Source: an optimization exercise on an open RTL-to-GDS flow (aim: small area, a short achievable clock period and few clock cycles). Production flows keep margins and buffers that such runs may drop.
RTL that was checked went through simulation tests only; none was proved equivalent to the original.
Not every run is shown, and edits may drop behaviour that the tests do not exercise.
For runs 3, 4 and 12, only the layout was checked, not whether the RTL still works.

## flow/design.v in outline (module list and top-level ports)
// module fp9_mul: 435 lines
// module fp9_add: 777 lines
// module fp9_add_ns: 725 lines
// module mv_mul: 91 lines
module mv_mul #(
    parameter SHAPE_M       = 2,
    parameter SHAPE_N       = 8,
    parameter ELEMENT_WIDTH = 9,
    parameter CTRL_C_WIDTH  = 16,
    parameter DEPTH_WARP    = 4
) (
    input  wire                              clk,
    input  wire                              rst_n,
    input  wire [SHAPE_M*SHAPE_N*ELEMENT_WIDTH-1:0]  a_i,
    input  wire [SHAPE_N*ELEMENT_WIDTH-1:0]  b_i,
    input  wire [2:0]                        rm_i,
    input  wire [7:0]                        ctrl_reg_idxw_i,
    input  wire [DEPTH_WARP-1:0]             ctrl_warpid_i,
    input  wire                              in_valid_i,
    output reg                               in_ready_o,
    output reg                               out_valid_o,
    input  wire                              out_ready_i,
    output reg  [SHAPE_M*ELEMENT_WIDTH-1:0]  result_o,
    output reg  [4:0]                        fflags_o
);
  // ...
==> flow/flow/run.sh <==
#!/bin/bash
# The standard layout (standard.sh: floorplan, power grid, placement,
# CTS, routing) with two changes:
# - synthesis is the standard one (synth_recipe.tcl, same registers and names)
#   except for the combinational mapping: no full-adder extraction, no
#   Kogge-Stone adder map, and ABC script flow/map.abc (logic rewriting, then area-oriented mapping with upsizing)
#   (flow/my_synth.tcl);
# - the buffers that placement puts on every input and output port are the
#   plain sky130 buf_1 instead of the default clkdlybuf4s50 delay cell.
set -euo pipefail
W=$PWD
FLOW_SYNTH_TCL=$W/synth_recipe.tcl bash standard.sh \
  SYNTH_SCRIPT=$W/flow/my_synth.tcl ADDER_MAP_FILE= SYNTH_OPERATIONS_ARGS=-nofsm \
  'BUFFER_PORTS_ARGS=-buffer_cell sky130_fd_sc_hd__buf_1' finish > standard_flow.log 2>&1
==> flow/flow/map.abc <==
strash
dc2
balance
rewrite
refactor
balance
rewrite
rewrite -z
balance
refactor -z
rewrite -z
balance
dc2
balance
rewrite
refactor
balance
rewrite
rewrite -z
balance
refactor -z
rewrite -z
balance
dch -f
map -a {D}
topo
buffer
upsize {D}
dnsize {D}
==> flow/flow/my_synth.tcl <==
# Synthesis script for flow/run.sh: synth_recipe.tcl (the standard synthesis,
# named by FLOW_SYNTH_TCL) with the technology mapping done by flow/map.abc
# instead of ORFS's abc_area/abc_speed script. Registers are untouched: ABC
# only maps the combinational logic.
set map_script [file join [file dirname [file normalize [info script]]] map.abc]
proc abc {args} {
  set i [lsearch -exact $args -script]
  if {$i >= 0} { set args [lreplace $args $i [expr {$i + 1}]] }
  yosys abc -script $::map_script {*}$args
}
source $::env(FLOW_SYNTH_TCL)
==> flow/standard.sh <==
#!/bin/bash
# synth_recipe.tcl (not shown) runs the flow's synth.tcl, then flattens the netlist and writes it again
# the make line also repeats each setting of config.mk as NAME=value (left out here)
make -C /OpenROAD-flow-scripts/flow DESIGN_CONFIG=/design/flow/config.mk WORK_HOME=/design/flow/orfs CLKGATE_MAP_FILE= SYNTH_SCRIPT=/design/flow/synth_recipe.tcl "${@:-finish}"
==> flow/config.mk <==
export PLATFORM = sky130hd
export DESIGN_NAME = mv_mul
export DESIGN_NICKNAME = mv_mul
export VERILOG_FILES = /design/flow/design.v
export SDC_FILE = /design/flow/constraint.sdc
export NUM_CORES = 4
export LEC_CHECK = 0
export ABC_AREA = 1
export CAP_MARGIN = 20
export CORE_MARGIN = 2
export CORE_UTILIZATION = 40
export SETUP_SLACK_MARGIN = 3
export SLEW_MARGIN = 20
==> flow/constraint.sdc <==
create_clock -name core_clock -period 10.0 [get_ports {clk}]
set_input_delay 2.0000 -clock core_clock [delete_from_list [all_inputs] [get_ports {clk}]]
set_output_delay 2.0000 -clock core_clock [all_outputs]
set_load 0.01 [all_outputs]
**Run 1: final layout**

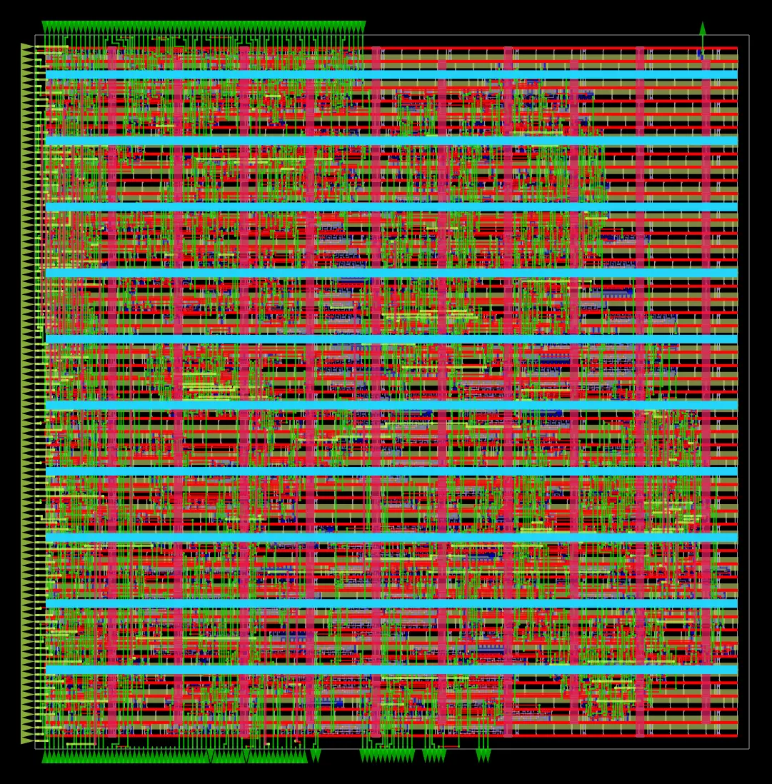
# IOs: 260
Die Wd: 147 um

**Run 1: close-up of the layout**

Window x 95 to 125, y 95 to 125 um. Cells in gray, sequential cells in the stronger gray; small squares are vias.
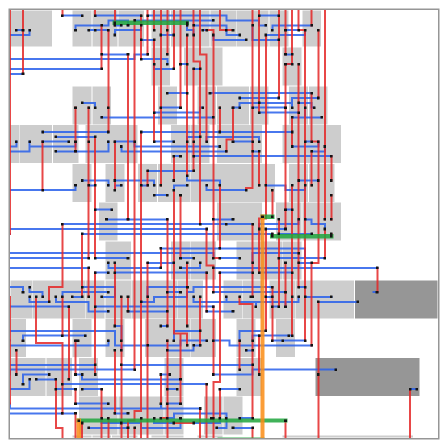
Key: metal 1 = blue; metal 4 = orange; metal 3 = green; metal 2 = red
Sequential cells in the window: 2. Most frequent: nand2_1 (13), nor2_1 (12), inv_1 (8). 73 logic cells have their middle in the window.

**Run 1: selected gate families**

(3 px per um)
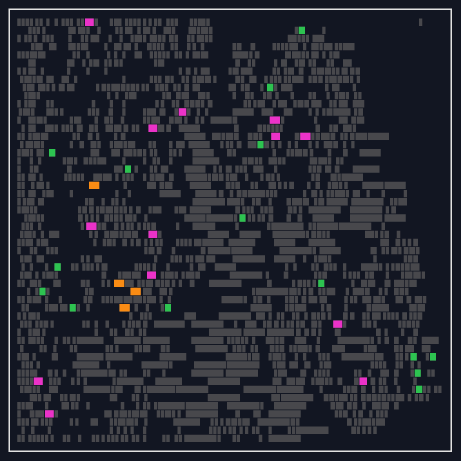
Key: AND-OR and OR-AND gates = magenta [cells 13, most used a22o_1, where widely spread]; adder and majority cells = orange [cells 4, most used maj3_1]; AND and OR gates = green [cells 15, most used and3_1]
most common cell after layout, fill and taps aside: nand2_1
fraction of area in multi-input gates: 0.534
Finished Layout Cells: 1832

==> results.txt, run 1 <==
status=complete, no violations; Mapped Avg Cell Area=roughly 6.2 sq um; post-synthesis async set-or-reset flop share=0.153; most frequent cell after synthesis=nand2_1; clock tree from TritonCTS=done; share of layout cells above drive strength 1=0.0647; maxcap violations=0; r2r worst-path depth=49; clk buf depth=2; cts hold-fix bufs=0; unrepaired setup endpoints after global routing=false; Detailed Place HPWL=21.7 mm; die area=~22000 sq um; drc violations=0; Slew headroom=0.472; multi-input logic area=5310 sq um; Clock transition at path regs=60 ps; worst path required time=just over 10000 ps; Via-to-Cell Ratio=5.18; Max stage delay cell, worst path=dfxtp_2; crit path time final=6380 ps; Worst path depth=~50; Worst Path Class, Setup=flop to flop; post-place setup slack=2540 ps; Max FO, Critical Path=9; first-pass GRT wire length=41.5 mm; largest net degree at the start of global routing=36; Root Buffer=clkbuf_16; measured slew at the worst slew-check pin=around 790 ps; Num CTS Buffers=9; FF/Latch Area=2130 sq um; WP data arrival=approximately 6600 ps; Setup TNS=0 ps; top cell type's share of synthesized area=0.132; Layout Nets=about 1800; Hold Path Cell Cnt=0; worst setup margin=between 3000 and 4000 ps; CP delay by family, top=simple AND/OR/NAND/NOR gates; Startpoint Class=flop; number of global-route vias before repair=between 8000 and 9000; fill cell count=between 2000 and 2500; largest area contributor in the netlist=edfxtp_1; register area share after synthesis=0.261; endpoints failing setup=0; post-route clock skew=7.75 ps; Synth cell types=60; final hold vios=0; Reg2Reg Setup Slack=3620 ps; Skew-Pair Late Insertion Delay=350 ps; Max Slew Vio Count=0; total global routing track utilization=0.237; Critical Path Max Stage Delay=370 ps; Initial Utilization=0.406; Tcrit/Tclk final=0.638; core area=20100 sq um; max FFs per register=18; antenna violations before repair=2; count of standard-cell rows=52; routability cong.=slightly above 0.9; IO Port Bufs=around 240; area delta synth->final=21.7%; Hold Path Class=flop to flop; Post-Route WL=26.5 mm; f_max=157 MHz; Yosys reg bits=85; Post-synth EDFFs=36; ranking of synthesized cells by area=edfxtp_1 13%, nand2_1 12%, nor2_1 10%, inv_1 9.5%, dfxtp_1 8.8%; Syn. warnings=1; H-tree level count=3; Vias=9497; Critical Path End Type=flop; Buf/Inv on CP=9
Testbench counts for the RTL of run 1, summed over its fixed seeds: cycles 22,536.
[run 1: cell families (layout without fill, tap and decap cells)]
logic type      Yosys count  after routing  synth area share
simple gates            600            600             0.303
compound gates          337            337             0.267
buf+inv                 248            486             0.116
flops                    85             85             0.261
xor+xnor                 44             44            0.0472
fa+ha+maj                 4              4           0.00490
other cells               1              5          0.000459
mux                       1              1           0.00138
[run 1: per-stage QoR]
| step | cells | hold slack (ps) | area [sq um] |
|---|---|---|---|
| floorplan | 1322 | 327 | 8170 |
| global placement | 1808 | 339 | 9330 |
| detailed placement | 1808 | 341 | 9330 |
| CTS | 1824 | 353 | 9680 |
| global route | 1832 | 364 | 9940 |
| finish | 1832 | 351 | 9940 |
[run 1: worst reg2reg max path: cells and delay by family, from the launching register on]
family,cells,cell delay [ps]
flops,1,370
buf+inv,9,750
compound gates,11,1720
simple gates,29,3450
[run 1: metal layers]
layer | wire length (um) | track usage
met1 | 11100 | 0.281
met2 | 13200 | 0.425
met3 | 1080 | 0.0276
met4 | 1160 | 0.114
met5 | 0 | 0
[run 1: area by class of cell]
type / instances / area share
inverters: 218 / 0.0824
flip-flops and latches: 85 / 0.215
diodes: 2 / 0.000504
multi-input cells: 989 / 0.534
repair buffers: 252 / 0.0997
clock buffers: 10 / 0.0252
clock inverters: 6 / 0.00944
well taps: 270 / 0.0340
[run 1: cell usage in the layout (no fill, tap or decap), drive strengths merged, types with 3 or more instances in the layout]
cell / count
nand2: 264
buf: 252
nor2: 233
inv: 214
a22oi: 92
o21ai: 92
a21oi: 65
nand3: 40
edfxtp: 36
dfxtp: 36
nor3: 30
xor2: 28
xnor2: 16
nand4: 14
o22ai: 12
o31ai: 12
dfrtp: 12
o211ai: 11
clkbuf: 10
a31oi: 9
a221oi: 8
or2: 8
a211oi: 7
clkinv: 7
a22o: 6
and3: 5
maj3: 4
o311ai: 4
nor4: 3
conb: 3
o221ai: 3
[run 1: timing repair]
item                       4_1_cts  5_1_grt
gates cloned                     0        0
setup endpoints to repair       32       44
setup buffers                    0        6
pin swaps                        0        5
gates resized for setup          5       61
**Run 1: wiring heat map**

(2 px per um) 29 x 29 tiles, from dark blue (low) to red (high), scaled to the fullest tile. Values are wire area over tile area, all layers added.
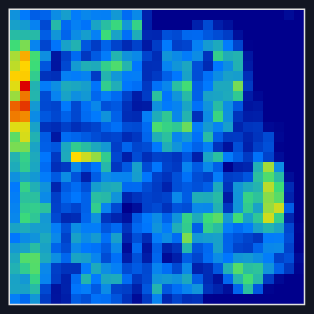

==> run 2, diff against run 1 <==
--- a/flow/flow/run.sh
+++ b/flow/flow/run.sh
@@ -5,3 +5,3 @@
 #   except for the combinational mapping: no full-adder extraction, no
-#   Kogge-Stone adder map, and ABC script flow/map.abc (logic rewriting, then area-oriented mapping with upsizing)
+#   Kogge-Stone adder map, and ABC script flow/map.abc (logic rewriting, then mapping with &nf and gate sizing)
 #   (flow/my_synth.tcl);
--- a/flow/flow/map.abc
+++ b/flow/flow/map.abc
@@ -23,5 +23,6 @@
 balance
-dch -f
-map -a {D}
-topo
+&get -n
+&dch -f
+&nf -R 1000 {D}
+&put
 buffer
**Run 2: wiring heat map**

(2 px per um) 29 x 29 tiles, from dark blue (low) to red (high), scaled to the fullest tile. Values are wire area over tile area, all layers added.
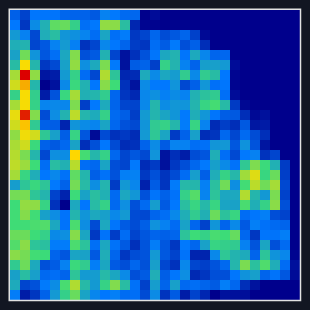
The fullest tile reaches 0.82. 15% of the tiles are nearly empty. The densest ninth of the die: middle left. The emptiest ninth of the die: upper right. 11% of the tiles are over half the peak. The mean over all tiles is 0.21.
Vias: 8913
total global routing track utilization: 0.248
Post-Route WL: 27.3 mm

**Run 2: sizing map**

(4 px per um)
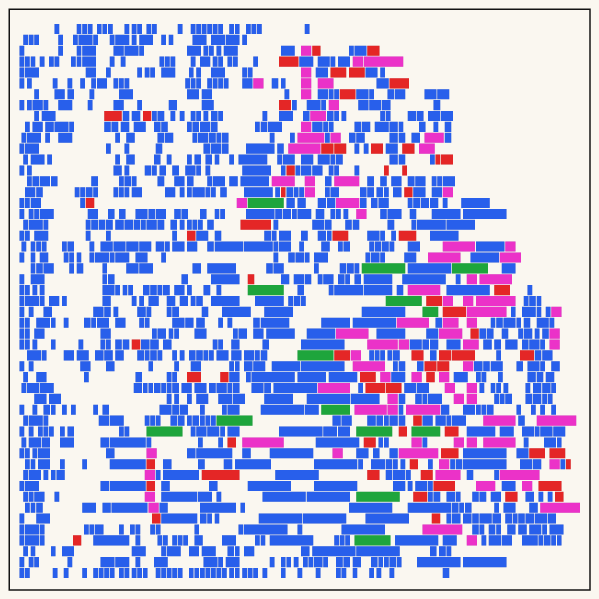
Key: _0 and _1 cells = blue [cells 1136]; _2 cells = red [cells 68]; _6 and larger = green [cells 14]; _3 and _4 cells = magenta [cells 83]
area delta synth->final: 27.1%
worst setup margin: 3210 ps
Non-CTS buffers: 287
final instance area: 10100 sq um

**Run 2: close-up of the layout**

Window x 94 to 124, y 94 to 124 um. Cells in gray, sequential cells in the stronger gray; small squares are vias.
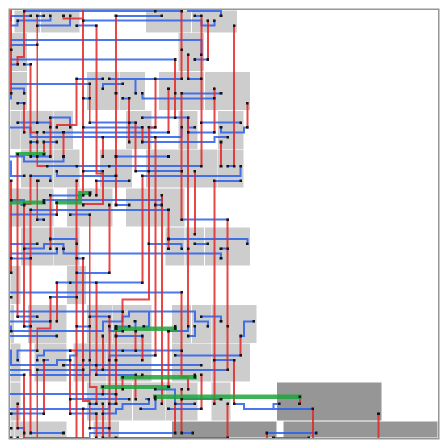

**Run 2: selected gate families**

(3 px per um)
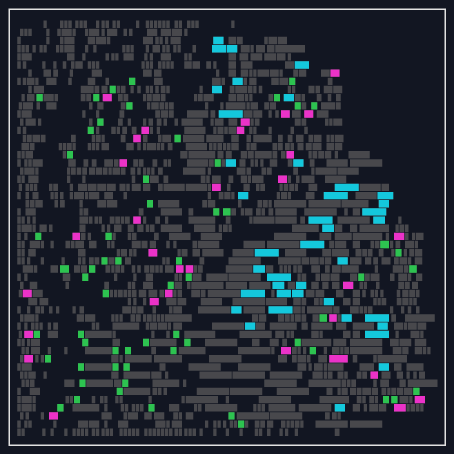
Key: multiplexers = cyan [cells 39, most used mux2i_1]; AND-OR and OR-AND gates = magenta [cells 31, most used o21a_1, where widely spread]; AND and OR gates = green [cells 60, most used and2_1, where widely spread]
most common cell after layout, fill and taps aside: buf_1
fraction of area in multi-input gates: 0.585
Finished Layout Cells: 1569

==> results.txt, run 2 <==
number of global-route vias before repair=8117; Layout Nets=roughly 1500; routability cong.=0.925; post-route clock skew=between 8 and 9 ps; Hold Path Class=flop to flop; Initial Utilization=0.408; post-place setup slack=1900 ps; Synth Flop Type=edfxtp_1; Setup TNS=0 ps; f_max=about 150 MHz; Die Wd=about 140 um; Hold Path Cell Cnt=0; IO Port Bufs=between 200 and 250; die area=between 20000 and 25000 sq um; Max FO, Critical Path=7; Num CTS Buffers=9; max FFs per register=18; Max stage delay cell, worst path=a2111oi_4; Clock transition at path regs=60 ps; clock tree from TritonCTS=done; Critical Path End Type=flop; # IOs=260; largest net degree at the start of global routing=29; first-pass GRT wire length=40.9 mm; top cell type's share of synthesized area=0.136; Detailed Place HPWL=approximately 21 mm; H-tree level count=3; count of standard-cell rows=51; most frequent CP cell=nor2_1; drc violations=0; final hold slack=351 ps; Tcrit/Tclk final=0.679; Synth cell types=85; Mapped Avg Cell Area=about 7.7 sq um; total gr overflow=0; Max Slew Vio Count=0; endpoints failing setup=0; Slew headroom=0.267; register area share after synthesis=0.268; core area=19500 sq um; cts hold-fix bufs=0; Syn. warnings=1; most frequent cells in the layout=241 x buf_1, 135 x nor2_1, 131 x nand2_1; Root Buffer=clkbuf_16; final core utilization=0.518; DR WL/cell=17.4 um; First-pass DRT Iterations=6; maxcap violations=0; antenna-violating nets left=0; final hold vios=0; measured slew at the worst slew-check pin=1100 ps; Mapped Area=7930 sq um; Via-to-Cell Ratio=5.68; WP data arrival=6850 ps; Reg2Reg Setup Slack=3210 ps; Worst Path Class, Setup=flop to flop; antenna violations before repair=3; worst path required time=10070 ps; initial drt markers=677; status=complete, no violations; die height=145 um; clk buf depth=2; synthesized instance count=1035; Post-synth EDFFs=36; Skew-Pair Late Insertion Delay=340 ps; most frequent cell after synthesis=nor2_1; Critical Path Max Stage Delay=550 ps; Placed Instances=1510; crit path time final=6790 ps; share of layout cells above drive strength 1=0.127; r2r worst-path depth=31; post-synthesis async set-or-reset flop share=0.153; clk sinks=85; unrepaired setup endpoints after global routing=false; Yosys reg bits=85; most instantiated cells after synthesis=137 x nor2_1, 136 x nand2_1, 58 x a21oi_1, 52 x o21ai_0, 48 x a222oi_1; Startpoint Class=flop; ranking of synthesized cells by area=edfxtp_1 14%, dfxtp_1 9.1%, nor2_1 6.5%, nand2_1 6.4%, a222oi_1 6.1%; largest area contributor in the netlist=edfxtp_1
-- run 2: cell count changes in the layout (fill, tap and decap cells not counted), sizes merged, moves of 27 or more --
cell,before,now
mux2i,0,33
inv,214,32
xnor2,16,43
nor2,233,140
buf,252,287
a22oi,92,23
nand2,264,140
a222oi,0,48
-- run 2: cells by family (layout without fill, tap and decap cells) --
family,Yosys count,after routing,share of synthesized area
compound gates,305,305,0.275
xor+xnor,70,70,0.0844
fa+ha+maj,10,10,0.0134
buf+inv,71,335,0.0377
flops,85,85,0.268
mux,39,39,0.0532
other cells,1,6,0.000473
simple gates,454,454,0.268
-- run 2: metal layers --
metal	vias up	global-route usage	wire, um
met2	337	0.435	13700
met3	63	0.0214	1260
li1	4369	-	-
met4	0	0.155	1560
met1	4144	0.293	10800
met5	-	0	0
-- run 2: timing repair --
action                                  in CTS  in global routing
pin swaps                                    3                 20
resized for setup                           11                 58
setup buffers                               11                 29
endpoints found under the setup margin      37                 48
-- run 2: area by class of cell --
cell class	instances	area [sq um]
fillers	1889	9380
clock inverters	6	87.6
inverters	32	120
flip-flops and latches	85	2130
multi-input cells	881	5890
well taps	265	332
diodes	3	7.51
repair buffers	287	1280
clock buffers	10	229
-- run 2: per-stage QoR --
stage / area, sq um
4_1_cts: 9530
3_3_place_gp: 9040
6_report: 10100
3_5_place_dp: 9040
5_1_grt: 10100
2_1_floorplan: 7940
-- run 2: critical path: cells and delay by family (launching register included) --
kind / cells / cell delay [ps]
flops: 1 / 510
compound gates: 12 / 2520
simple gates: 9 / 1140
mux: 1 / 350
fa+ha+maj: 2 / 750
xor+xnor: 3 / 690
buf+inv: 4 / 560
**Run 2: final layout**

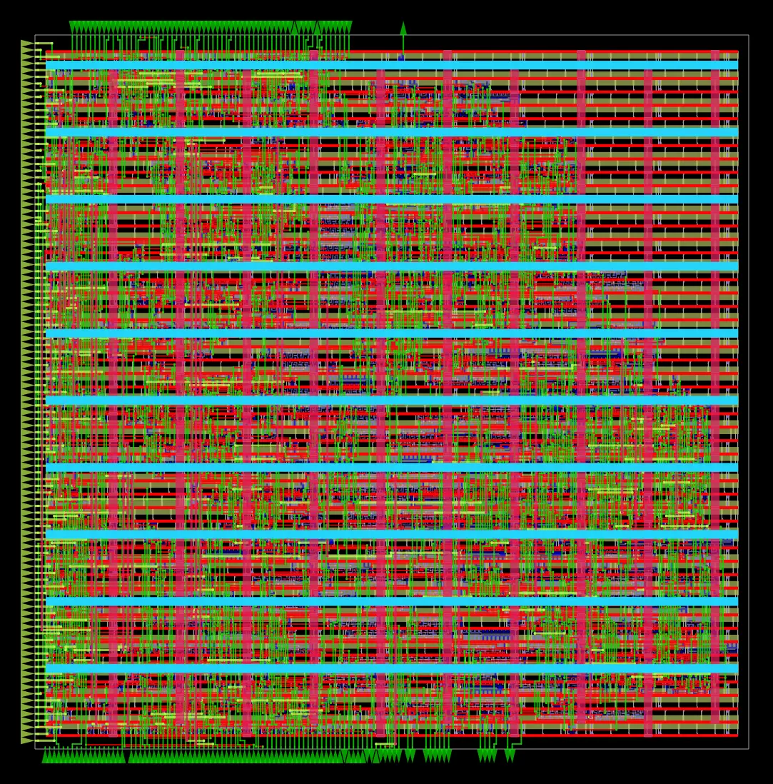

==> run 3, diff against run 2 <==
--- a/flow/design.v
+++ b/flow/design.v
@@ -2003,3 +2003,3 @@
     reg [8:0] s0, s1;        
-    reg [8:0] t0, t1;        
+    reg [8:0] t0;            
     always @(posedge clk) begin
@@ -2010,11 +2010,10 @@
     fp9_add_ns u_add1 (.a(pa), .b(pb), .y(l1));
+    wire [8:0] l2;
     always @(posedge clk) begin
         s0 <= l1;
-        s1 <= s0;
+        s1 <= (ph[4] | ph[8]) ? l2 : s0;
     end
-    wire [8:0] l2;
-    fp9_add u_add2 (.a(top ? t0 : s1), .b(top ? t1 : s0), .y(l2));
+    fp9_add u_add2 (.a(top ? t0 : s1), .b(top ? s1 : s0), .y(l2));
     always @(posedge clk) begin
         if (ph[2] | ph[6]) t0 <= l2;
-        if (ph[4] | ph[8]) t1 <= l2;
         if (ph[5])         result_o[8:0]  <= l2;
--- a/flow/flow/run.sh
+++ b/flow/flow/run.sh
@@ -5,3 +5,3 @@
 #   except for the combinational mapping: no full-adder extraction, no
-#   Kogge-Stone adder map, and ABC script flow/map.abc (logic rewriting, then mapping with &nf and gate sizing)
+#   Kogge-Stone adder map, and ABC script flow/map.abc (logic rewriting, then area-oriented mapping with upsizing)
 #   (flow/my_synth.tcl);
--- a/flow/flow/map.abc
+++ b/flow/flow/map.abc
@@ -23,6 +23,5 @@
 balance
-&get -n
-&dch -f
-&nf -R 1000 {D}
-&put
+dch -f
+map -a {D}
+topo
 buffer
**Run 3: final layout**

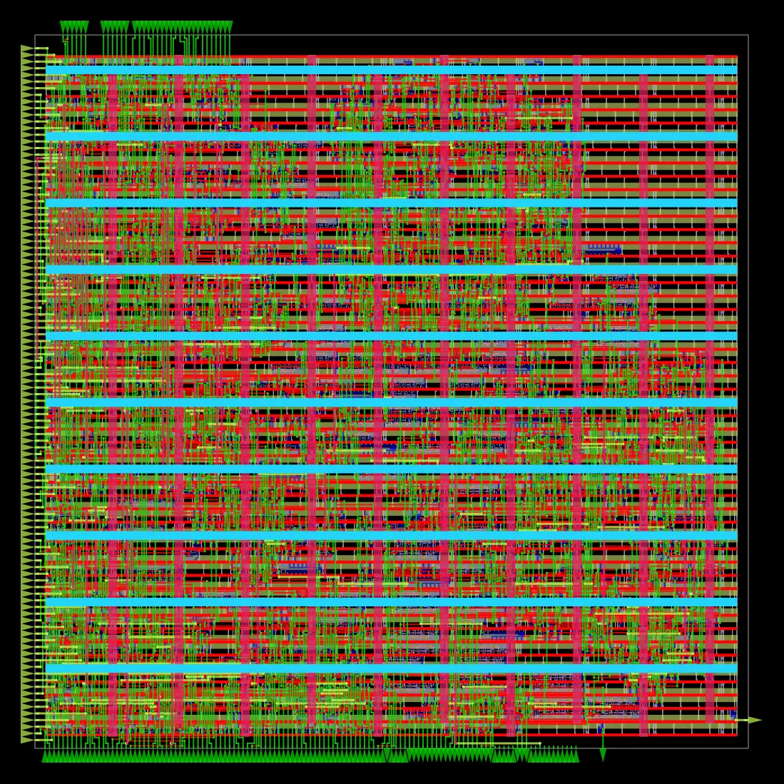
count of standard-cell rows: 51
Die Wd: 146 um
Finished Layout Cells: 1842
final instance area: 9660 sq um
die area: 21300 sq um

**Run 3: wiring heat map**

(2 px per um) 29 x 29 tiles, from dark blue (low) to red (high), scaled to the fullest tile. Values are wire area over tile area, all layers added.
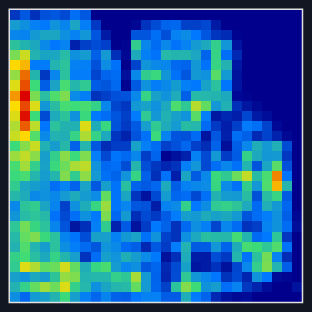
total global routing track utilization: 0.257
Post-Route WL: 28.1 mm

**Run 3: selected gate families**

(3 px per um)
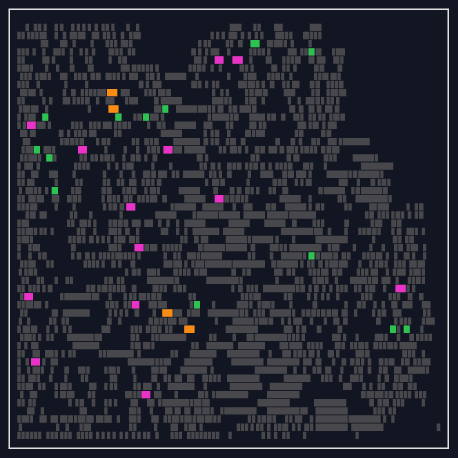
Key: AND and OR gates = green [cells 13, most used or2_2]; AND-OR and OR-AND gates = magenta [cells 13, most used a22o_1]; adder and majority cells = orange [cells 4, most used maj3_1]
fraction of area in multi-input gates: 0.550
most common cell after layout, fill and taps aside: nand2_1

**Run 3: close-up of the layout**

Window x 94 to 124, y 94 to 124 um. Cells in gray, sequential cells in the stronger gray; small squares are vias.
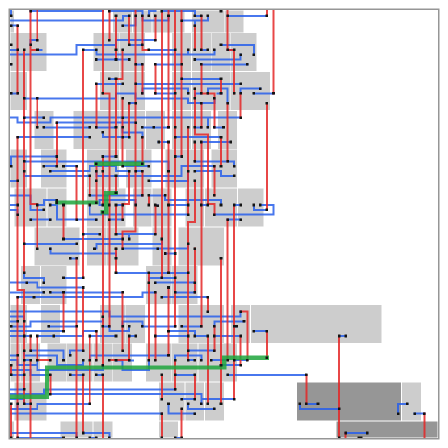
Key: metal 3 = green; metal 1 = blue; metal 2 = red
69 logic cells have their middle in the window. Most frequent: nor2_1 (13), inv_1 (9), a21oi_1 (8). Sequential cells in the window: 1.

==> results.txt, run 3 <==
status=complete, no violations; fill cell count=between 2000 and 2500; Max stage delay cell, worst path=dfxtp_1; synthesized instance count=between 1000 and 1500; unrepaired setup endpoints after global routing=false; largest net degree at the start of global routing=36; Hold Path Cell Cnt=2; top cell type's share of synthesized area=0.114; share of layout cells above drive strength 1=0.0691; clock tree from TritonCTS=done; clk buf depth=2; Root Buffer=clkbuf_16; DR WL/cell=15.2 um; total gr overflow=0; Placed Area=9210 sq um; met1 WL=11.2 mm; Mapped Area=8050 sq um; Via-to-Cell Ratio=5.32; antenna-violating nets left=0; H-tree level count=3; Slew headroom=0.443; crit path time final=6360 ps; Skew-Pair Late Insertion Delay=approximately 340 ps; Yosys reg bits=76; Detailed Place HPWL=23.1 mm; antenna violations before repair=0; largest area contributor in the netlist=nand2_1; Num CTS Buffers=9; DR WL met2=14.2 mm; maxcap violations=0; number of diodes=0; Post-synth EDFFs=27; Initial Utilization=0.411; Syn. warnings=1; drc violations=0; area delta synth->final=20.0%; endpoints failing setup=0; most frequent cell after synthesis=nand2_1; Max FO, Critical Path=13; cts hold-fix bufs=0; Worst Path Class, Setup=flop to flop; measured slew at the worst slew-check pin=814 ps; # IOs=260
run 3: through the flow:
stage / util / hold slack, ps / worst slack [ps] / std cells
after floorplan: - / 428 / 4470 / 1338
after global placement: 0.470 / 444 / 2990 / 1819
after detailed placement: 0.470 / 458 / 2870 / 1819
after CTS: 0.485 / 464 / 3110 / 1835
after global routing: 0.493 / 504 / 2980 / 1842
final: 0.493 / 473 / 3640 / 1842
run 3: repair_timing:
item,4_1_cts,5_1_grt
setup endpoints to repair,22,37
pin swaps,0,4
setup buffers,0,7
resized for setup,1,39
run 3: cells by family after synthesis:
kind of cell,Yosys count,synth area share
AOI/OAI and AO/OA,355,0.284
adders and majority gates,4,0.00497
and+or+nand+nor,602,0.313
buffers and inverters,258,0.122
xor gates and xnor gates,39,0.0434
muxes,1,0.00140
other,1,0.000466
DFF,76,0.231
run 3: final cells by class:
cell class / instances / share of cell area
Multi-Input combinational cell: 1004 / 0.550
Clock buffer: 9 / 0.0233
Sequential cell: 76 / 0.193
Tap cell: 265 / 0.0343
Inverter: 228 / 0.0886
Clock inverter: 7 / 0.00777
Timing Repair Buffer: 253 / 0.103
run 3: worst max-delay path, delay by kind of cell (launching register included):
family          cells  cell delay [ps]
simple gates       25             2950
compound gates     14             2340
buf+inv             8              550
flops               1              390
run 3: per-layer routing:
layer / track usage / vias up
met1: 0.290 / 4445
met5: 0 / -
met2: 0.471 / 329
met4: 0.137 / 0
met3: 0.0339 / 74
li1: - / 4952
**Run 3: sizing map**

(4 px per um)
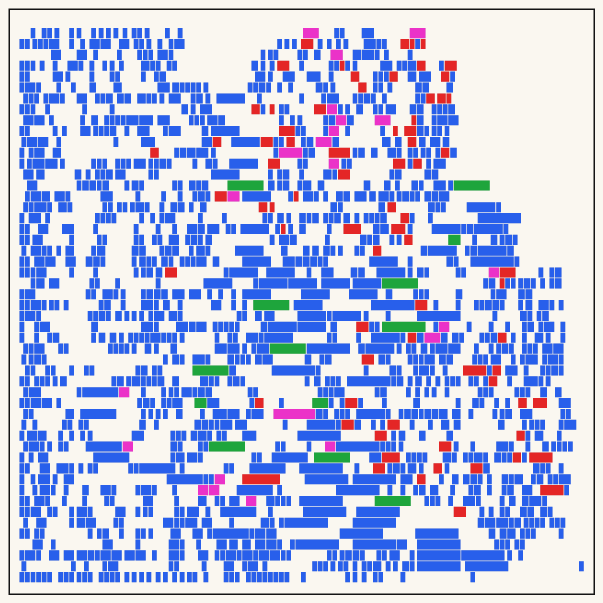

--- run 4: outline of the changes from run 3 ---
flow/design.v: 2027 -> 2088 lines; modules unchanged: 2
  fp9_add_ns: edited, 725 -> 785 lines
  mv_mul: edited, 90 -> 91 lines
==> module mv_mul as of run 4 <==
module mv_mul #(
    parameter SHAPE_M       = 2,
    parameter SHAPE_N       = 8,
    parameter ELEMENT_WIDTH = 9,
    parameter CTRL_C_WIDTH  = 16,
    parameter DEPTH_WARP    = 4
) (
    input  wire                              clk,
    input  wire                              rst_n,
    input  wire [SHAPE_M*SHAPE_N*ELEMENT_WIDTH-1:0]  a_i,
    input  wire [SHAPE_N*ELEMENT_WIDTH-1:0]  b_i,
    input  wire [2:0]                        rm_i,
    input  wire [7:0]                        ctrl_reg_idxw_i,
    input  wire [DEPTH_WARP-1:0]             ctrl_warpid_i,
    input  wire                              in_valid_i,
    output reg                               in_ready_o,
    output reg                               out_valid_o,
    input  wire                              out_ready_i,
    output reg  [SHAPE_M*ELEMENT_WIDTH-1:0]  result_o,
    output reg  [4:0]                        fflags_o
);
    reg [9:0]  ph;           
    reg        ph0;
    reg        top;          
    wire       acc = in_valid_i & in_ready_o;
    always @(posedge clk or negedge rst_n) begin
        if (!rst_n) begin
            ph0        <= 1'b1;
            ph         <= 10'd0;
            in_ready_o <= 1'b0;
            top        <= 1'b0;
        end else begin
            ph0        <= !in_valid_i | ph[9];
            ph         <= in_valid_i ? {ph[8:0], ph0} : 10'd0;
            in_ready_o <= in_valid_i & ph[8];
            top        <= in_valid_i & (ph[4] | ph[8]);
        end
    end
    always @(posedge clk or negedge rst_n) begin
        if (!rst_n)
            out_valid_o <= 1'b0;
        else if (acc)
            out_valid_o <= 1'b1;
        else if (out_ready_i)
            out_valid_o <= 1'b0;
    end
    wire [7:0] slot = {ph[6:0], ph0};
    wire [3:0] csel = slot[3:0] | slot[7:4];
    reg  [8:0] ma0, ma1, mb0, mb1;
    integer t;
    always @(*) begin
        ma0 = 9'd0; ma1 = 9'd0; mb0 = 9'd0; mb1 = 9'd0;
        for (t = 0; t < 8; t = t + 1) begin
            ma0 = ma0 | ({9{slot[t]}} & a_i[(t[2]*8 + {t[0], t[1]})*9 +: 9]);
            ma1 = ma1 | ({9{slot[t]}} & a_i[(t[2]*8 + {t[0], t[1]} + 4)*9 +: 9]);
        end
        for (t = 0; t < 4; t = t + 1) begin
            mb0 = mb0 | ({9{csel[t]}} & b_i[{t[0], t[1]}*9 +: 9]);
            mb1 = mb1 | ({9{csel[t]}} & b_i[({t[0], t[1]} + 4)*9 +: 9]);
        end
    end
    wire [8:0] p0, p1;
    fp9_mul u_mul0 (.a(ma0), .b(mb0), .y(p0));
    fp9_mul u_mul1 (.a(ma1), .b(mb1), .y(p1));
    reg [8:0] pa, pb;        
    reg [8:0] s0, s1;        
    reg [8:0] t0, t1;        
    always @(posedge clk) begin
        pa <= p0;
        pb <= p1;
    end
    wire [8:0] l1;
    fp9_add_ns u_add1 (.a(pa), .b(pb), .y(l1));
    always @(posedge clk) begin
        s0 <= l1;
        s1 <= s0;
    end
    wire [8:0] l2;
    fp9_add u_add2 (.a(top ? t0 : s1), .b(top ? t1 : s0), .y(l2));
    always @(posedge clk) begin
        if (ph[2] | ph[6]) t0 <= l2;
        if (ph[4] | ph[8]) t1 <= l2;
        if (ph[5])         result_o[8:0]  <= l2;
        if (ph[9])         result_o[17:9] <= l2;
    end
    wire ov0 = &result_o[7:3];
    wire ov1 = &result_o[16:12];
    always @(*) begin
        fflags_o = {2'b00, (ov0 & |result_o[2:0]) | (ov1 & |result_o[11:9]), 1'b0, ov0 | ov1};
    end
endmodule
**Run 4: sizing map**

(4 px per um)
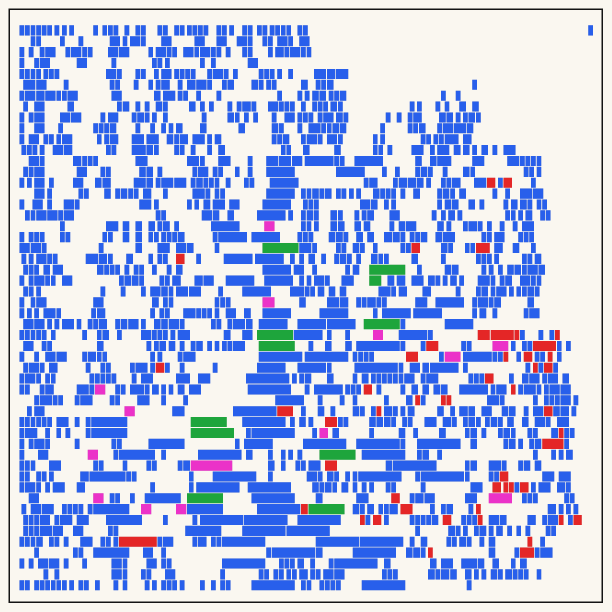
Key: _3 and _4 cells = magenta [cells 14]; _2 cells = red [cells 50]; _6 and larger = green [cells 11]; _0 and _1 cells = blue [cells 1485]
Non-CTS buffers: 247
final instance area: 9750 sq um

**Run 4: selected gate families**

(3 px per um)
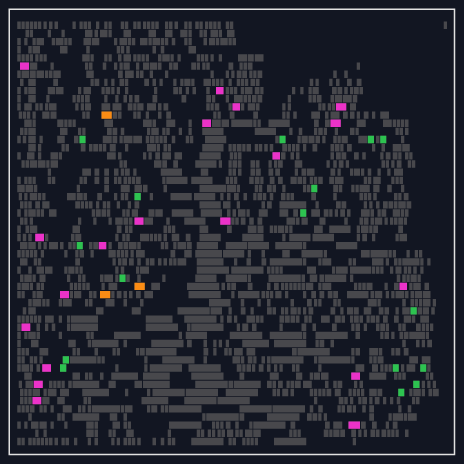
Key: AND and OR gates = green [cells 16, most used or2_2]; adder and majority cells = orange [cells 3, most used maj3_1]; AND-OR and OR-AND gates = magenta [cells 19, most used a22o_1, where widely spread]
Finished Layout Cells: 1832
fraction of area in multi-input gates: 0.535

==> results.txt, run 4 <==
Placed Area=9440 sq um; most frequent CP cell=inv_2; H-tree level count=3; ranking of synthesized cells by area=edfxtp_1 13%, nand2_1 12%, nor2_1 9.5%, inv_1 8.7%, dfxtp_1 8.7%; measured slew at the worst slew-check pin=about 1000 ps; Slew headroom=0.327; Clock transition at path regs=60 ps; postcts setup bufs=0; core area=20300 sq um; fill cell count=roughly 2200; most common cell after layout, fill and taps aside=nand2_1; Yosys reg bits=85; total gr overflow=0; largest area contributor in the netlist=edfxtp_1; Post-synth EDFFs=36; drc violations=0; Hold Path Cell Cnt=0; die height=148 um; clock tree from TritonCTS=done; Layout Nets=around 1800; Max Slew Vio Count=0; Synth Area in Adders=0.00363; share of layout cells above drive strength 1=0.0481; post-place setup slack=3240 ps; r2r worst-path depth=39; number of global-route vias before repair=9038; Critical Path End Type=flop; Synth Flop Type=edfxtp_1; crit path time final=6340 ps; Reg2Reg Setup Slack=3660 ps; Syn. warnings=1; Detailed Place HPWL=23.2 mm; max FFs per register=18; synthesized instance count=1325; Initial Utilization=0.408; f_max=158 MHz; most frequent cells in the layout=268 x nand2_1, 241 x buf_1, 209 x nor2_1; first-pass GRT wire length=44.2 mm; Startpoint Class=flop; unrepaired setup endpoints after global routing=false; Hold Path Class=flop to flop; antenna violations before repair=2; largest family of logic cells by synthesized area=simple AND/OR/NAND/NOR gates; die area=~22000 sq um; top cell type's share of synthesized area=0.131; xor/xnor share of the synthesized area=0.0494; Via-to-Cell Ratio=5.34; most instantiated cells after synthesis=268 x nand2_1, 210 x nor2_1, 193 x inv_1, 92 x a22oi_1, 84 x o21ai_0; count of standard-cell rows=between 50 and 60; most frequent cell after synthesis=nand2_1; post-synthesis mux area share=0.00136; largest net degree at the start of global routing=36; status=complete, no violations; post-route clock skew=between 9 and 10 ps
**Run 4: wiring heat map**

(2 px per um) 30 x 30 tiles, from dark blue (low) to red (high), scaled to the fullest tile. Values are wire area over tile area, all layers added.
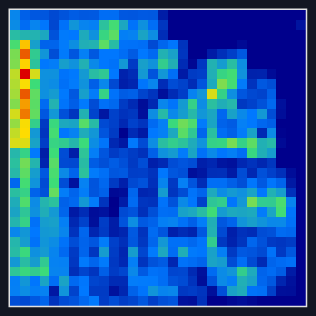
The mean over all tiles is 0.21. 5.8% of the tiles are over half the peak. The emptiest ninth of the die: upper right. The fullest tile reaches 0.93. 13% of the tiles are nearly empty.
total global routing track utilization: 0.248
DR WL/cell: 15.3 um
Vias: 9789
Post-Route WL: 28.0 mm

**Run 4: congestion heat map**

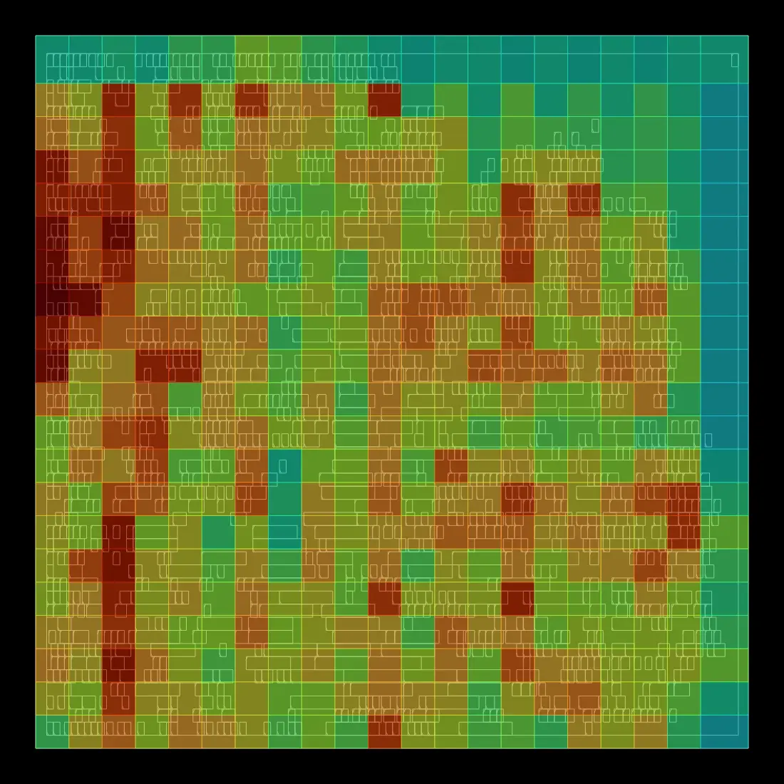
met1 Use GR: 0.311
M2 GR Usage: 0.426
GR peak layer: met2
final core utilization: 0.480
GRT met3 Usage: 0.0306

run 4: through the flow:
step	cells	hold WS, ps
finish	1832	354
global route	1832	358
CTS	1830	353
detailed placement	1814	341
global placement	1814	341
floorplan	1327	327
run 4: critical path, delay by kind of cell, from the launching register on:
family                    cells  cell delay (ps)
and+or+nand+nor              20             2510
DFF                           1              640
buffers and inverters         9              730
AOI/OAI and AO/OA             8             1440
muxes                         1              430
xor gates and xnor gates      1              340
run 4: cell families (layout without fill, tap and decap cells):
kind of cell | count (synthesis) | in the layout
XOR/XNOR | 45 | 45
other | 1 | 5
adder cells (fa/ha/maj) | 3 | 3
AND/OR/NAND/NOR | 594 | 594
flip-flops | 85 | 85
buffers and inverters | 246 | 479
multiplexers | 1 | 1
AO/OA/AOI/OAI | 350 | 350
run 4: layout make-up:
cell class	instances	area (sq um)	share of cell area
inverters	216	811	0.0831
clock buffers	9	225	0.0231
clock inverters	7	73.8	0.00757
multi-input cells	996	5220	0.535
well taps	270	338	0.0346
repair buffers	247	950	0.0974
flip-flops and latches	85	2130	0.219
diodes	2	5.00	0.000513
run 4: layer usage:
metal | share of wire | GRT usage
met5 | 0 | 0
met3 | 0.050 | 0.0306
met1 | 0.43 | 0.311
met4 | 0.042 | 0.111
met2 | 0.48 | 0.426
run 4: repair_timing:
item                       4_1_cts  5_1_grt
resized for setup                0        4
setup endpoints to repair        0       36
hold buffers                     0        0
**Run 4: close-up of the layout**

Window x 96 to 126, y 96 to 126 um. Cells in gray, sequential cells in the stronger gray; small squares are vias.
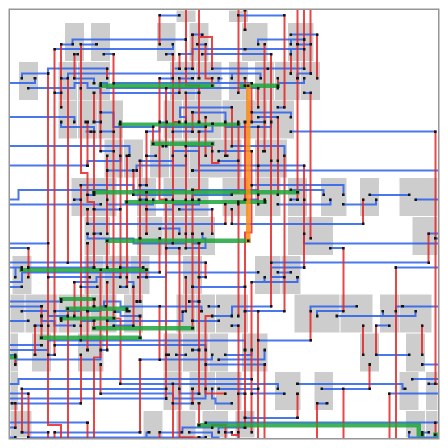

==> run 5, diff against run 4 <==
--- a/flow/design.v
+++ b/flow/design.v
@@ -2063,3 +2063,3 @@
     reg [8:0] s0, s1;        
-    reg [8:0] t0, t1;        
+    reg [8:0] t0;            
     always @(posedge clk) begin
@@ -2070,11 +2070,10 @@
     fp9_add_ns u_add1 (.a(pa), .b(pb), .y(l1));
+    wire [8:0] l2;
     always @(posedge clk) begin
         s0 <= l1;
-        s1 <= s0;
+        s1 <= (ph[4] | ph[8]) ? l2 : s0;
     end
-    wire [8:0] l2;
-    fp9_add u_add2 (.a(top ? t0 : s1), .b(top ? t1 : s0), .y(l2));
+    fp9_add u_add2 (.a(top ? t0 : s1), .b(top ? s1 : s0), .y(l2));
     always @(posedge clk) begin
         if (ph[2] | ph[6]) t0 <= l2;
-        if (ph[4] | ph[8]) t1 <= l2;
         if (ph[5])         result_o[8:0]  <= l2;
**Run 5: close-up of the layout**

Window x 95 to 125, y 95 to 125 um. Cells in gray, sequential cells in the stronger gray; small squares are vias.
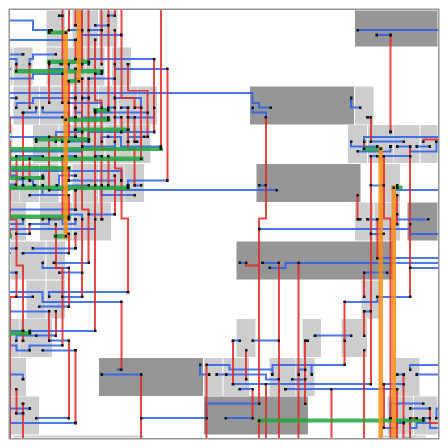
Key: metal 2 = red; metal 1 = blue; metal 3 = green; metal 4 = orange
Sequential cells in the window: 6. Most frequent: nand2_1 (13), inv_1 (8), nor2_1 (8). 59 logic cells have their middle in the window.

**Run 5: congestion heat map**

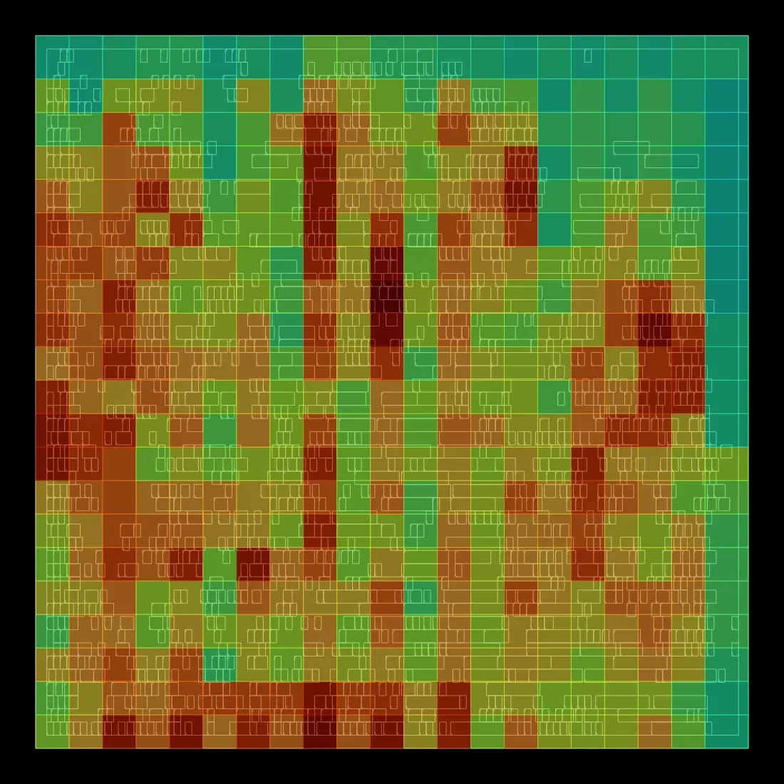
met1 Use GR: 0.297
final core utilization: 0.480
total global routing track utilization: 0.267

**Run 5: final layout**

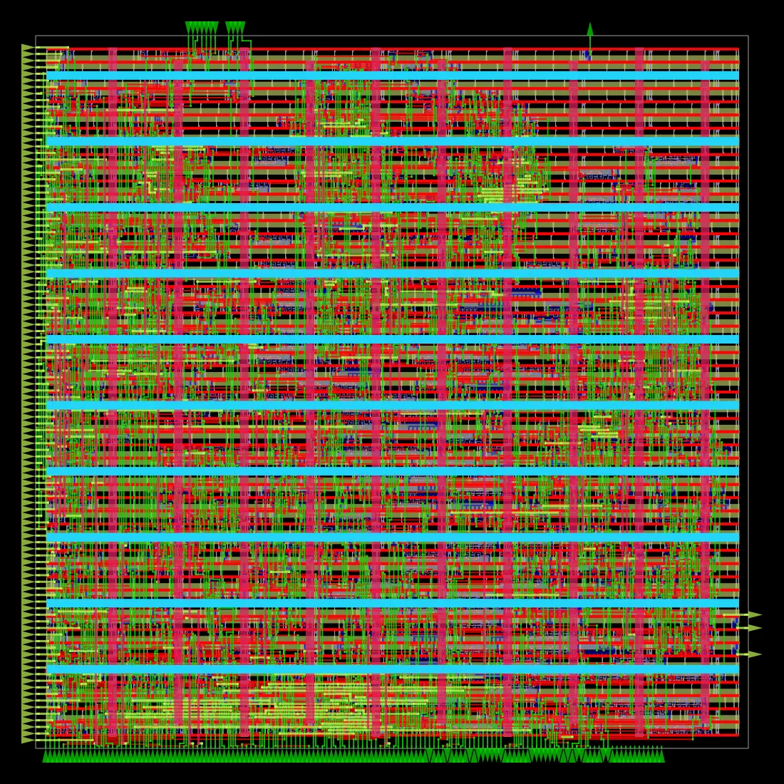
count of standard-cell rows: 52
final instance area: 9670 sq um
die area: 21600 sq um

**Run 5: selected gate families**

(3 px per um)
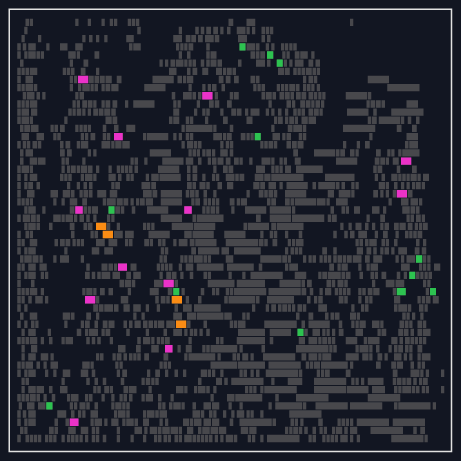
Key: adder and majority cells = orange [cells 4, most used maj3_1]; AND and OR gates = green [cells 12, most used or2_2, where widely spread]; AND-OR and OR-AND gates = magenta [cells 12, most used a32o_1]
Finished Layout Cells: 1842
fraction of area in multi-input gates: 0.554

==> results.txt, run 5 <==
largest area contributor in the netlist=nand2_1; Max stage delay cell, worst path=dfrtp_2; Root Buffer=clkbuf_16; clk sinks=76; First-pass DRT Iterations=6; final hold vios=0; post-place setup slack=3370 ps; number of global-route vias before repair=9467; Reg2Reg Setup Slack=3700 ps; Yosys reg bits=76; maxcap violations=0; clk buf depth=2; Max FO, Critical Path=34; post-synthesis async set-or-reset flop share=0.171; top cell type's share of synthesized area=0.120; IO Port Bufs=241; most frequent cells in the layout=261 x nand2_1, 241 x buf_1, 203 x nor2_1; antenna violations before repair=1; area delta synth->final=18.4%; cts hold-fix bufs=0; Hold Path Class=flop to flop; ranking of synthesized cells by area=nand2_1 12%, edfxtp_1 9.9%, a22oi_1 9.8%, nor2_1 9.3%, inv_1 9.1%; Setup TNS=0 ps; Mapped Area=8170 sq um; f_max=159 MHz; most frequent cell after synthesis=nand2_1; CP delay by family, top=simple AND/OR/NAND/NOR gates; antenna-violating nets left=0; Post-Route WL=about 30 mm; total gr overflow=0; Placed Instances=approximately 1800; Buf/Inv on CP=9; final hold slack=457 ps; Num CTS Buffers=9; Worst path depth=43; H-tree level count=3; Critical Path End Type=flop; Synth cell types=62; Mapped Avg Cell Area=between 6 and 7 sq um; first-pass GRT wire length=46.7 mm; most instantiated cells after synthesis=262 x nand2_1, 203 x nor2_1, 197 x inv_1, 107 x a22oi_1, 83 x o21ai_0; worst path required time=10060 ps; Syn. warnings=1; Max Slew Vio Count=0; status=complete, no violations; max FFs per register=18; Synth Flop Type=dfxtp_1; Layout Nets=~1800; r2r worst-path depth=43; most frequent CP cell=nand2_1; Die Wd=147 um; # IOs=260; DR WL/cell=~16 um; endpoints failing setup=0; Tcrit/Tclk final=0.630; share of layout cells above drive strength 1=0.0547; register area share after synthesis=0.227; core area=about 20000 sq um; WP data arrival=6360 ps; post-route clock skew=4.44 ps; die height=147 um
Testbench counts for the RTL of run 5, summed over its fixed seeds: cycles 22,536.
-- run 5: cell types whose count changed after synthesis, moves of 6 or more --
cell,change
a22oi_1,+15
a31oi_1,+13
nand2_1,-6
a22o_1,-6
nor2_1,-7
edfxtp_1,-9
nor4_1,+7
-- run 5: worst min-delay path, cell delays in order, from the launching register on --
cell	delay [ps]
dfxtp_1	290
inv_1	50
o21ai_1	60
-- run 5: cell families (layout without fill, tap and decap cells) --
| group | count (synthesis) | after routing | share of synthesized area |
|---|---|---|---|
| XOR/XNOR | 44 | 44 | 0.0504 |
| multiplexers | 2 | 2 | 0.00276 |
| buffers and inverters | 252 | 484 | 0.118 |
| AO/OA/AOI/OAI | 358 | 358 | 0.285 |
| AND/OR/NAND/NOR | 600 | 600 | 0.311 |
| adder cells (fa/ha/maj) | 4 | 4 | 0.00490 |
| other | 1 | 4 | 0.000459 |
| flip-flops | 76 | 76 | 0.227 |
-- run 5: metal layers --
layer	vias to the layer above	GRT usage	share of wire
li1	4991	-	-
met1	4434	0.297	0.39
met2	416	0.496	0.50
met3	83	0.0398	0.060
met4	0	0.131	0.049
met5	-	0	0
-- run 5: timing repair --
item | in CTS | in global routing
endpoints found under the setup margin | 0 | 36
setup buffers | 0 | 0
resized for setup | 0 | 2
-- run 5: stage by stage --
step           area, sq um   util
2_1_floorplan         8180      -
3_3_place_gp          9330  0.462
3_5_place_dp          9330  0.462
4_1_cts               9670  0.479
5_1_grt               9670  0.480
6_report              9670  0.480
-- run 5: area by class of cell --
type	count	area [sq um]
fill	2220	10500
multi-input combinational	1011	5360
sequential	76	1860
timing repair buffer	246	942
inverter	222	836
tap	270	338
clock buffer	11	243
clock inverter	5	98.8
antenna	1	2.50
**Run 5: sizing map**

(4 px per um)
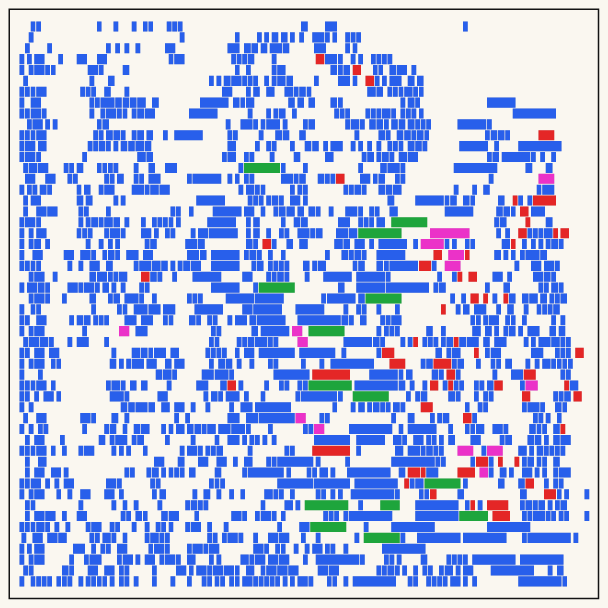

==> run 6, diff against run 5 <==
--- a/flow/config.mk
+++ b/flow/config.mk
@@ -11,2 +11,4 @@
 export CORE_UTILIZATION = 40
+export CTS_BUF_LIST = sky130_fd_sc_hd__clkbuf_4 sky130_fd_sc_hd__clkbuf_8
+export GPL_ROUTABILITY_DRIVEN = 0
 export SETUP_SLACK_MARGIN = 3
**Run 6: sizing map**

(4 px per um)
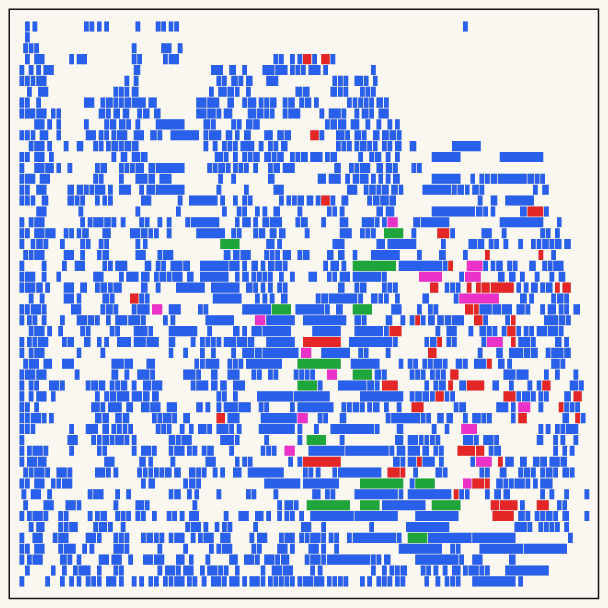
Key: _0 and _1 cells = blue [cells 1484]; _3 and _4 cells = magenta [cells 16]; _2 cells = red [cells 56]; _6 and larger = green [cells 15]
worst setup margin: 3620 ps
Non-CTS buffers: 246
area delta synth->final: 17.5%
final instance area: 9600 sq um

**Run 6: final layout**

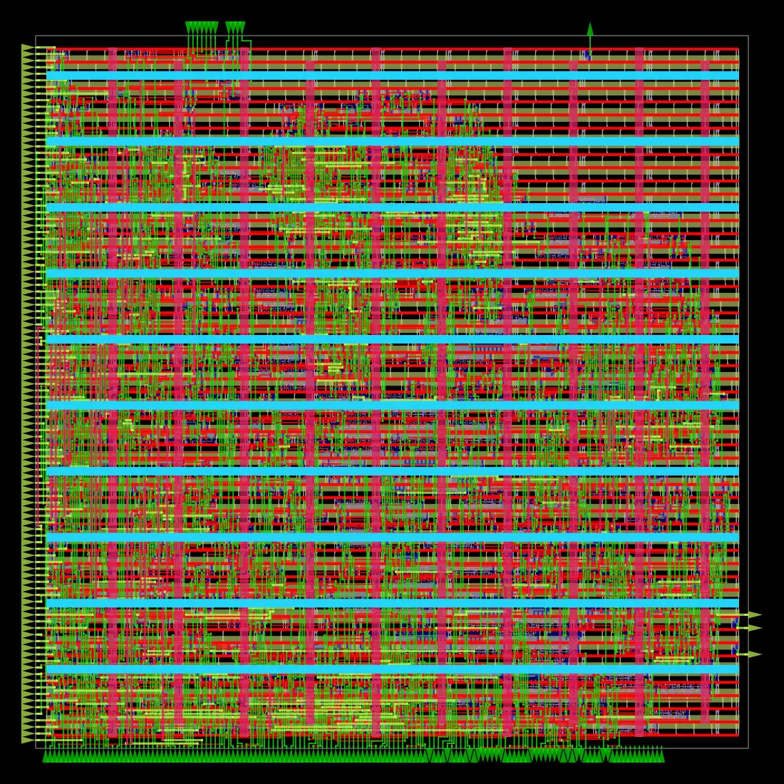
die height: 147 um
final core utilization: 0.476
Post-Route WL: 29.0 mm
Die Wd: 147 um

**Run 6: wiring heat map**

(2 px per um) 29 x 29 tiles, from dark blue (low) to red (high), scaled to the fullest tile. Values are wire area over tile area, all layers added.
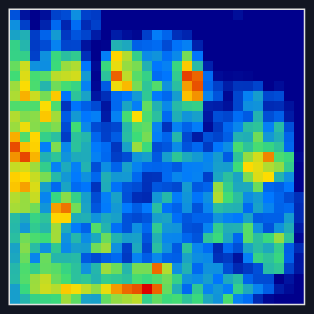
20% of the tiles are over half the peak. The mean over all tiles is 0.22. The fullest tile reaches 0.71. The emptiest ninth of the die: upper right.
total global routing track utilization: 0.262
Vias: 10000
DR WL/cell: 15.8 um

**Run 6: close-up of the layout**

Window x 95 to 125, y 95 to 125 um. Cells in gray, sequential cells in the stronger gray; small squares are vias.
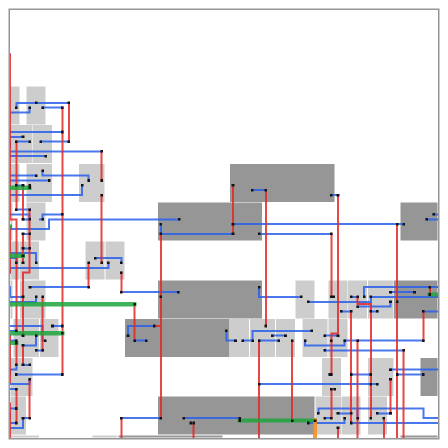
Key: metal 2 = red; metal 3 = green; metal 4 = orange; metal 1 = blue
Sequential cells in the window: 5. 32 logic cells have their middle in the window. Most frequent: nand2_1 (7), inv_1 (6).

==> results.txt, run 6 <==
Critical Path End Type=flop; CP delay by family, top=simple AND/OR/NAND/NOR gates; postcts setup bufs=0; antenna violations before repair=1; # IOs=260; most common cell after layout, fill and taps aside=nand2_1; antenna-violating nets left=0; clk sinks=between 70 and 80; Worst Path Class, Setup=flop to flop; Setup TNS=0 ps; final hold vios=0; Startpoint Class=flop; WP data arrival=6440 ps; r2r worst-path depth=between 40 and 50; crit path time final=6380 ps; ranking of synthesized cells by area=nand2_1 12%, edfxtp_1 9.9%, a22oi_1 9.8%, nor2_1 9.3%, inv_1 9.1%; First-pass DRT Iterations=7; maxcap violations=0; clock tree from TritonCTS=done; most frequent cell after synthesis=nand2_1; Finished Layout Cells=1842; Detailed Place HPWL=23.8 mm; Placed Instances=1825; total gr overflow=0; Max stage delay cell, worst path=dfrtp_2; endpoints failing setup=0; Layout Nets=1801; post-synthesis async set-or-reset flop share=0.171; core area=20200 sq um; post_cts resized=0; Initial Utilization=0.405; Skew-Pair Late Insertion Delay=340 ps; H-tree level count=3; first-pass GRT wire length=46.1 mm; multi-input logic area=5350 sq um; Syn. warnings=1; Num CTS Buffers=9; status=complete, no violations; final hold slack=466 ps; count of standard-cell rows=52; Hold Path Class=flop to flop; measured slew at the worst slew-check pin=968 ps; die area=21600 sq um; largest net degree at the start of global routing=35; Via-to-Cell Ratio=5.43; post-route clock skew=8.62 ps; Buf/Inv on CP=9; initial drt markers=571; Synth Flop Type=dfxtp_1; Worst path depth=43; Mapped Area=roughly 8200 sq um; Clock transition at path regs=70 ps; number of global-route vias before repair=9441; Tcrit/Tclk final=0.638; Post-synth EDFFs=27; FF/Latch Area=1860 sq um; Yosys reg bits=between 70 and 80; register area share after synthesis=0.227; Critical Path Max Stage Delay=730 ps; drc violations=0; share of layout cells above drive strength 1=0.0554; Reg2Reg Setup Slack=3620 ps; most frequent CP cell=nand2_1; Mapped Avg Cell Area=6.11 sq um; top cell type's share of synthesized area=0.120; clk buf depth=2; most instantiated cells after synthesis=262 x nand2_1, 203 x nor2_1, 197 x inv_1, 107 x a22oi_1, 83 x o21ai_0; Root Buffer=clkbuf_8; most frequent cells in the layout=262 x nand2_1, 241 x buf_1, 203 x nor2_1; f_max=157 MHz; fill cell count=2221; cts hold-fix bufs=0; IO Port Bufs=241; Max Slew Vio Count=0; worst path required time=10060 ps; max FFs per register=18; synthesized instance count=approximately 1300; unrepaired setup endpoints after global routing=false; largest area contributor in the netlist=nand2_1; Max FO, Critical Path=34; Hold Path Cell Cnt=2; Synth cell types=62
==> run 6: cell counts after synthesis <==
Identical to the previous run, type by type.
==> run 6: worst reg2reg max path: cells and delay by family (launching register included) <==
family,cells,cell delay (ps)
flip-flops,1,730
AO/OA/AOI/OAI,10,1570
multiplexers,1,480
AND/OR/NAND/NOR,23,2540
buffers and inverters,9,800
==> run 6: layout make-up <==
cell class              count  share of cell area
multi-input cells        1011               0.557
flip-flops and latches     76               0.194
repair buffers            246              0.0981
inverters                 222              0.0870
well taps                 270              0.0352
clock buffers              12              0.0159
clock inverters             4              0.0125
diodes                      1            0.000261
==> run 6: metrics by stage <==
stage	util	cell area (sq um)	setup WS, ps
3_3_place_gp	0.462	9330	3420
5_1_grt	0.476	9600	3020
4_1_cts	0.476	9600	3300
6_report	0.476	9600	3620
3_5_place_dp	0.462	9330	3340
2_1_floorplan	-	8180	4610
==> run 6: cell families (layout without fill, tap and decap cells) <==
family / count (synthesis) / count (layout) / synth area share
simple gates: 600 / 600 / 0.311
compound gates: 358 / 358 / 0.285
buf+inv: 252 / 484 / 0.118
flops: 76 / 76 / 0.227
xor+xnor: 44 / 44 / 0.0504
fa+ha+maj: 4 / 4 / 0.00490
mux: 2 / 2 / 0.00276
other cells: 1 / 4 / 0.000459
==> run 6: per-layer routing <==
metal | up-vias | routed length (um) | track usage | part of all wire
met2 | 451 | 14400 | 0.474 | 0.50
li1 | 4980 | - | - | -
met5 | - | 0 | 0 | 0
met3 | 72 | 1780 | 0.0360 | 0.061
met4 | 0 | 1460 | 0.138 | 0.050
met1 | 4503 | 11400 | 0.301 | 0.39
**Run 6: congestion heat map**

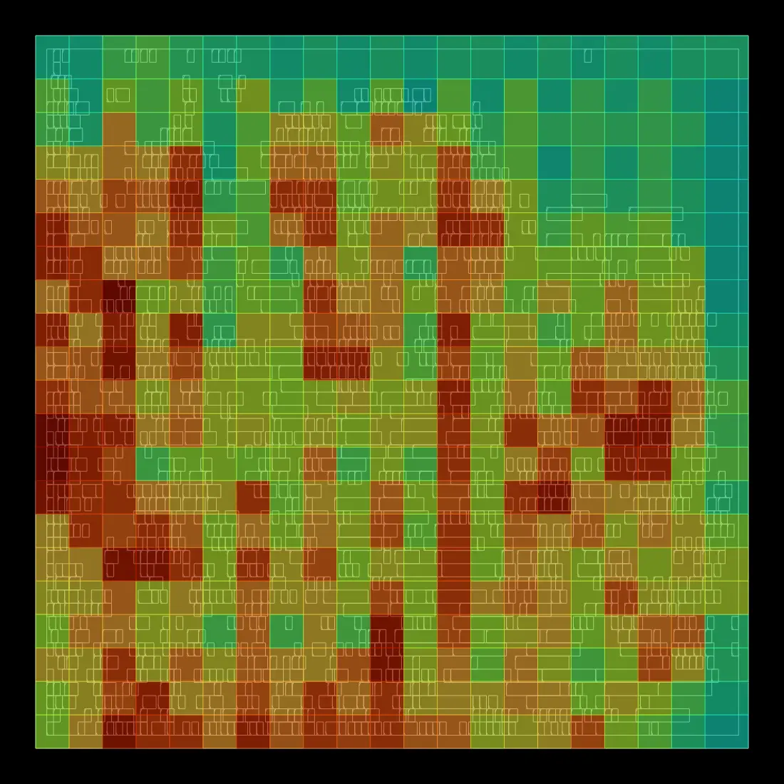

==> run 7, diff against run 6 <==
--- a/flow/config.mk
+++ b/flow/config.mk
@@ -12,3 +12,2 @@
 export CTS_BUF_LIST = sky130_fd_sc_hd__clkbuf_4 sky130_fd_sc_hd__clkbuf_8
-export GPL_ROUTABILITY_DRIVEN = 0
 export SETUP_SLACK_MARGIN = 3
**Run 7: congestion heat map**

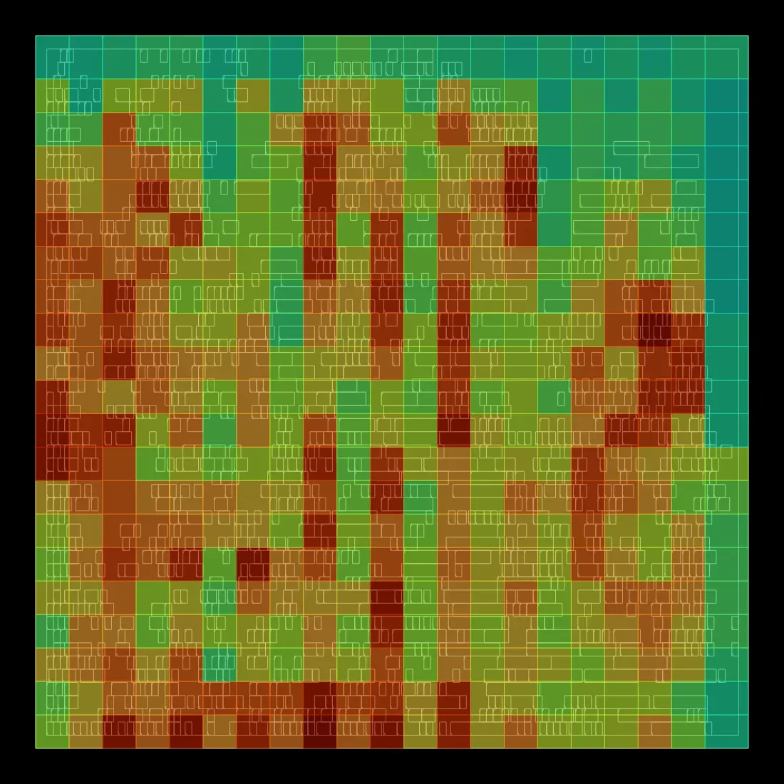
met1 Use GR: 0.298
final core utilization: 0.475
total global routing track utilization: 0.267

**Run 7: final layout**

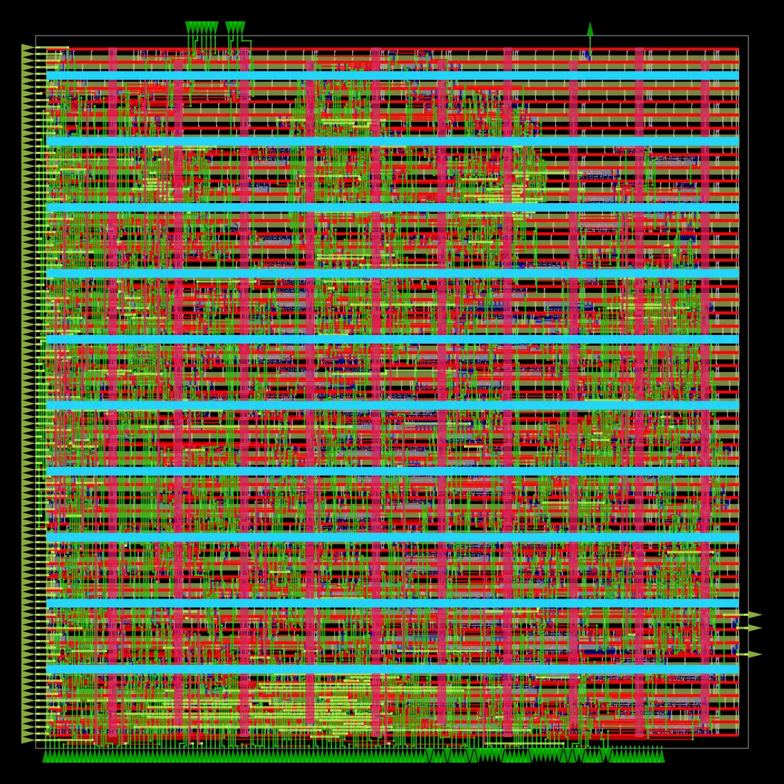
final instance area: 9580 sq um
Post-Route WL: 29.6 mm

==> results.txt, run 7 <==
WP data arrival=~6400 ps; Worst Path Class, Setup=flop to flop; Post-synth EDFFs=27; Hold Path Cell Cnt=2; top cell type's share of synthesized area=0.120; crit path time final=6330 ps; final hold vios=0; register area share after synthesis=0.227; die height=147 um; status=complete, no violations; drc violations=0; most frequent cell after synthesis=nand2_1; total gr overflow=0; post-synthesis async set-or-reset flop share=0.171; Synth cell types=a little over 60; Finished Layout Cells=1842; First-pass DRT Iterations=6; count of standard-cell rows=52; largest area contributor in the netlist=nand2_1; Slew headroom=0.385; die area=21600 sq um; # IOs=260; Skew-Pair Late Insertion Delay=350 ps; Max FO, Critical Path=34; Yosys reg bits=76; post-route clock skew=6.95 ps; Synth Flop Type=dfxtp_1; clock tree from TritonCTS=done; clk sinks=76; share of layout cells above drive strength 1=0.0554; Reg2Reg Setup Slack=between 3000 and 4000 ps; endpoints failing setup=0; fill cell count=2230; max FFs per register=18; synthesized instance count=1337; most common cell after layout, fill and taps aside=nand2_1; IO Port Bufs=241; Max Slew Vio Count=0; Layout Nets=around 1800; f_max=158 MHz; Setup TNS=0 ps; first-pass GRT wire length=46.7 mm; Clock transition at path regs=70 ps; clk buf depth=2; r2r worst-path depth=43; Critical Path End Type=flop; most frequent CP cell=nand2_1; antenna violations before repair=1; ranking of synthesized cells by area=nand2_1 12%, edfxtp_1 9.9%, a22oi_1 9.8%, nor2_1 9.3%, inv_1 9.1%; Root Buffer=clkbuf_8; maxcap violations=0; antenna-violating nets left=0; Startpoint Class=flop; Critical Path Max Stage Delay=about 720 ps; Mapped Avg Cell Area=between 6 and 7 sq um; largest net degree at the start of global routing=35; Max stage delay cell, worst path=dfrtp_2; worst path required time=10070 ps; Placed Area=9330 sq um; most frequent cells in the layout=261 x nand2_1, 241 x buf_1, 203 x nor2_1; measured slew at the worst slew-check pin=923 ps; Detailed Place HPWL=24.3 mm; Hold Path Class=flop to flop; Initial Utilization=0.405; Placed Instances=1825; H-tree level count=3; Mapped Area=approximately 8200 sq um; Via-to-Cell Ratio=5.37; Tcrit/Tclk final=0.633
**Run 7: wiring heat map**

(2 px per um) 29 x 29 tiles, from dark blue (low) to red (high), scaled to the fullest tile. Values are wire area over tile area, all layers added.
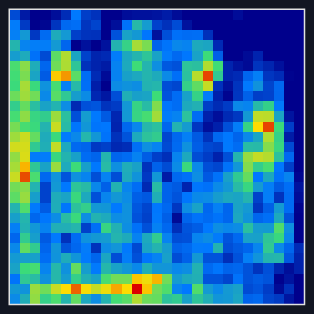
The fullest tile reaches 0.80. The mean over all tiles is 0.22. 12% of the tiles are over half the peak. The emptiest ninth of the die: upper right.
DR WL/cell: 16.1 um
Vias: 9893

**Run 7: sizing map**

(4 px per um)
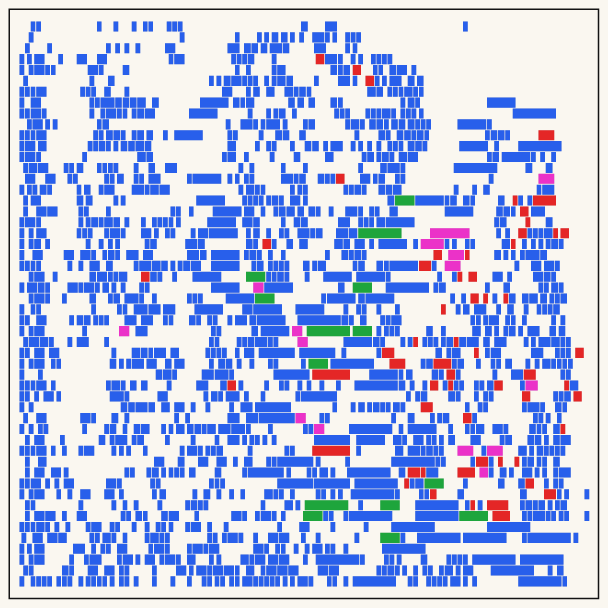
Key: _6 and larger = green [cells 14]; _0 and _1 cells = blue [cells 1484]; _3 and _4 cells = magenta [cells 15]; _2 cells = red [cells 58]
area delta synth->final: 17.2%
worst setup margin: 3670 ps

-- run 7: area by class of cell --
cell class / count / area (sq um) / share of cell area
clock buffer: 11 / 145 / 0.0152
tap: 270 / 338 / 0.0353
multi-input combinational: 1011 / 5360 / 0.559
timing repair buffer: 246 / 942 / 0.0984
clock inverter: 5 / 98.8 / 0.0103
inverter: 222 / 836 / 0.0873
antenna: 1 / 2.50 / 0.000261
sequential: 76 / 1860 / 0.194
-- run 7: timing repair --
item | 4_1_cts | 5_1_grt
hold buffers | 0 | 0
setup buffers | 0 | 0
setup endpoints to repair | 0 | 36
resized for setup | 0 | 2
-- run 7: per-layer routing --
| metal | track usage | routed length (um) |
|---|---|---|
| met5 | 0 | 0 |
| met4 | 0.125 | 1320 |
| met3 | 0.0391 | 1710 |
| met2 | 0.498 | 15000 |
| met1 | 0.298 | 11500 |
-- run 7: cell families after synthesis --
family / Yosys count / share of synthesized area
AND/OR/NAND/NOR: 600 / 0.311
AO/OA/AOI/OAI: 358 / 0.285
buffers and inverters: 252 / 0.118
flip-flops: 76 / 0.227
XOR/XNOR: 44 / 0.0504
adder cells (fa/ha/maj): 4 / 0.00490
multiplexers: 2 / 0.00276
other: 1 / 0.000459
-- run 7: worst max-delay path, delay by kind of cell, from the launching register on --
kind / cells / cell delay [ps]
compound gates: 10 / 1500
buf+inv: 9 / 750
flops: 1 / 720
mux: 1 / 480
simple gates: 23 / 2580
-- run 7: through the flow --
stage / hold slack [ps] / setup slack (ps)
after floorplan: 428 / 4610
after global placement: 437 / 3350
after detailed placement: 450 / 3370
after CTS: 465 / 3340
after global routing: 486 / 3000
final: 460 / 3670
**Run 7: selected gate families**

(3 px per um)
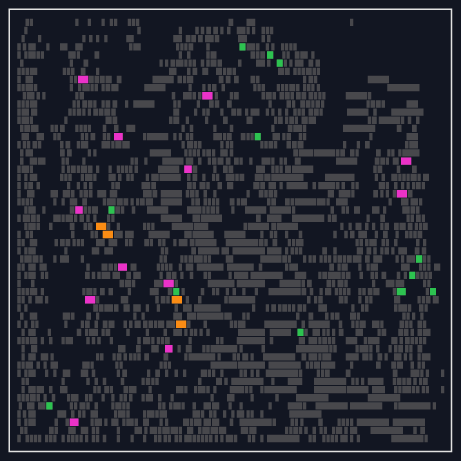

==> run 8, diff against run 7 <==
--- a/flow/config.mk
+++ b/flow/config.mk
@@ -10,3 +10,3 @@
 export CORE_MARGIN = 2
-export CORE_UTILIZATION = 40
+export CORE_UTILIZATION = 45
 export CTS_BUF_LIST = sky130_fd_sc_hd__clkbuf_4 sky130_fd_sc_hd__clkbuf_8
**Run 8: selected gate families**

(3 px per um)
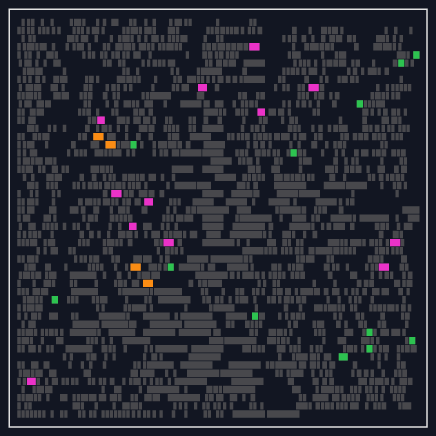
Key: adder and majority cells = orange [cells 4, most used maj3_1, where middle left]; AND and OR gates = green [cells 12, most used or2_2, where widely spread]; AND-OR and OR-AND gates = magenta [cells 12, most used a32o_1]
Finished Layout Cells: 1800
fraction of area in multi-input gates: 0.565

**Run 8: sizing map**

(4 px per um)
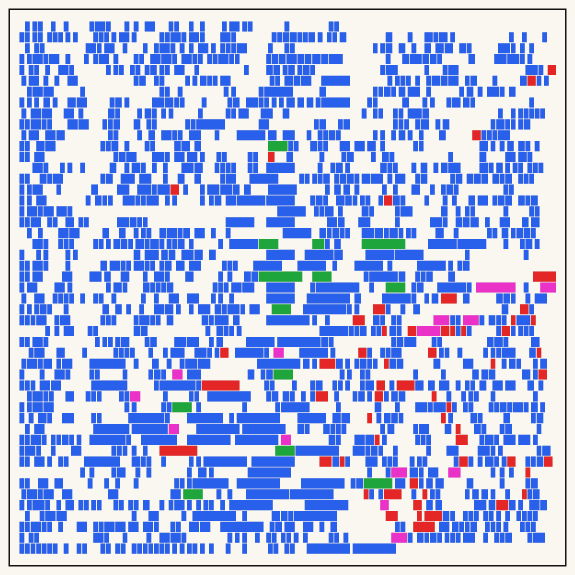
worst setup margin: 3700 ps
area delta synth->final: 16.0%
Non-CTS buffers: 243
final instance area: 9480 sq um

==> results.txt, run 8 <==
largest area contributor in the netlist=nand2_1; most frequent cell after synthesis=nand2_1; Via-to-Cell Ratio=5.43; Critical Path Max Stage Delay=710 ps; most instantiated cells after synthesis=262 x nand2_1, 203 x nor2_1, 197 x inv_1, 107 x a22oi_1, 83 x o21ai_0; Worst path depth=45; core area=17900 sq um; Post-synth EDFFs=27; Setup TNS=0 ps; cts hold-fix bufs=0; ranking of synthesized cells by area=nand2_1 12%, edfxtp_1 9.9%, a22oi_1 9.8%, nor2_1 9.3%, inv_1 9.1%; # IOs=260; Max Slew Vio Count=0; antenna violations before repair=3; largest net degree at the start of global routing=35; Num CTS Buffers=9; final hold vios=0; Worst Path Class, Setup=flop to flop; post-synthesis mux area share=0.00276; register area share after synthesis=0.227; H-tree level count=3; Yosys reg bits=76; clk sinks=76; most frequent cells in the layout=262 x nand2_1, 241 x buf_1, 203 x nor2_1; Mapped Avg Cell Area=around 6.1 sq um; Tcrit/Tclk final=0.630; clk buf depth=2; CP delay by family, top=simple AND/OR/NAND/NOR gates; Hold Path Cell Cnt=2; drc violations=0; Clock transition at path regs=80 ps; Skew-Pair Late Insertion Delay=~340 ps; routability cong.=0.913; Critical Path End Type=flop; Synth Area in Adders=0.00490; clock tree from TritonCTS=done; Max stage delay cell, worst path=dfrtp_2; r2r worst-path depth=45; Placed Area=a little over 9000 sq um; f_max=between 150 and 200 MHz; fill cell count=about 1900; endpoints failing setup=0; xor/xnor share of the synthesized area=0.0504; total gr overflow=0; first-pass GRT wire length=44.5 mm; worst path required time=roughly 10000 ps; initial drt markers=737; WP data arrival=6570 ps; status=complete, no violations; maxcap violations=0; Slew headroom=0.340; Reg2Reg Setup Slack=3700 ps; simple-gate share of the synthesized area=0.311; Die Wd=139 um; antenna-violating nets left=0; Synth Flop Type=dfxtp_1; Startpoint Class=flop; Layout Nets=roughly 1800; share of layout cells above drive strength 1=0.0536; post-route clock skew=11.6 ps; Synth cell types=62; Compound-Gate Fraction of Synth Area=0.285; Buf/Inv on CP=9; IO Port Bufs=roughly 240; Hold Path Class=flop to flop; post-synthesis async set-or-reset flop share=0.171; unrepaired setup endpoints after global routing=false; FF/Latch Area=1860 sq um; Mapped Area=8170 sq um; crit path time final=6300 ps; max FFs per register=18; largest family of logic cells by synthesized area=simple AND/OR/NAND/NOR gates; First-pass DRT Iterations=7
**Run 8: final layout**

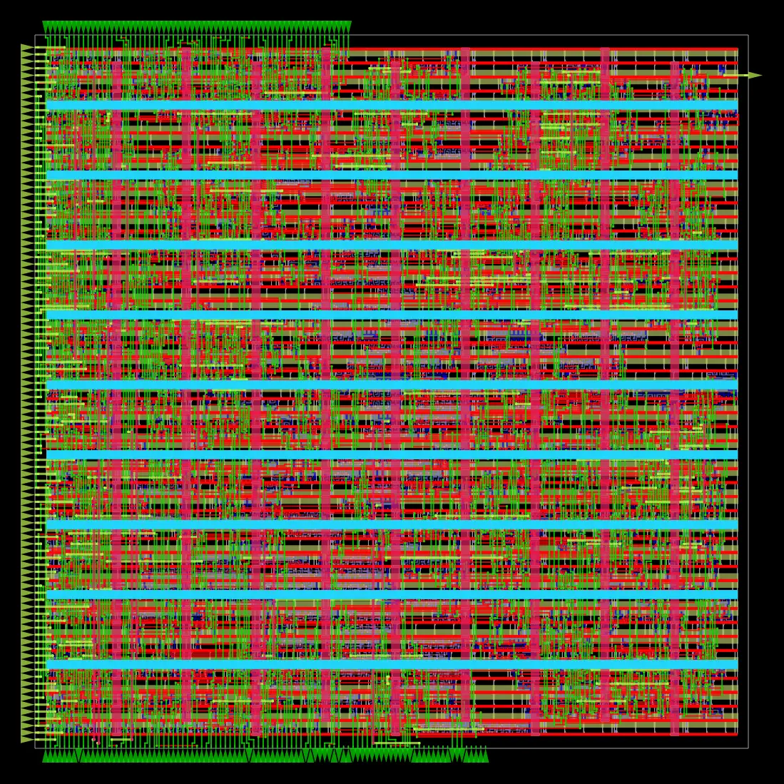
die height: 139 um
count of standard-cell rows: 49
final core utilization: 0.530
Post-Route WL: 27.6 mm
die area: 19300 sq um

**Run 8: congestion heat map**

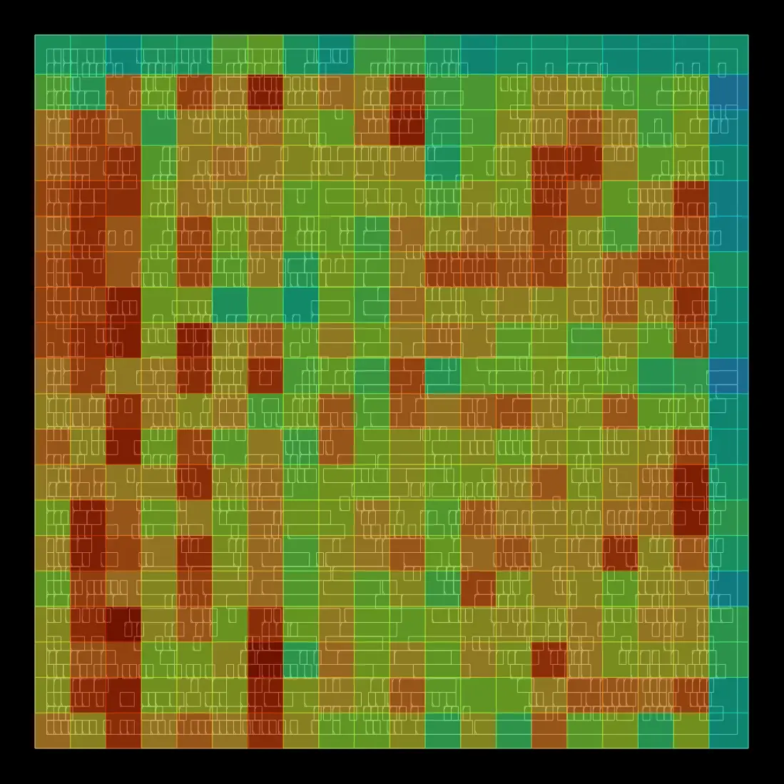
GRT met3 Usage: 0.0190
M2 GR Usage: 0.500
DR WL/cell: 15.3 um
total global routing track utilization: 0.278

run 8: cell counts after synthesis:
Identical to the previous run, type by type.
run 8: worst register-to-register path, delay by kind of cell, from the launching register on:
kind / cells / cell delay [ps]
multiplexers: 1 / 480
buffers and inverters: 9 / 790
AO/OA/AOI/OAI: 11 / 1610
AND/OR/NAND/NOR: 24 / 2670
flip-flops: 1 / 710
run 8: area by class of cell:
type | count | share of cell area
Clock buffer | 10 | 0.0139
Inverter | 222 | 0.0881
Timing Repair Buffer | 243 | 0.0970
Antenna cell | 3 | 0.000792
Multi-Input combinational cell | 1011 | 0.565
Tap cell | 229 | 0.0302
Sequential cell | 76 | 0.196
Clock inverter | 6 | 0.00937
run 8: per-layer routing:
metal  global-route usage  up-vias  routed length, um
met5                    0        -                  0
met4               0.0973        0                751
met3               0.0190       44               1210
met2                0.500      337              13700
met1                0.353     4406              11900
li1                     -     4982                  -
run 8: stage by stage:
step / setup WS, ps / cells / hold slack [ps] / utilization
3_3_place_gp: 3440 / 1781 / 441 / 0.517
6_report: 3700 / 1800 / 464 / 0.530
5_1_grt: 3020 / 1800 / 491 / 0.530
4_1_cts: 3380 / 1797 / 467 / 0.529
3_5_place_dp: 3410 / 1781 / 449 / 0.517
2_1_floorplan: 4610 / 1339 / 428 / -
run 8: what timing repair did:
action / CTS / global route
setup endpoints to repair: 0 / 32
resized for setup: 0 / 1
setup buffers: 0 / 0
run 8: logic make-up after synthesis:
| family | after synthesis |
|---|---|
| other cells | 1 |
| compound gates | 358 |
| simple gates | 600 |
| mux | 2 |
| buf+inv | 252 |
| fa+ha+maj | 4 |
| xor+xnor | 44 |
| flops | 76 |
**Run 8: close-up of the layout**

Window x 89 to 119, y 89 to 119 um. Cells in gray, sequential cells in the stronger gray; small squares are vias.
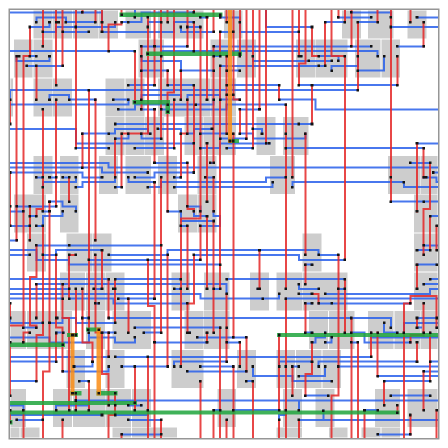

==> run 9, diff against run 8 <==
--- a/flow/config.mk
+++ b/flow/config.mk
@@ -12,3 +12,3 @@
 export CTS_BUF_LIST = sky130_fd_sc_hd__clkbuf_4 sky130_fd_sc_hd__clkbuf_8
-export SETUP_SLACK_MARGIN = 3
+export SETUP_SLACK_MARGIN = 3.5
 export SLEW_MARGIN = 20
**Run 9: close-up of the layout**

Window x 89 to 119, y 89 to 119 um. Cells in gray, sequential cells in the stronger gray; small squares are vias.
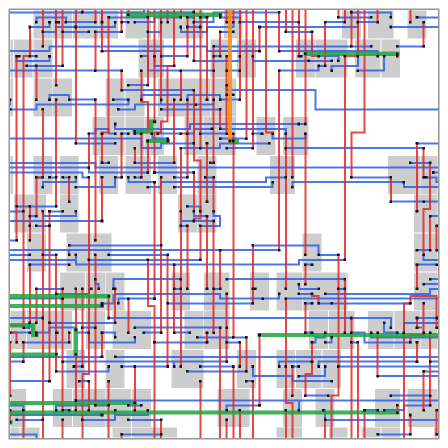
Key: metal 4 = orange; metal 1 = blue; metal 2 = red; metal 3 = green
Most frequent: nor2_1 (20), nand2_1 (15), inv_1 (14). 88 logic cells have their middle in the window. Sequential cells in the window: 0.

**Run 9: congestion heat map**

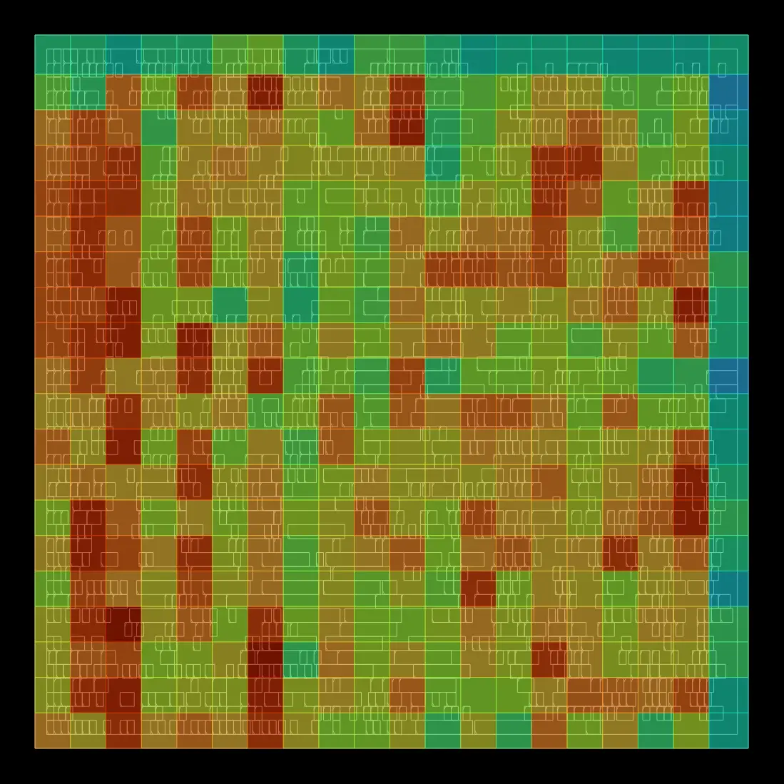
met1 Use GR: 0.353
DR WL/cell: 15.5 um
final core utilization: 0.538

**Run 9: sizing map**

(4 px per um)
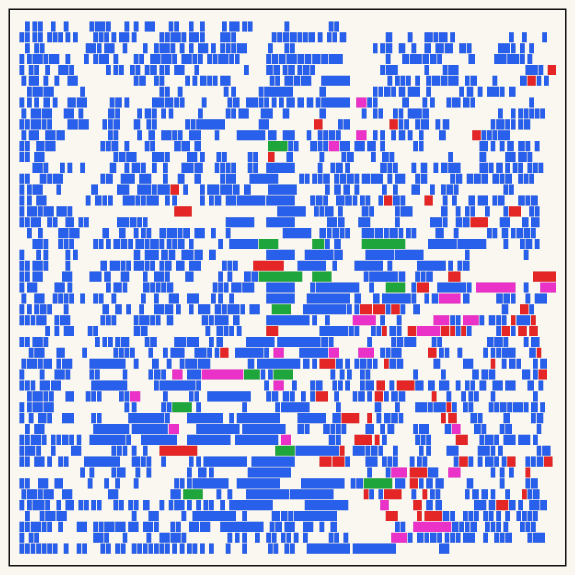
Key: _6 and larger = green [cells 14]; _3 and _4 cells = magenta [cells 25]; _0 and _1 cells = blue [cells 1465]; _2 cells = red [cells 70]
final instance area: 9630 sq um
Non-CTS buffers: 249
area delta synth->final: 17.9%
worst setup margin: 3930 ps

**Run 9: selected gate families**

(3 px per um)
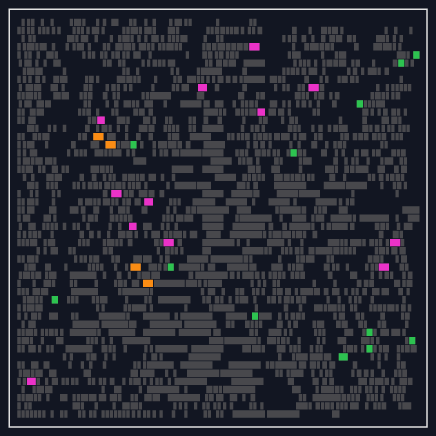
fraction of area in multi-input gates: 0.566
Finished Layout Cells: 1806

==> results.txt, run 9 <==
clk sinks=76; final hold vios=0; Max stage delay cell, worst path=dfrtp_4; WP data arrival=6130 ps; Skew-Pair Late Insertion Delay=340 ps; Clock transition at path regs=80 ps; status=complete, no violations; cts hold-fix bufs=0; Startpoint Class=flop; register area share after synthesis=0.227; Die Wd=139 um; endpoints failing setup=0; clk buf depth=2; share of layout cells above drive strength 1=0.0693; Via-to-Cell Ratio=5.46; Tcrit/Tclk final=0.607; die area=19300 sq um; initial drt markers=749; Buf/Inv on CP=11; count of standard-cell rows=just under 50; Worst Path Class, Setup=flop to flop; Mapped Area=a little over 8000 sq um; Post-synth EDFFs=27; largest net degree at the start of global routing=35; Reg2Reg Setup Slack=3930 ps; first-pass GRT wire length=~44 mm; Hold Path Cell Cnt=2; Initial Utilization=0.456; r2r worst-path depth=39; top cell type's share of synthesized area=0.120; worst path required time=10060 ps; CP delay by family, top=simple AND/OR/NAND/NOR gates; most common cell after layout, fill and taps aside=nand2_1; Layout Nets=1804; Setup TNS=0 ps; most frequent cells in the layout=261 x nand2_1, 241 x buf_1, 197 x inv_1, 197 x nor2_1, 107 x a22oi_1; # IOs=260; largest area contributor in the netlist=nand2_1; Placed Instances=between 1500 and 2000; Hold Path Class=flop to flop; post-route clock skew=11.6 ps; Root Buffer=clkbuf_8; Worst path depth=39; Syn. warnings=1; Mapped Avg Cell Area=~6 sq um; fill cell count=1918; antenna-violating nets left=0; Slew headroom=0.341; max FFs per register=18; Vias=just under 10000; M2 GR Usage=0.500; Critical Path End Type=flop; GRT met3 Usage=0.0190; total global routing track utilization=0.278; f_max=approximately 160 MHz; measured slew at the worst slew-check pin=983 ps; die height=approximately 140 um; routability cong.=0.913
## run 9: cell type report
class	instances	area (sq um)	share of cell area
inverters	222	838	0.0870
repair buffers	249	968	0.101
clock buffers	10	131	0.0136
clock inverters	6	88.8	0.00922
diodes	3	7.51	0.000779
well taps	229	287	0.0297
multi-input cells	1011	5450	0.566
flip-flops and latches	76	1860	0.193
## run 9: cells by family (layout without fill, tap and decap cells)
group	after synthesis	count (layout)	share of synthesized area
flops	76	76	0.227
buf+inv	252	487	0.118
other cells	1	6	0.000459
compound gates	358	358	0.285
fa+ha+maj	4	4	0.00490
mux	2	2	0.00276
xor+xnor	44	44	0.0504
simple gates	600	600	0.311
## run 9: what timing repair did
item / CTS / global route
endpoints found under the setup margin: 12 / 40
pin swaps: 0 / 2
buffers inserted: 0 / 6
resized for setup: 1 / 27
## run 9: tightest hold or removal path, cell delays in order, from the launching register on
cell and delay, ps:
dfrtp_1 330, inv_1 30, nor2_1 70
## run 9: routing by layer
metal / routed length [um] / part of all wire / vias up
li1: - / - / 5003
met1: 12100 / 0.43 / 4498
met2: 14000 / 0.50 / 327
met3: 1160 / 0.041 / 40
met4: 754 / 0.027 / 0
met5: 0 / 0 / -
## run 9: per-stage QoR
step	setup slack, ps	instance area, sq um	hold slack (ps)
2_1_floorplan	4610	8180	428
3_3_place_gp	3440	9250	441
3_5_place_dp	3410	9250	449
4_1_cts	3670	9470	467
5_1_grt	3470	9630	491
6_report	3930	9630	464
**Run 9: final layout**

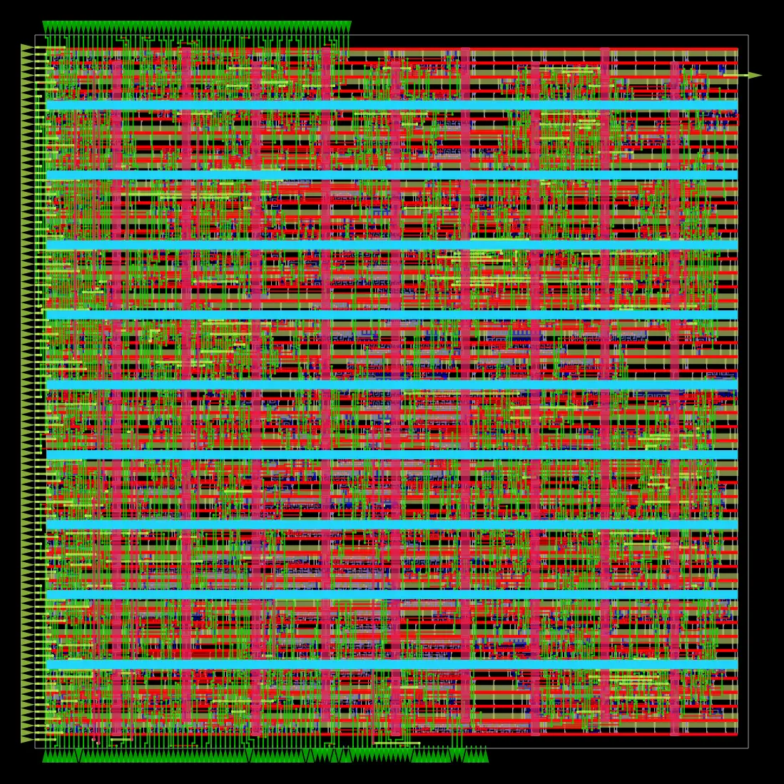

==> run 10, diff against run 9 <==
--- a/flow/config.mk
+++ b/flow/config.mk
@@ -12,3 +12,3 @@
 export CTS_BUF_LIST = sky130_fd_sc_hd__clkbuf_4 sky130_fd_sc_hd__clkbuf_8
-export SETUP_SLACK_MARGIN = 3.5
+export SETUP_SLACK_MARGIN = 3.25
 export SLEW_MARGIN = 20
**Run 10: final layout**

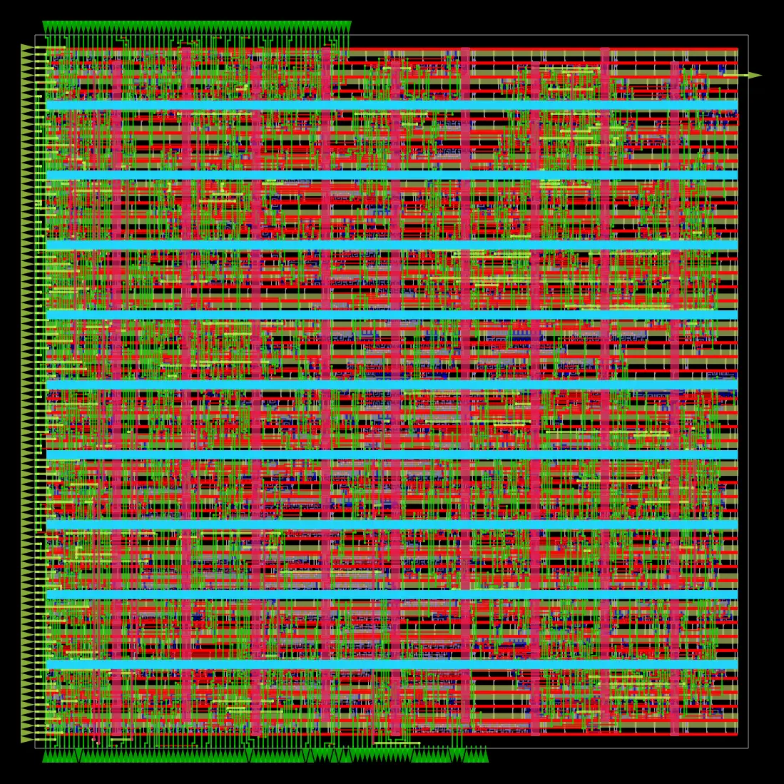
final instance area: 9540 sq um
Finished Layout Cells: 1801
Die Wd: 139 um
final core utilization: 0.533

**Run 10: selected gate families**

(3 px per um)
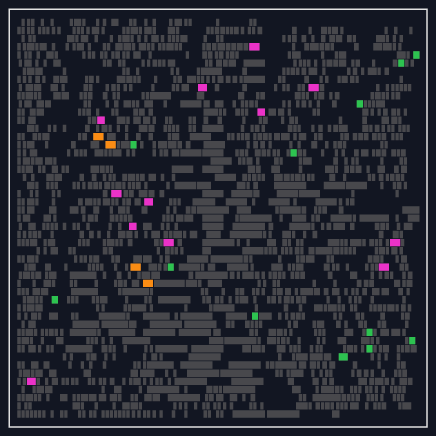
fraction of area in multi-input gates: 0.566

**Run 10: sizing map**

(4 px per um)
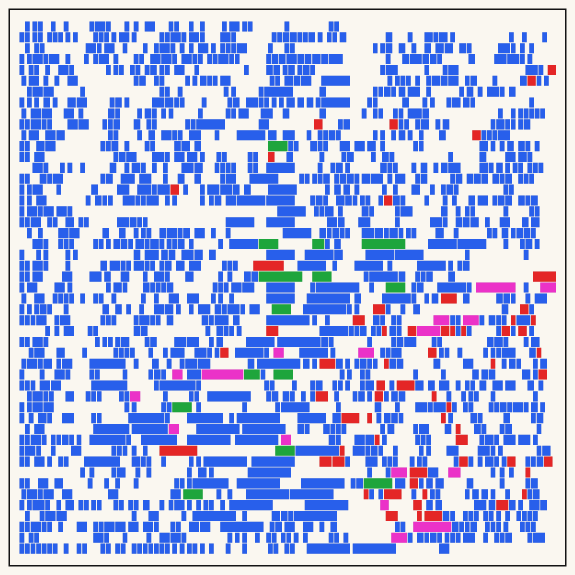
Non-CTS buffers: 244
worst setup margin: 3720 ps
area delta synth->final: 16.8%

**Run 10: wiring heat map**

(3 px per um) 28 x 28 tiles, from dark blue (low) to red (high), scaled to the fullest tile. Values are wire area over tile area, all layers added.
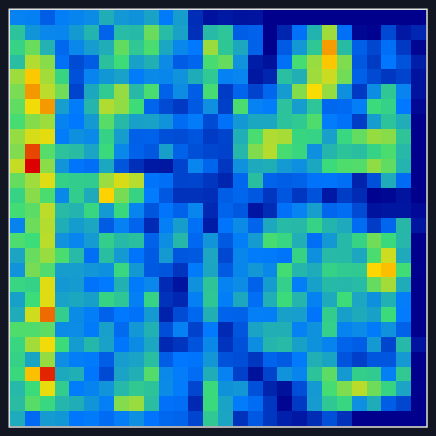
Post-Route WL: 27.8 mm
DR WL/cell: 15.4 um
Vias: 9813

==> results.txt, run 10 <==
Critical Path End Type=flop; total gr overflow=0; initial drt markers=666; clk buf depth=2; Initial Utilization=0.456; measured slew at the worst slew-check pin=roughly 990 ps; routability cong.=0.913; share of layout cells above drive strength 1=0.0593; Via-to-Cell Ratio=between 5 and 6; first-pass GRT wire length=44.5 mm; antenna-violating nets left=0; ranking of synthesized cells by area=nand2_1 12%, edfxtp_1 9.9%, a22oi_1 9.8%, nor2_1 9.3%, inv_1 9.1%; most common cell after layout, fill and taps aside=nand2_1; post-route clock skew=between 10 and 15 ps; number of global-route vias before repair=slightly above 9000; total global routing track utilization=0.278; Mapped Area=a little over 8000 sq um; Skew-Pair Late Insertion Delay=~340 ps; r2r worst-path depth=42; final hold vios=0; max FFs per register=18; Syn. warnings=1; status=complete, no violations; top cell type's share of synthesized area=0.120; Layout Nets=1799; Synth Flop Type=dfxtp_1; Max Slew Vio Count=0; Reg2Reg Setup Slack=3900 ps; antenna violations before repair=3; Max FO, Critical Path=6; WP data arrival=about 6600 ps; synthesized instance count=1337; Clock transition at path regs=80 ps; IO Port Bufs=between 200 and 250; Synth cell types=62; First-pass DRT Iterations=7; core area=17900 sq um; register area share after synthesis=0.227; unrepaired setup endpoints after global routing=false; Yosys reg bits=76; drc violations=0; largest area contributor in the netlist=nand2_1; worst path required time=10270 ps; cts hold-fix bufs=0; Placed Instances=1781; Hold Path Class=flop to flop; crit path time final=6280 ps; Startpoint Class=input pin; most frequent cell after synthesis=nand2_1; H-tree level count=3; die area=19300 sq um; Hold Path Cell Cnt=2; Worst Path Class, Setup=input pin to flop; # IOs=between 200 and 300; Root Buffer=clkbuf_8; Detailed Place HPWL=23.0 mm; largest net degree at the start of global routing=35; Tcrit/Tclk final=0.628; post-synthesis async set-or-reset flop share=0.171; Slew headroom=0.336; maxcap violations=0; Setup TNS=0 ps; Mapped Avg Cell Area=roughly 6.1 sq um; most instantiated cells after synthesis=262 x nand2_1, 203 x nor2_1, 197 x inv_1, 107 x a22oi_1, 83 x o21ai_0; clk sinks=76; count of standard-cell rows=49; clock tree from TritonCTS=done; Num CTS Buffers=9; Post-synth EDFFs=27; endpoints failing setup=0; f_max=159 MHz; most frequent cells in the layout=261 x nand2_1, 241 x buf_1, 201 x nor2_1
run 10: cell counts after synthesis:
Identical to the previous run, type by type.
run 10: cell families after synthesis:
group	Yosys count	synth area share
AO/OA/AOI/OAI	358	0.285
XOR/XNOR	44	0.0504
adder cells (fa/ha/maj)	4	0.00490
buffers and inverters	252	0.118
flip-flops	76	0.227
multiplexers	2	0.00276
other	1	0.000459
AND/OR/NAND/NOR	600	0.311
run 10: stage by stage:
stage | hold slack (ps) | utilization | cell area (sq um) | worst slack [ps]
floorplan | 428 | - | 8180 | 4610
CTS | 467 | 0.529 | 9470 | 3380
global route | 491 | 0.533 | 9540 | 3240
detailed placement | 449 | 0.517 | 9250 | 3410
finish | 464 | 0.533 | 9540 | 3720
global placement | 441 | 0.517 | 9250 | 3440
run 10: cell type report:
| cell class | count | area [sq um] |
|---|---|---|
| Fill cell | 1933 | 8360 |
| Multi-Input combinational cell | 1011 | 5400 |
| Sequential cell | 76 | 1860 |
| Timing Repair Buffer | 244 | 931 |
| Inverter | 222 | 836 |
| Tap cell | 229 | 287 |
| Clock buffer | 10 | 131 |
| Clock inverter | 6 | 88.8 |
| Antenna cell | 3 | 7.51 |
run 10: per-layer routing:
metal / track usage / vias up / share of wire
met3: 0.0190 / 44 / 0.042
met5: 0 / - / 0
li1: - / 4989 / -
met2: 0.500 / 329 / 0.50
met1: 0.353 / 4451 / 0.43
met4: 0.0973 / 0 / 0.028
run 10: critical path: stages:
cell and delay (ps):
buf_1 80, a22o_1 220, nor4_1 630, inv_1 190
nor2_1 140, nand3_1 120, nor2_1 330, inv_1 150
o21ai_0 350, a31oi_1 180, maj3_1 390, maj3_1 370
xor2_1 160, nand2_1 110, nand2_1 110, nor2_1 50
a211oi_1 570, nand2_1 210, o21bai_1 180
run 10: what timing repair did:
action / CTS / global route
setup buffers: 0 / 1
endpoints found under the setup margin: 0 / 38
resized for setup: 0 / 13
**Run 10: close-up of the layout**

Window x 89 to 119, y 89 to 119 um. Cells in gray, sequential cells in the stronger gray; small squares are vias.
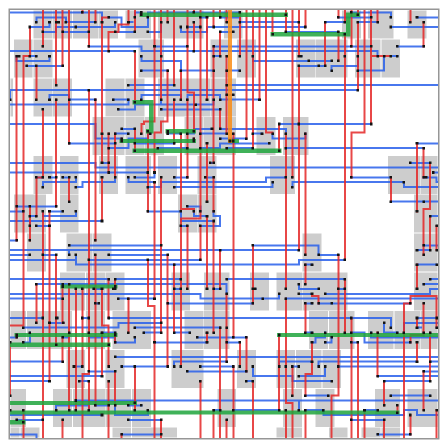

==> run 11, diff against run 10 <==
--- a/flow/config.mk
+++ b/flow/config.mk
@@ -10,3 +10,3 @@
 export CORE_MARGIN = 2
-export CORE_UTILIZATION = 45
+export CORE_UTILIZATION = 40
 export CTS_BUF_LIST = sky130_fd_sc_hd__clkbuf_4 sky130_fd_sc_hd__clkbuf_8
**Run 11: close-up of the layout**

Window x 95 to 125, y 95 to 125 um. Cells in gray, sequential cells in the stronger gray; small squares are vias.
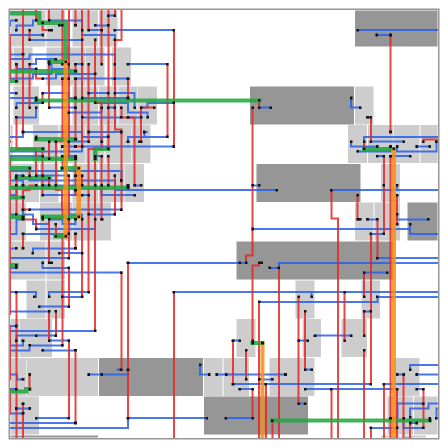

**Run 11: congestion heat map**

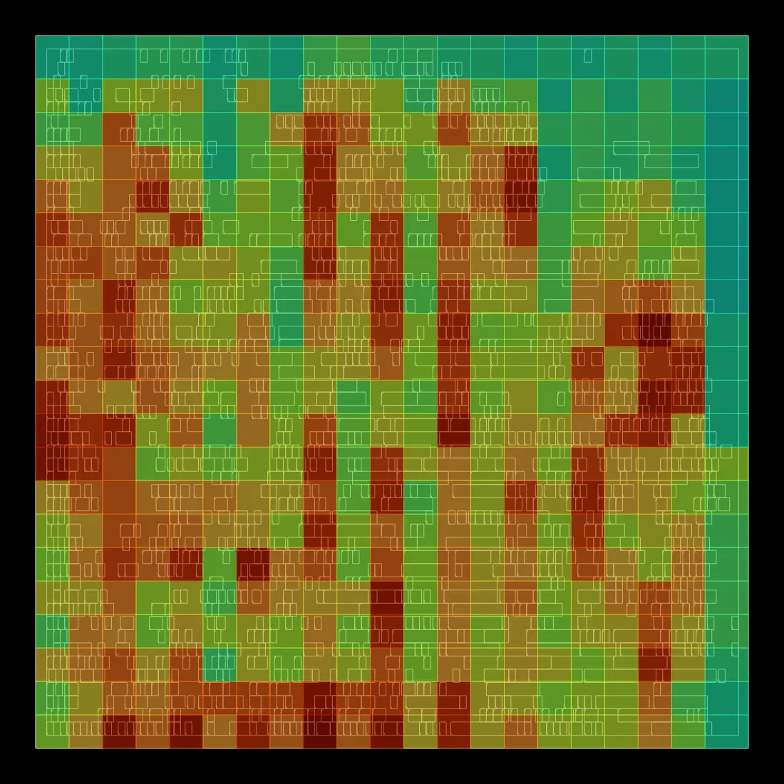
total global routing track utilization: 0.267
met1 Use GR: 0.298
M2 GR Usage: 0.498
DR WL/cell: 16.2 um
final core utilization: 0.478

**Run 11: final layout**

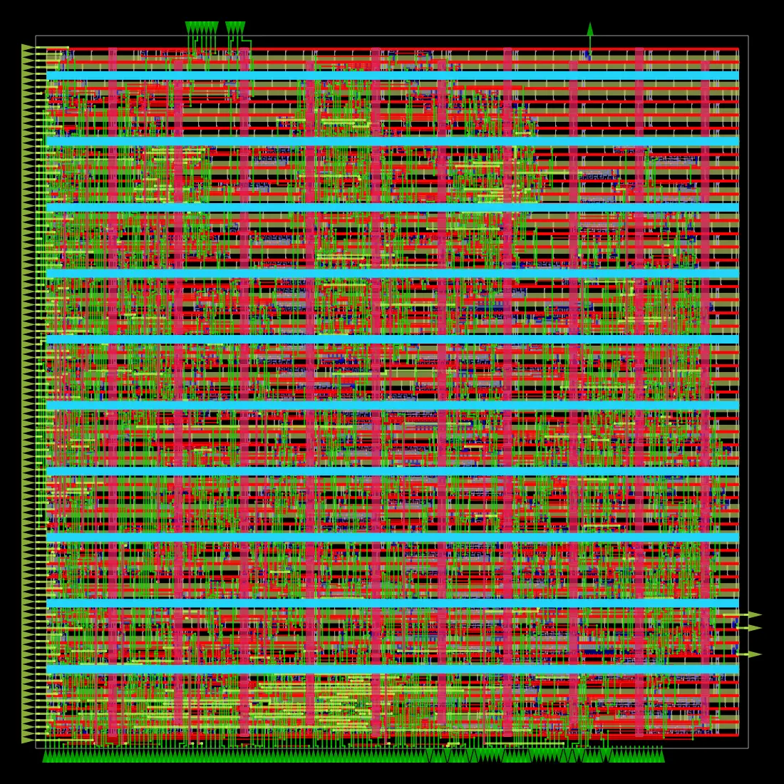
Post-Route WL: 29.8 mm
die height: 147 um
Finished Layout Cells: 1843
Die Wd: 147 um
final instance area: 9640 sq um

**Run 11: wiring heat map**

(2 px per um) 29 x 29 tiles, from dark blue (low) to red (high), scaled to the fullest tile. Values are wire area over tile area, all layers added.
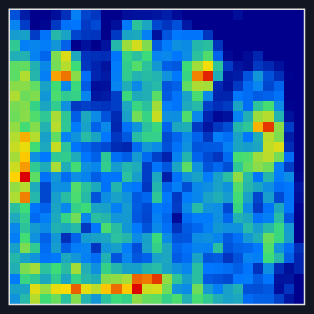
Vias: 9939

==> results.txt, run 11 <==
status=complete, no violations; Via-to-Cell Ratio=5.39; First-pass DRT Iterations=5; Layout Nets=1802; unrepaired setup endpoints after global routing=false; most common cell after layout, fill and taps aside=nand2_1; maxcap violations=0; max FFs per register=18; Synth Flop Type=dfxtp_1; most instantiated cells after synthesis=262 x nand2_1, 203 x nor2_1, 197 x inv_1, 107 x a22oi_1, 83 x o21ai_0; Slew headroom=0.390; total gr overflow=0; Worst Path Class, Setup=input pin to flop; GR peak layer=met2; final hold slack=460 ps; post-route clock skew=8.01 ps; f_max=163 MHz; H-tree level count=3; Post-synth EDFFs=27; routability cong.=0.957; measured slew at the worst slew-check pin=around 900 ps; Synth cell types=between 60 and 70; Max FO, Critical Path=6; Setup TNS=0 ps; first-pass GRT wire length=46.7 mm; Startpoint Class=input pin; largest net degree at the start of global routing=35; drc violations=0; Reg2Reg Setup Slack=3890 ps; Syn. warnings=1; Mapped Area=around 8000 sq um; ranking of synthesized cells by area=nand2_1 12%, edfxtp_1 9.9%, a22oi_1 9.8%, nor2_1 9.3%, inv_1 9.1%; Critical Path End Type=flop; share of layout cells above drive strength 1=0.0604; GRT met3 Usage=0.0391; Yosys reg bits=76; Hold Path Cell Cnt=2; IO Port Bufs=between 200 and 250; area delta synth->final=18.0%; antenna-violating nets left=0; Num CTS Buffers=9; worst path required time=between 10000 and 15000 ps; largest area contributor in the netlist=nand2_1; # IOs=260; Hold Path Class=flop to flop; register area share after synthesis=0.227; initial drt markers=705; Clock transition at path regs=80 ps; Max Slew Vio Count=0; synthesized instance count=1337; die area=between 20000 and 25000 sq um; clock tree from TritonCTS=done; top cell type's share of synthesized area=0.120; clk sinks=76; final hold vios=0; WP data arrival=6410 ps; endpoints failing setup=0; count of standard-cell rows=52; clk buf depth=2; r2r worst-path depth=46; Tcrit/Tclk final=0.615; Initial Utilization=0.405; antenna violations before repair=1; cts hold-fix bufs=0; number of global-route vias before repair=~9400
run 11: logic make-up (layout without fill, tap and decap cells):
kind of cell,after synthesis,after routing,share of synthesized area
AO/OA/AOI/OAI,358,358,0.285
XOR/XNOR,44,44,0.0504
adder cells (fa/ha/maj),4,4,0.00490
buffers and inverters,252,485,0.118
flip-flops,76,76,0.227
multiplexers,2,2,0.00276
other,1,4,0.000459
AND/OR/NAND/NOR,600,600,0.311
run 11: layout make-up:
type | instances | area (sq um)
Timing Repair Buffer | 247 | 953
Clock buffer | 11 | 145
Antenna cell | 1 | 2.50
Inverter | 222 | 836
Sequential cell | 76 | 1860
Multi-Input combinational cell | 1011 | 5400
Fill cell | 2220 | 10500
Tap cell | 270 | 338
Clock inverter | 5 | 98.8
run 11: repair_timing:
item / in CTS / in global routing
setup buffers: 0 / 1
gates resized for setup: 0 / 12
endpoints found under the setup margin: 0 / 38
run 11: worst max-delay path, cell delays in order:
cell      delay [ps]
buf_1             70
a22oi_1          180
nand2_1           70
nor4_1           440
inv_1            150
nor2_1           130
nand3_1          130
nor2_1           320
inv_1            160
o21ai_0          380
a31oi_1          190
maj3_1           390
maj3_1           380
xor2_1           180
nand2_1          110
nand2_1          110
nor2_1            50
a211oi_1         570
nand2_1          210
nor3_1           190
run 11: metal layers:
layer,wire length [um],share of wire
met1,11700,0.39
met2,15200,0.51
met3,1670,0.056
met4,1300,0.044
met5,0,0
run 11: per-stage QoR:
stage                     setup slack (ps)  utilization  instances  cell area, sq um
after CTS                             3340        0.475       1841              9570
final                                 3850        0.478       1843              9640
after global routing                  3250        0.478       1843              9640
after global placement                3350        0.462       1825              9330
after detailed placement              3370        0.462       1825              9330
after floorplan                       4610            -       1339              8180
**Run 11: sizing map**

(4 px per um)
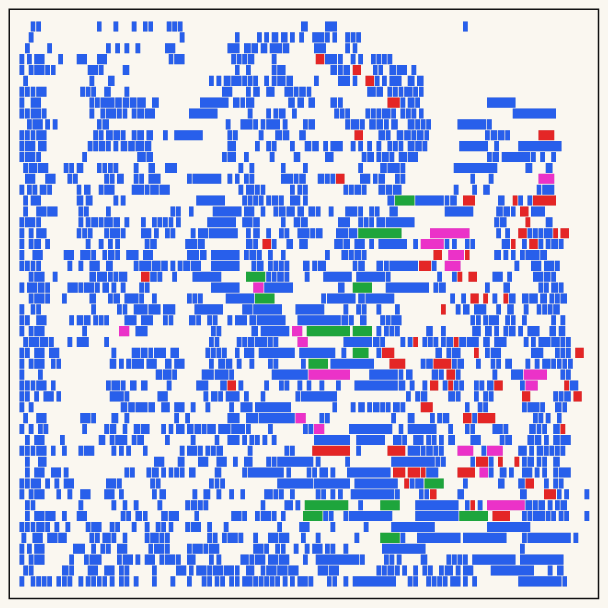

--- run 12: outline of the changes from run 11 ---
flow/design.v: 2087 -> 1997 lines; modules unchanged: 3
  fp9_add: edited, 777 -> 687 lines
--- a/flow/config.mk
+++ b/flow/config.mk
@@ -11,4 +11,4 @@
 export CORE_UTILIZATION = 40
 export CTS_BUF_LIST = sky130_fd_sc_hd__clkbuf_4 sky130_fd_sc_hd__clkbuf_8
-export SETUP_SLACK_MARGIN = 3.25
+export SETUP_SLACK_MARGIN = 3
 export SLEW_MARGIN = 20
**Run 12: sizing map**

(4 px per um)
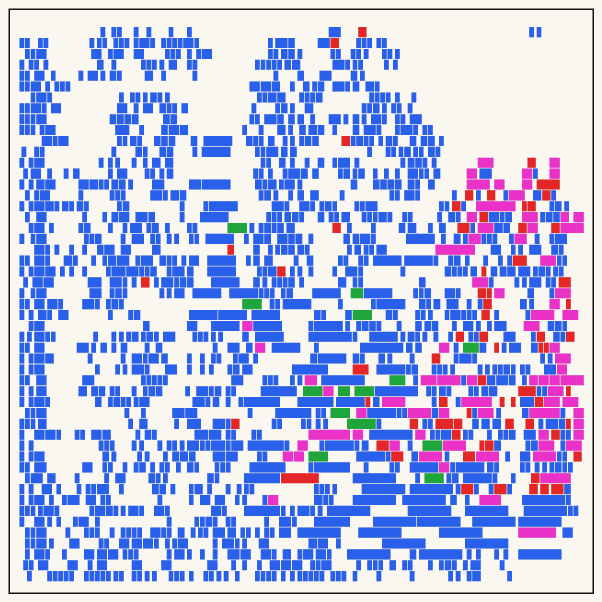
Key: _2 cells = red [cells 67]; _3 and _4 cells = magenta [cells 75]; _6 and larger = green [cells 14]; _0 and _1 cells = blue [cells 1409]
area delta synth->final: 23.5%
worst setup margin: 3040 ps
final instance area: 9910 sq um

**Run 12: congestion heat map**

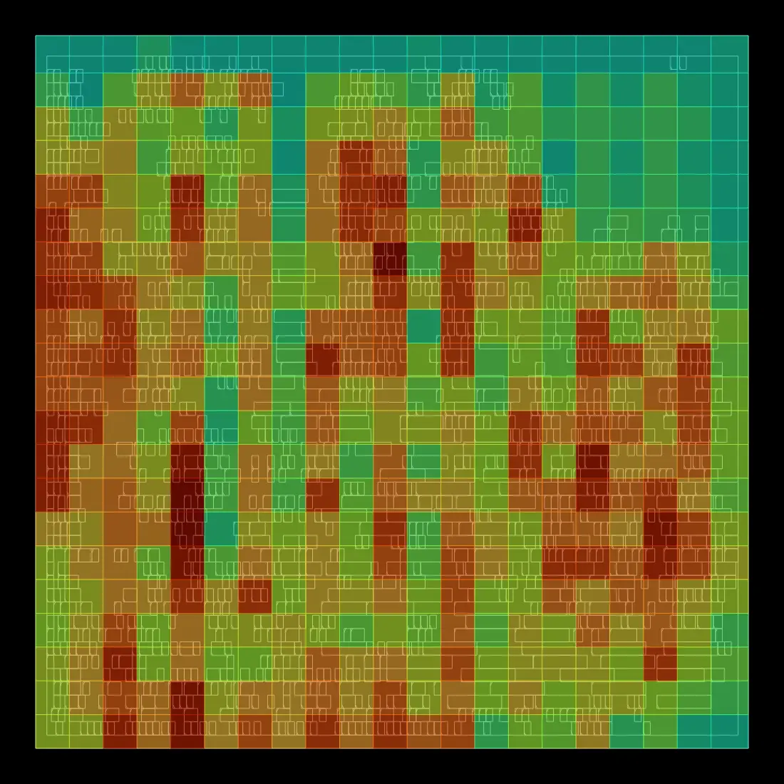
total global routing track utilization: 0.247
met1 Use GR: 0.282
M2 GR Usage: 0.481
final core utilization: 0.506

==> results.txt, run 12 <==
Post-synth EDFFs=27; max FFs per register=18; xor/xnor share of the synthesized area=0.0490; register area share after synthesis=0.232; f_max=roughly 140 MHz; die area=21200 sq um; largest area contributor in the netlist=nand2_1; WP data arrival=7180 ps; Critical Path Max Stage Delay=500 ps; Max FO, Critical Path=8; ranking of synthesized cells by area=nand2_1 12%, edfxtp_1 10%, nor2_1 9.8%, a22oi_1 9.5%, dfxtp_1 9.0%; count of standard-cell rows=about 50; # IOs=260; core area=19600 sq um; most common cell after layout, fill and taps aside=buf_1; Hold Path Class=flop to flop; Compound-Gate Fraction of Synth Area=0.287; CP delay by family, top=simple AND/OR/NAND/NOR gates; final hold vios=0; first-pass GRT wire length=around 43 mm; Buf/Inv on CP=9; Via-to-Cell Ratio=5.28; drc violations=0; Reg2Reg Setup Slack=3040 ps; Layout Nets=about 1800; Clock transition at path regs=80 ps; antenna-violating nets left=0; most frequent cell after synthesis=nand2_1; endpoints failing setup=0; most frequent cells in the layout=241 x buf_1, 240 x nand2_1, 199 x nor2_1; Critical Path End Type=flop; Skew-Pair Late Insertion Delay=340 ps; top cell type's share of synthesized area=0.118; Worst path depth=54; First-pass DRT Iterations=6; post-route clock skew=14.2 ps; Setup TNS=0 ps; maxcap violations=0; Max stage delay cell, worst path=dfrtp_4; Initial Utilization=0.410; clk sinks=76; worst path required time=10210 ps; status=complete, no violations; Num CTS Buffers=9; number of diodes=0; cts hold-fix bufs=0; Placed Instances=1784; die height=146 um; synthesized instance count=1301; clock tree from TritonCTS=done; Mapped Area=8020 sq um; Startpoint Class=flop; share of layout cells above drive strength 1=0.0997; antenna violations before repair=0; total gr overflow=0; largest family of logic cells by synthesized area=simple AND/OR/NAND/NOR gates; Synth Flop Type=dfxtp_1; initial drt markers=520; Mapped Avg Cell Area=6.17 sq um; most instantiated cells after synthesis=252 x nand2_1, 209 x nor2_1, 183 x inv_1, 101 x a22oi_1, 90 x o21ai_0; measured slew at the worst slew-check pin=around 1100 ps; Slew headroom=0.278; Finished Layout Cells=about 1800; simple-gate share of the synthesized area=0.309; Detailed Place HPWL=22.4 mm; r2r worst-path depth=54; Die Wd=146 um; Hold Path Cell Cnt=2; Worst Path Class, Setup=flop to flop; Synth Area in Adders=0.00624; post-synthesis mux area share=0.00281; clk buf depth=2; Synth cell types=65; Max Slew Vio Count=0; H-tree level count=3; Tcrit/Tclk final=0.696; largest net degree at the start of global routing=29; number of global-route vias before repair=9084; fill cell count=2126; routability cong.=0.945; IO Port Bufs=241; unrepaired setup endpoints after global routing=true; Yosys reg bits=76; Root Buffer=clkbuf_8; post-synthesis async set-or-reset flop share=0.171; crit path time final=6960 ps; Syn. warnings=1
**Run 12: wiring heat map**

(2 px per um) 29 x 29 tiles, from dark blue (low) to red (high), scaled to the fullest tile. Values are wire area over tile area, all layers added.
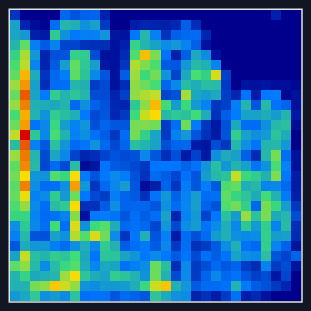
The mean over all tiles is 0.21. 10% of the tiles are nearly empty. 12% of the tiles are over half the peak. The fullest tile reaches 0.75. The emptiest ninth of the die: upper right.
Post-Route WL: 27.7 mm
DR WL/cell: 15.2 um
Vias: 9665

**Run 12: close-up of the layout**

Window x 94 to 124, y 94 to 124 um. Cells in gray, sequential cells in the stronger gray; small squares are vias.
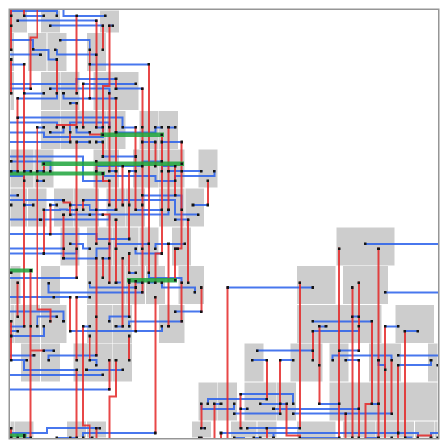
Key: metal 3 = green; metal 1 = blue; metal 2 = red
Sequential cells in the window: 0. 63 logic cells have their middle in the window. Most frequent: nand2_1 (17), nor2_1 (10), inv_1 (10).

## run 12: changes by cell type after synthesis, moves of 7 or more
cell	change
a31oi_1	-11
inv_1	-14
nand2_1	-10
nand2_2	+11
nand3_1	-17
o21ai_0	+7
o21ai_1	-7
## run 12: metal layers
layer | track usage | wire length [um]
met5 | 0 | 0
met4 | 0.0873 | 854
met3 | 0.0157 | 1120
met2 | 0.481 | 14800
met1 | 0.282 | 11000
## run 12: cell families (layout without fill, tap and decap cells)
kind of cell    Yosys count  in the layout
other cells               1              3
xor+xnor                 44             44
compound gates          352            352
simple gates            588            589
mux                       2              2
buf+inv                 233            494
fa+ha+maj                 5              5
flops                    76             76
## run 12: worst register-to-register path: cells and delay by family, from the launching register on
family	cells	cell delay (ps)
and+or+nand+nor	31	3160
muxes	1	340
AOI/OAI and AO/OA	11	1560
DFF	1	500
buffers and inverters	9	820
xor gates and xnor gates	2	460
## run 12: final cells by class
class / count / area [sq um] / area share
Multi-Input combinational cell: 995 / 5590 / 0.564
Sequential cell: 76 / 1860 / 0.188
Timing Repair Buffer: 276 / 1190 / 0.120
Inverter: 202 / 763 / 0.0770
Tap cell: 265 / 332 / 0.0335
Clock buffer: 9 / 124 / 0.0125
Clock inverter: 7 / 50.0 / 0.00505
## run 12: metrics by stage
step | worst slack, ps | area [sq um] | utilization | hold slack [ps]
2_1_floorplan | 3980 | 8030 | - | 434
3_3_place_gp | 2190 | 9160 | 0.468 | 442
3_5_place_dp | 2060 | 9160 | 0.468 | 463
4_1_cts | 3000 | 9420 | 0.481 | 473
5_1_grt | 2510 | 9910 | 0.506 | 501
6_report | 3040 | 9910 | 0.506 | 471
## run 12: repair_timing
action	CTS	global route
gates cloned	1	0
endpoints found under the setup margin	32	33
gates resized for setup	10	66
buffers inserted	4	25
pin swaps	2	33

separate check: timing with driven ports:
Ports are ideal in the flow. The routed layouts listed here were re-timed in OpenROAD. Step 1, drivers: a clkbuf_16 drives clk and a buf_2 each remaining input, both assumed. Step 2, shift: input delay + t, output delay - t, t = (earliest + latest rising clock arrival at the registers) / 2. This alone moves slack from input paths to output paths. Three values: no drivers, after step 1, after step 2; two values: the first two.
run	t (ns)	setup WS [ns]	worst register clock-pin slew, ns
run 1	0.378	3.616 / 3.616 / 3.616	0.06 / 0.06
run 2	0.371	3.213 / 3.213 / 3.202	0.06 / 0.06
run 3	0.381	3.642 / 3.642 / 3.571	0.07 / 0.07
run 4	0.367	3.659 / 3.659 / 3.392	0.06 / 0.06
run 5	0.367	3.699 / 3.699 / 3.535	0.06 / 0.06
run 6	0.370	3.615 / 3.615 / 3.584	0.08 / 0.08
run 7	0.378	3.672 / 3.672 / 3.513	0.08 / 0.08
run 8	0.366	3.699 / 3.699 / 3.402	0.08 / 0.08
run 9	0.366	3.930 / 3.930 / 3.580	0.08 / 0.08
run 10	0.367	3.724 / 3.734 / 3.367	0.08 / 0.08
run 11	0.379	3.851 / 3.863 / 3.484	0.08 / 0.08
run 12	0.358	3.038 / 3.038 / 3.038	0.09 / 0.09
After both steps every run listed still meets setup and hold. The setup slack of run 11, which loses most, moves by +0.012 ns with the drivers and by -0.367 ns with both steps.
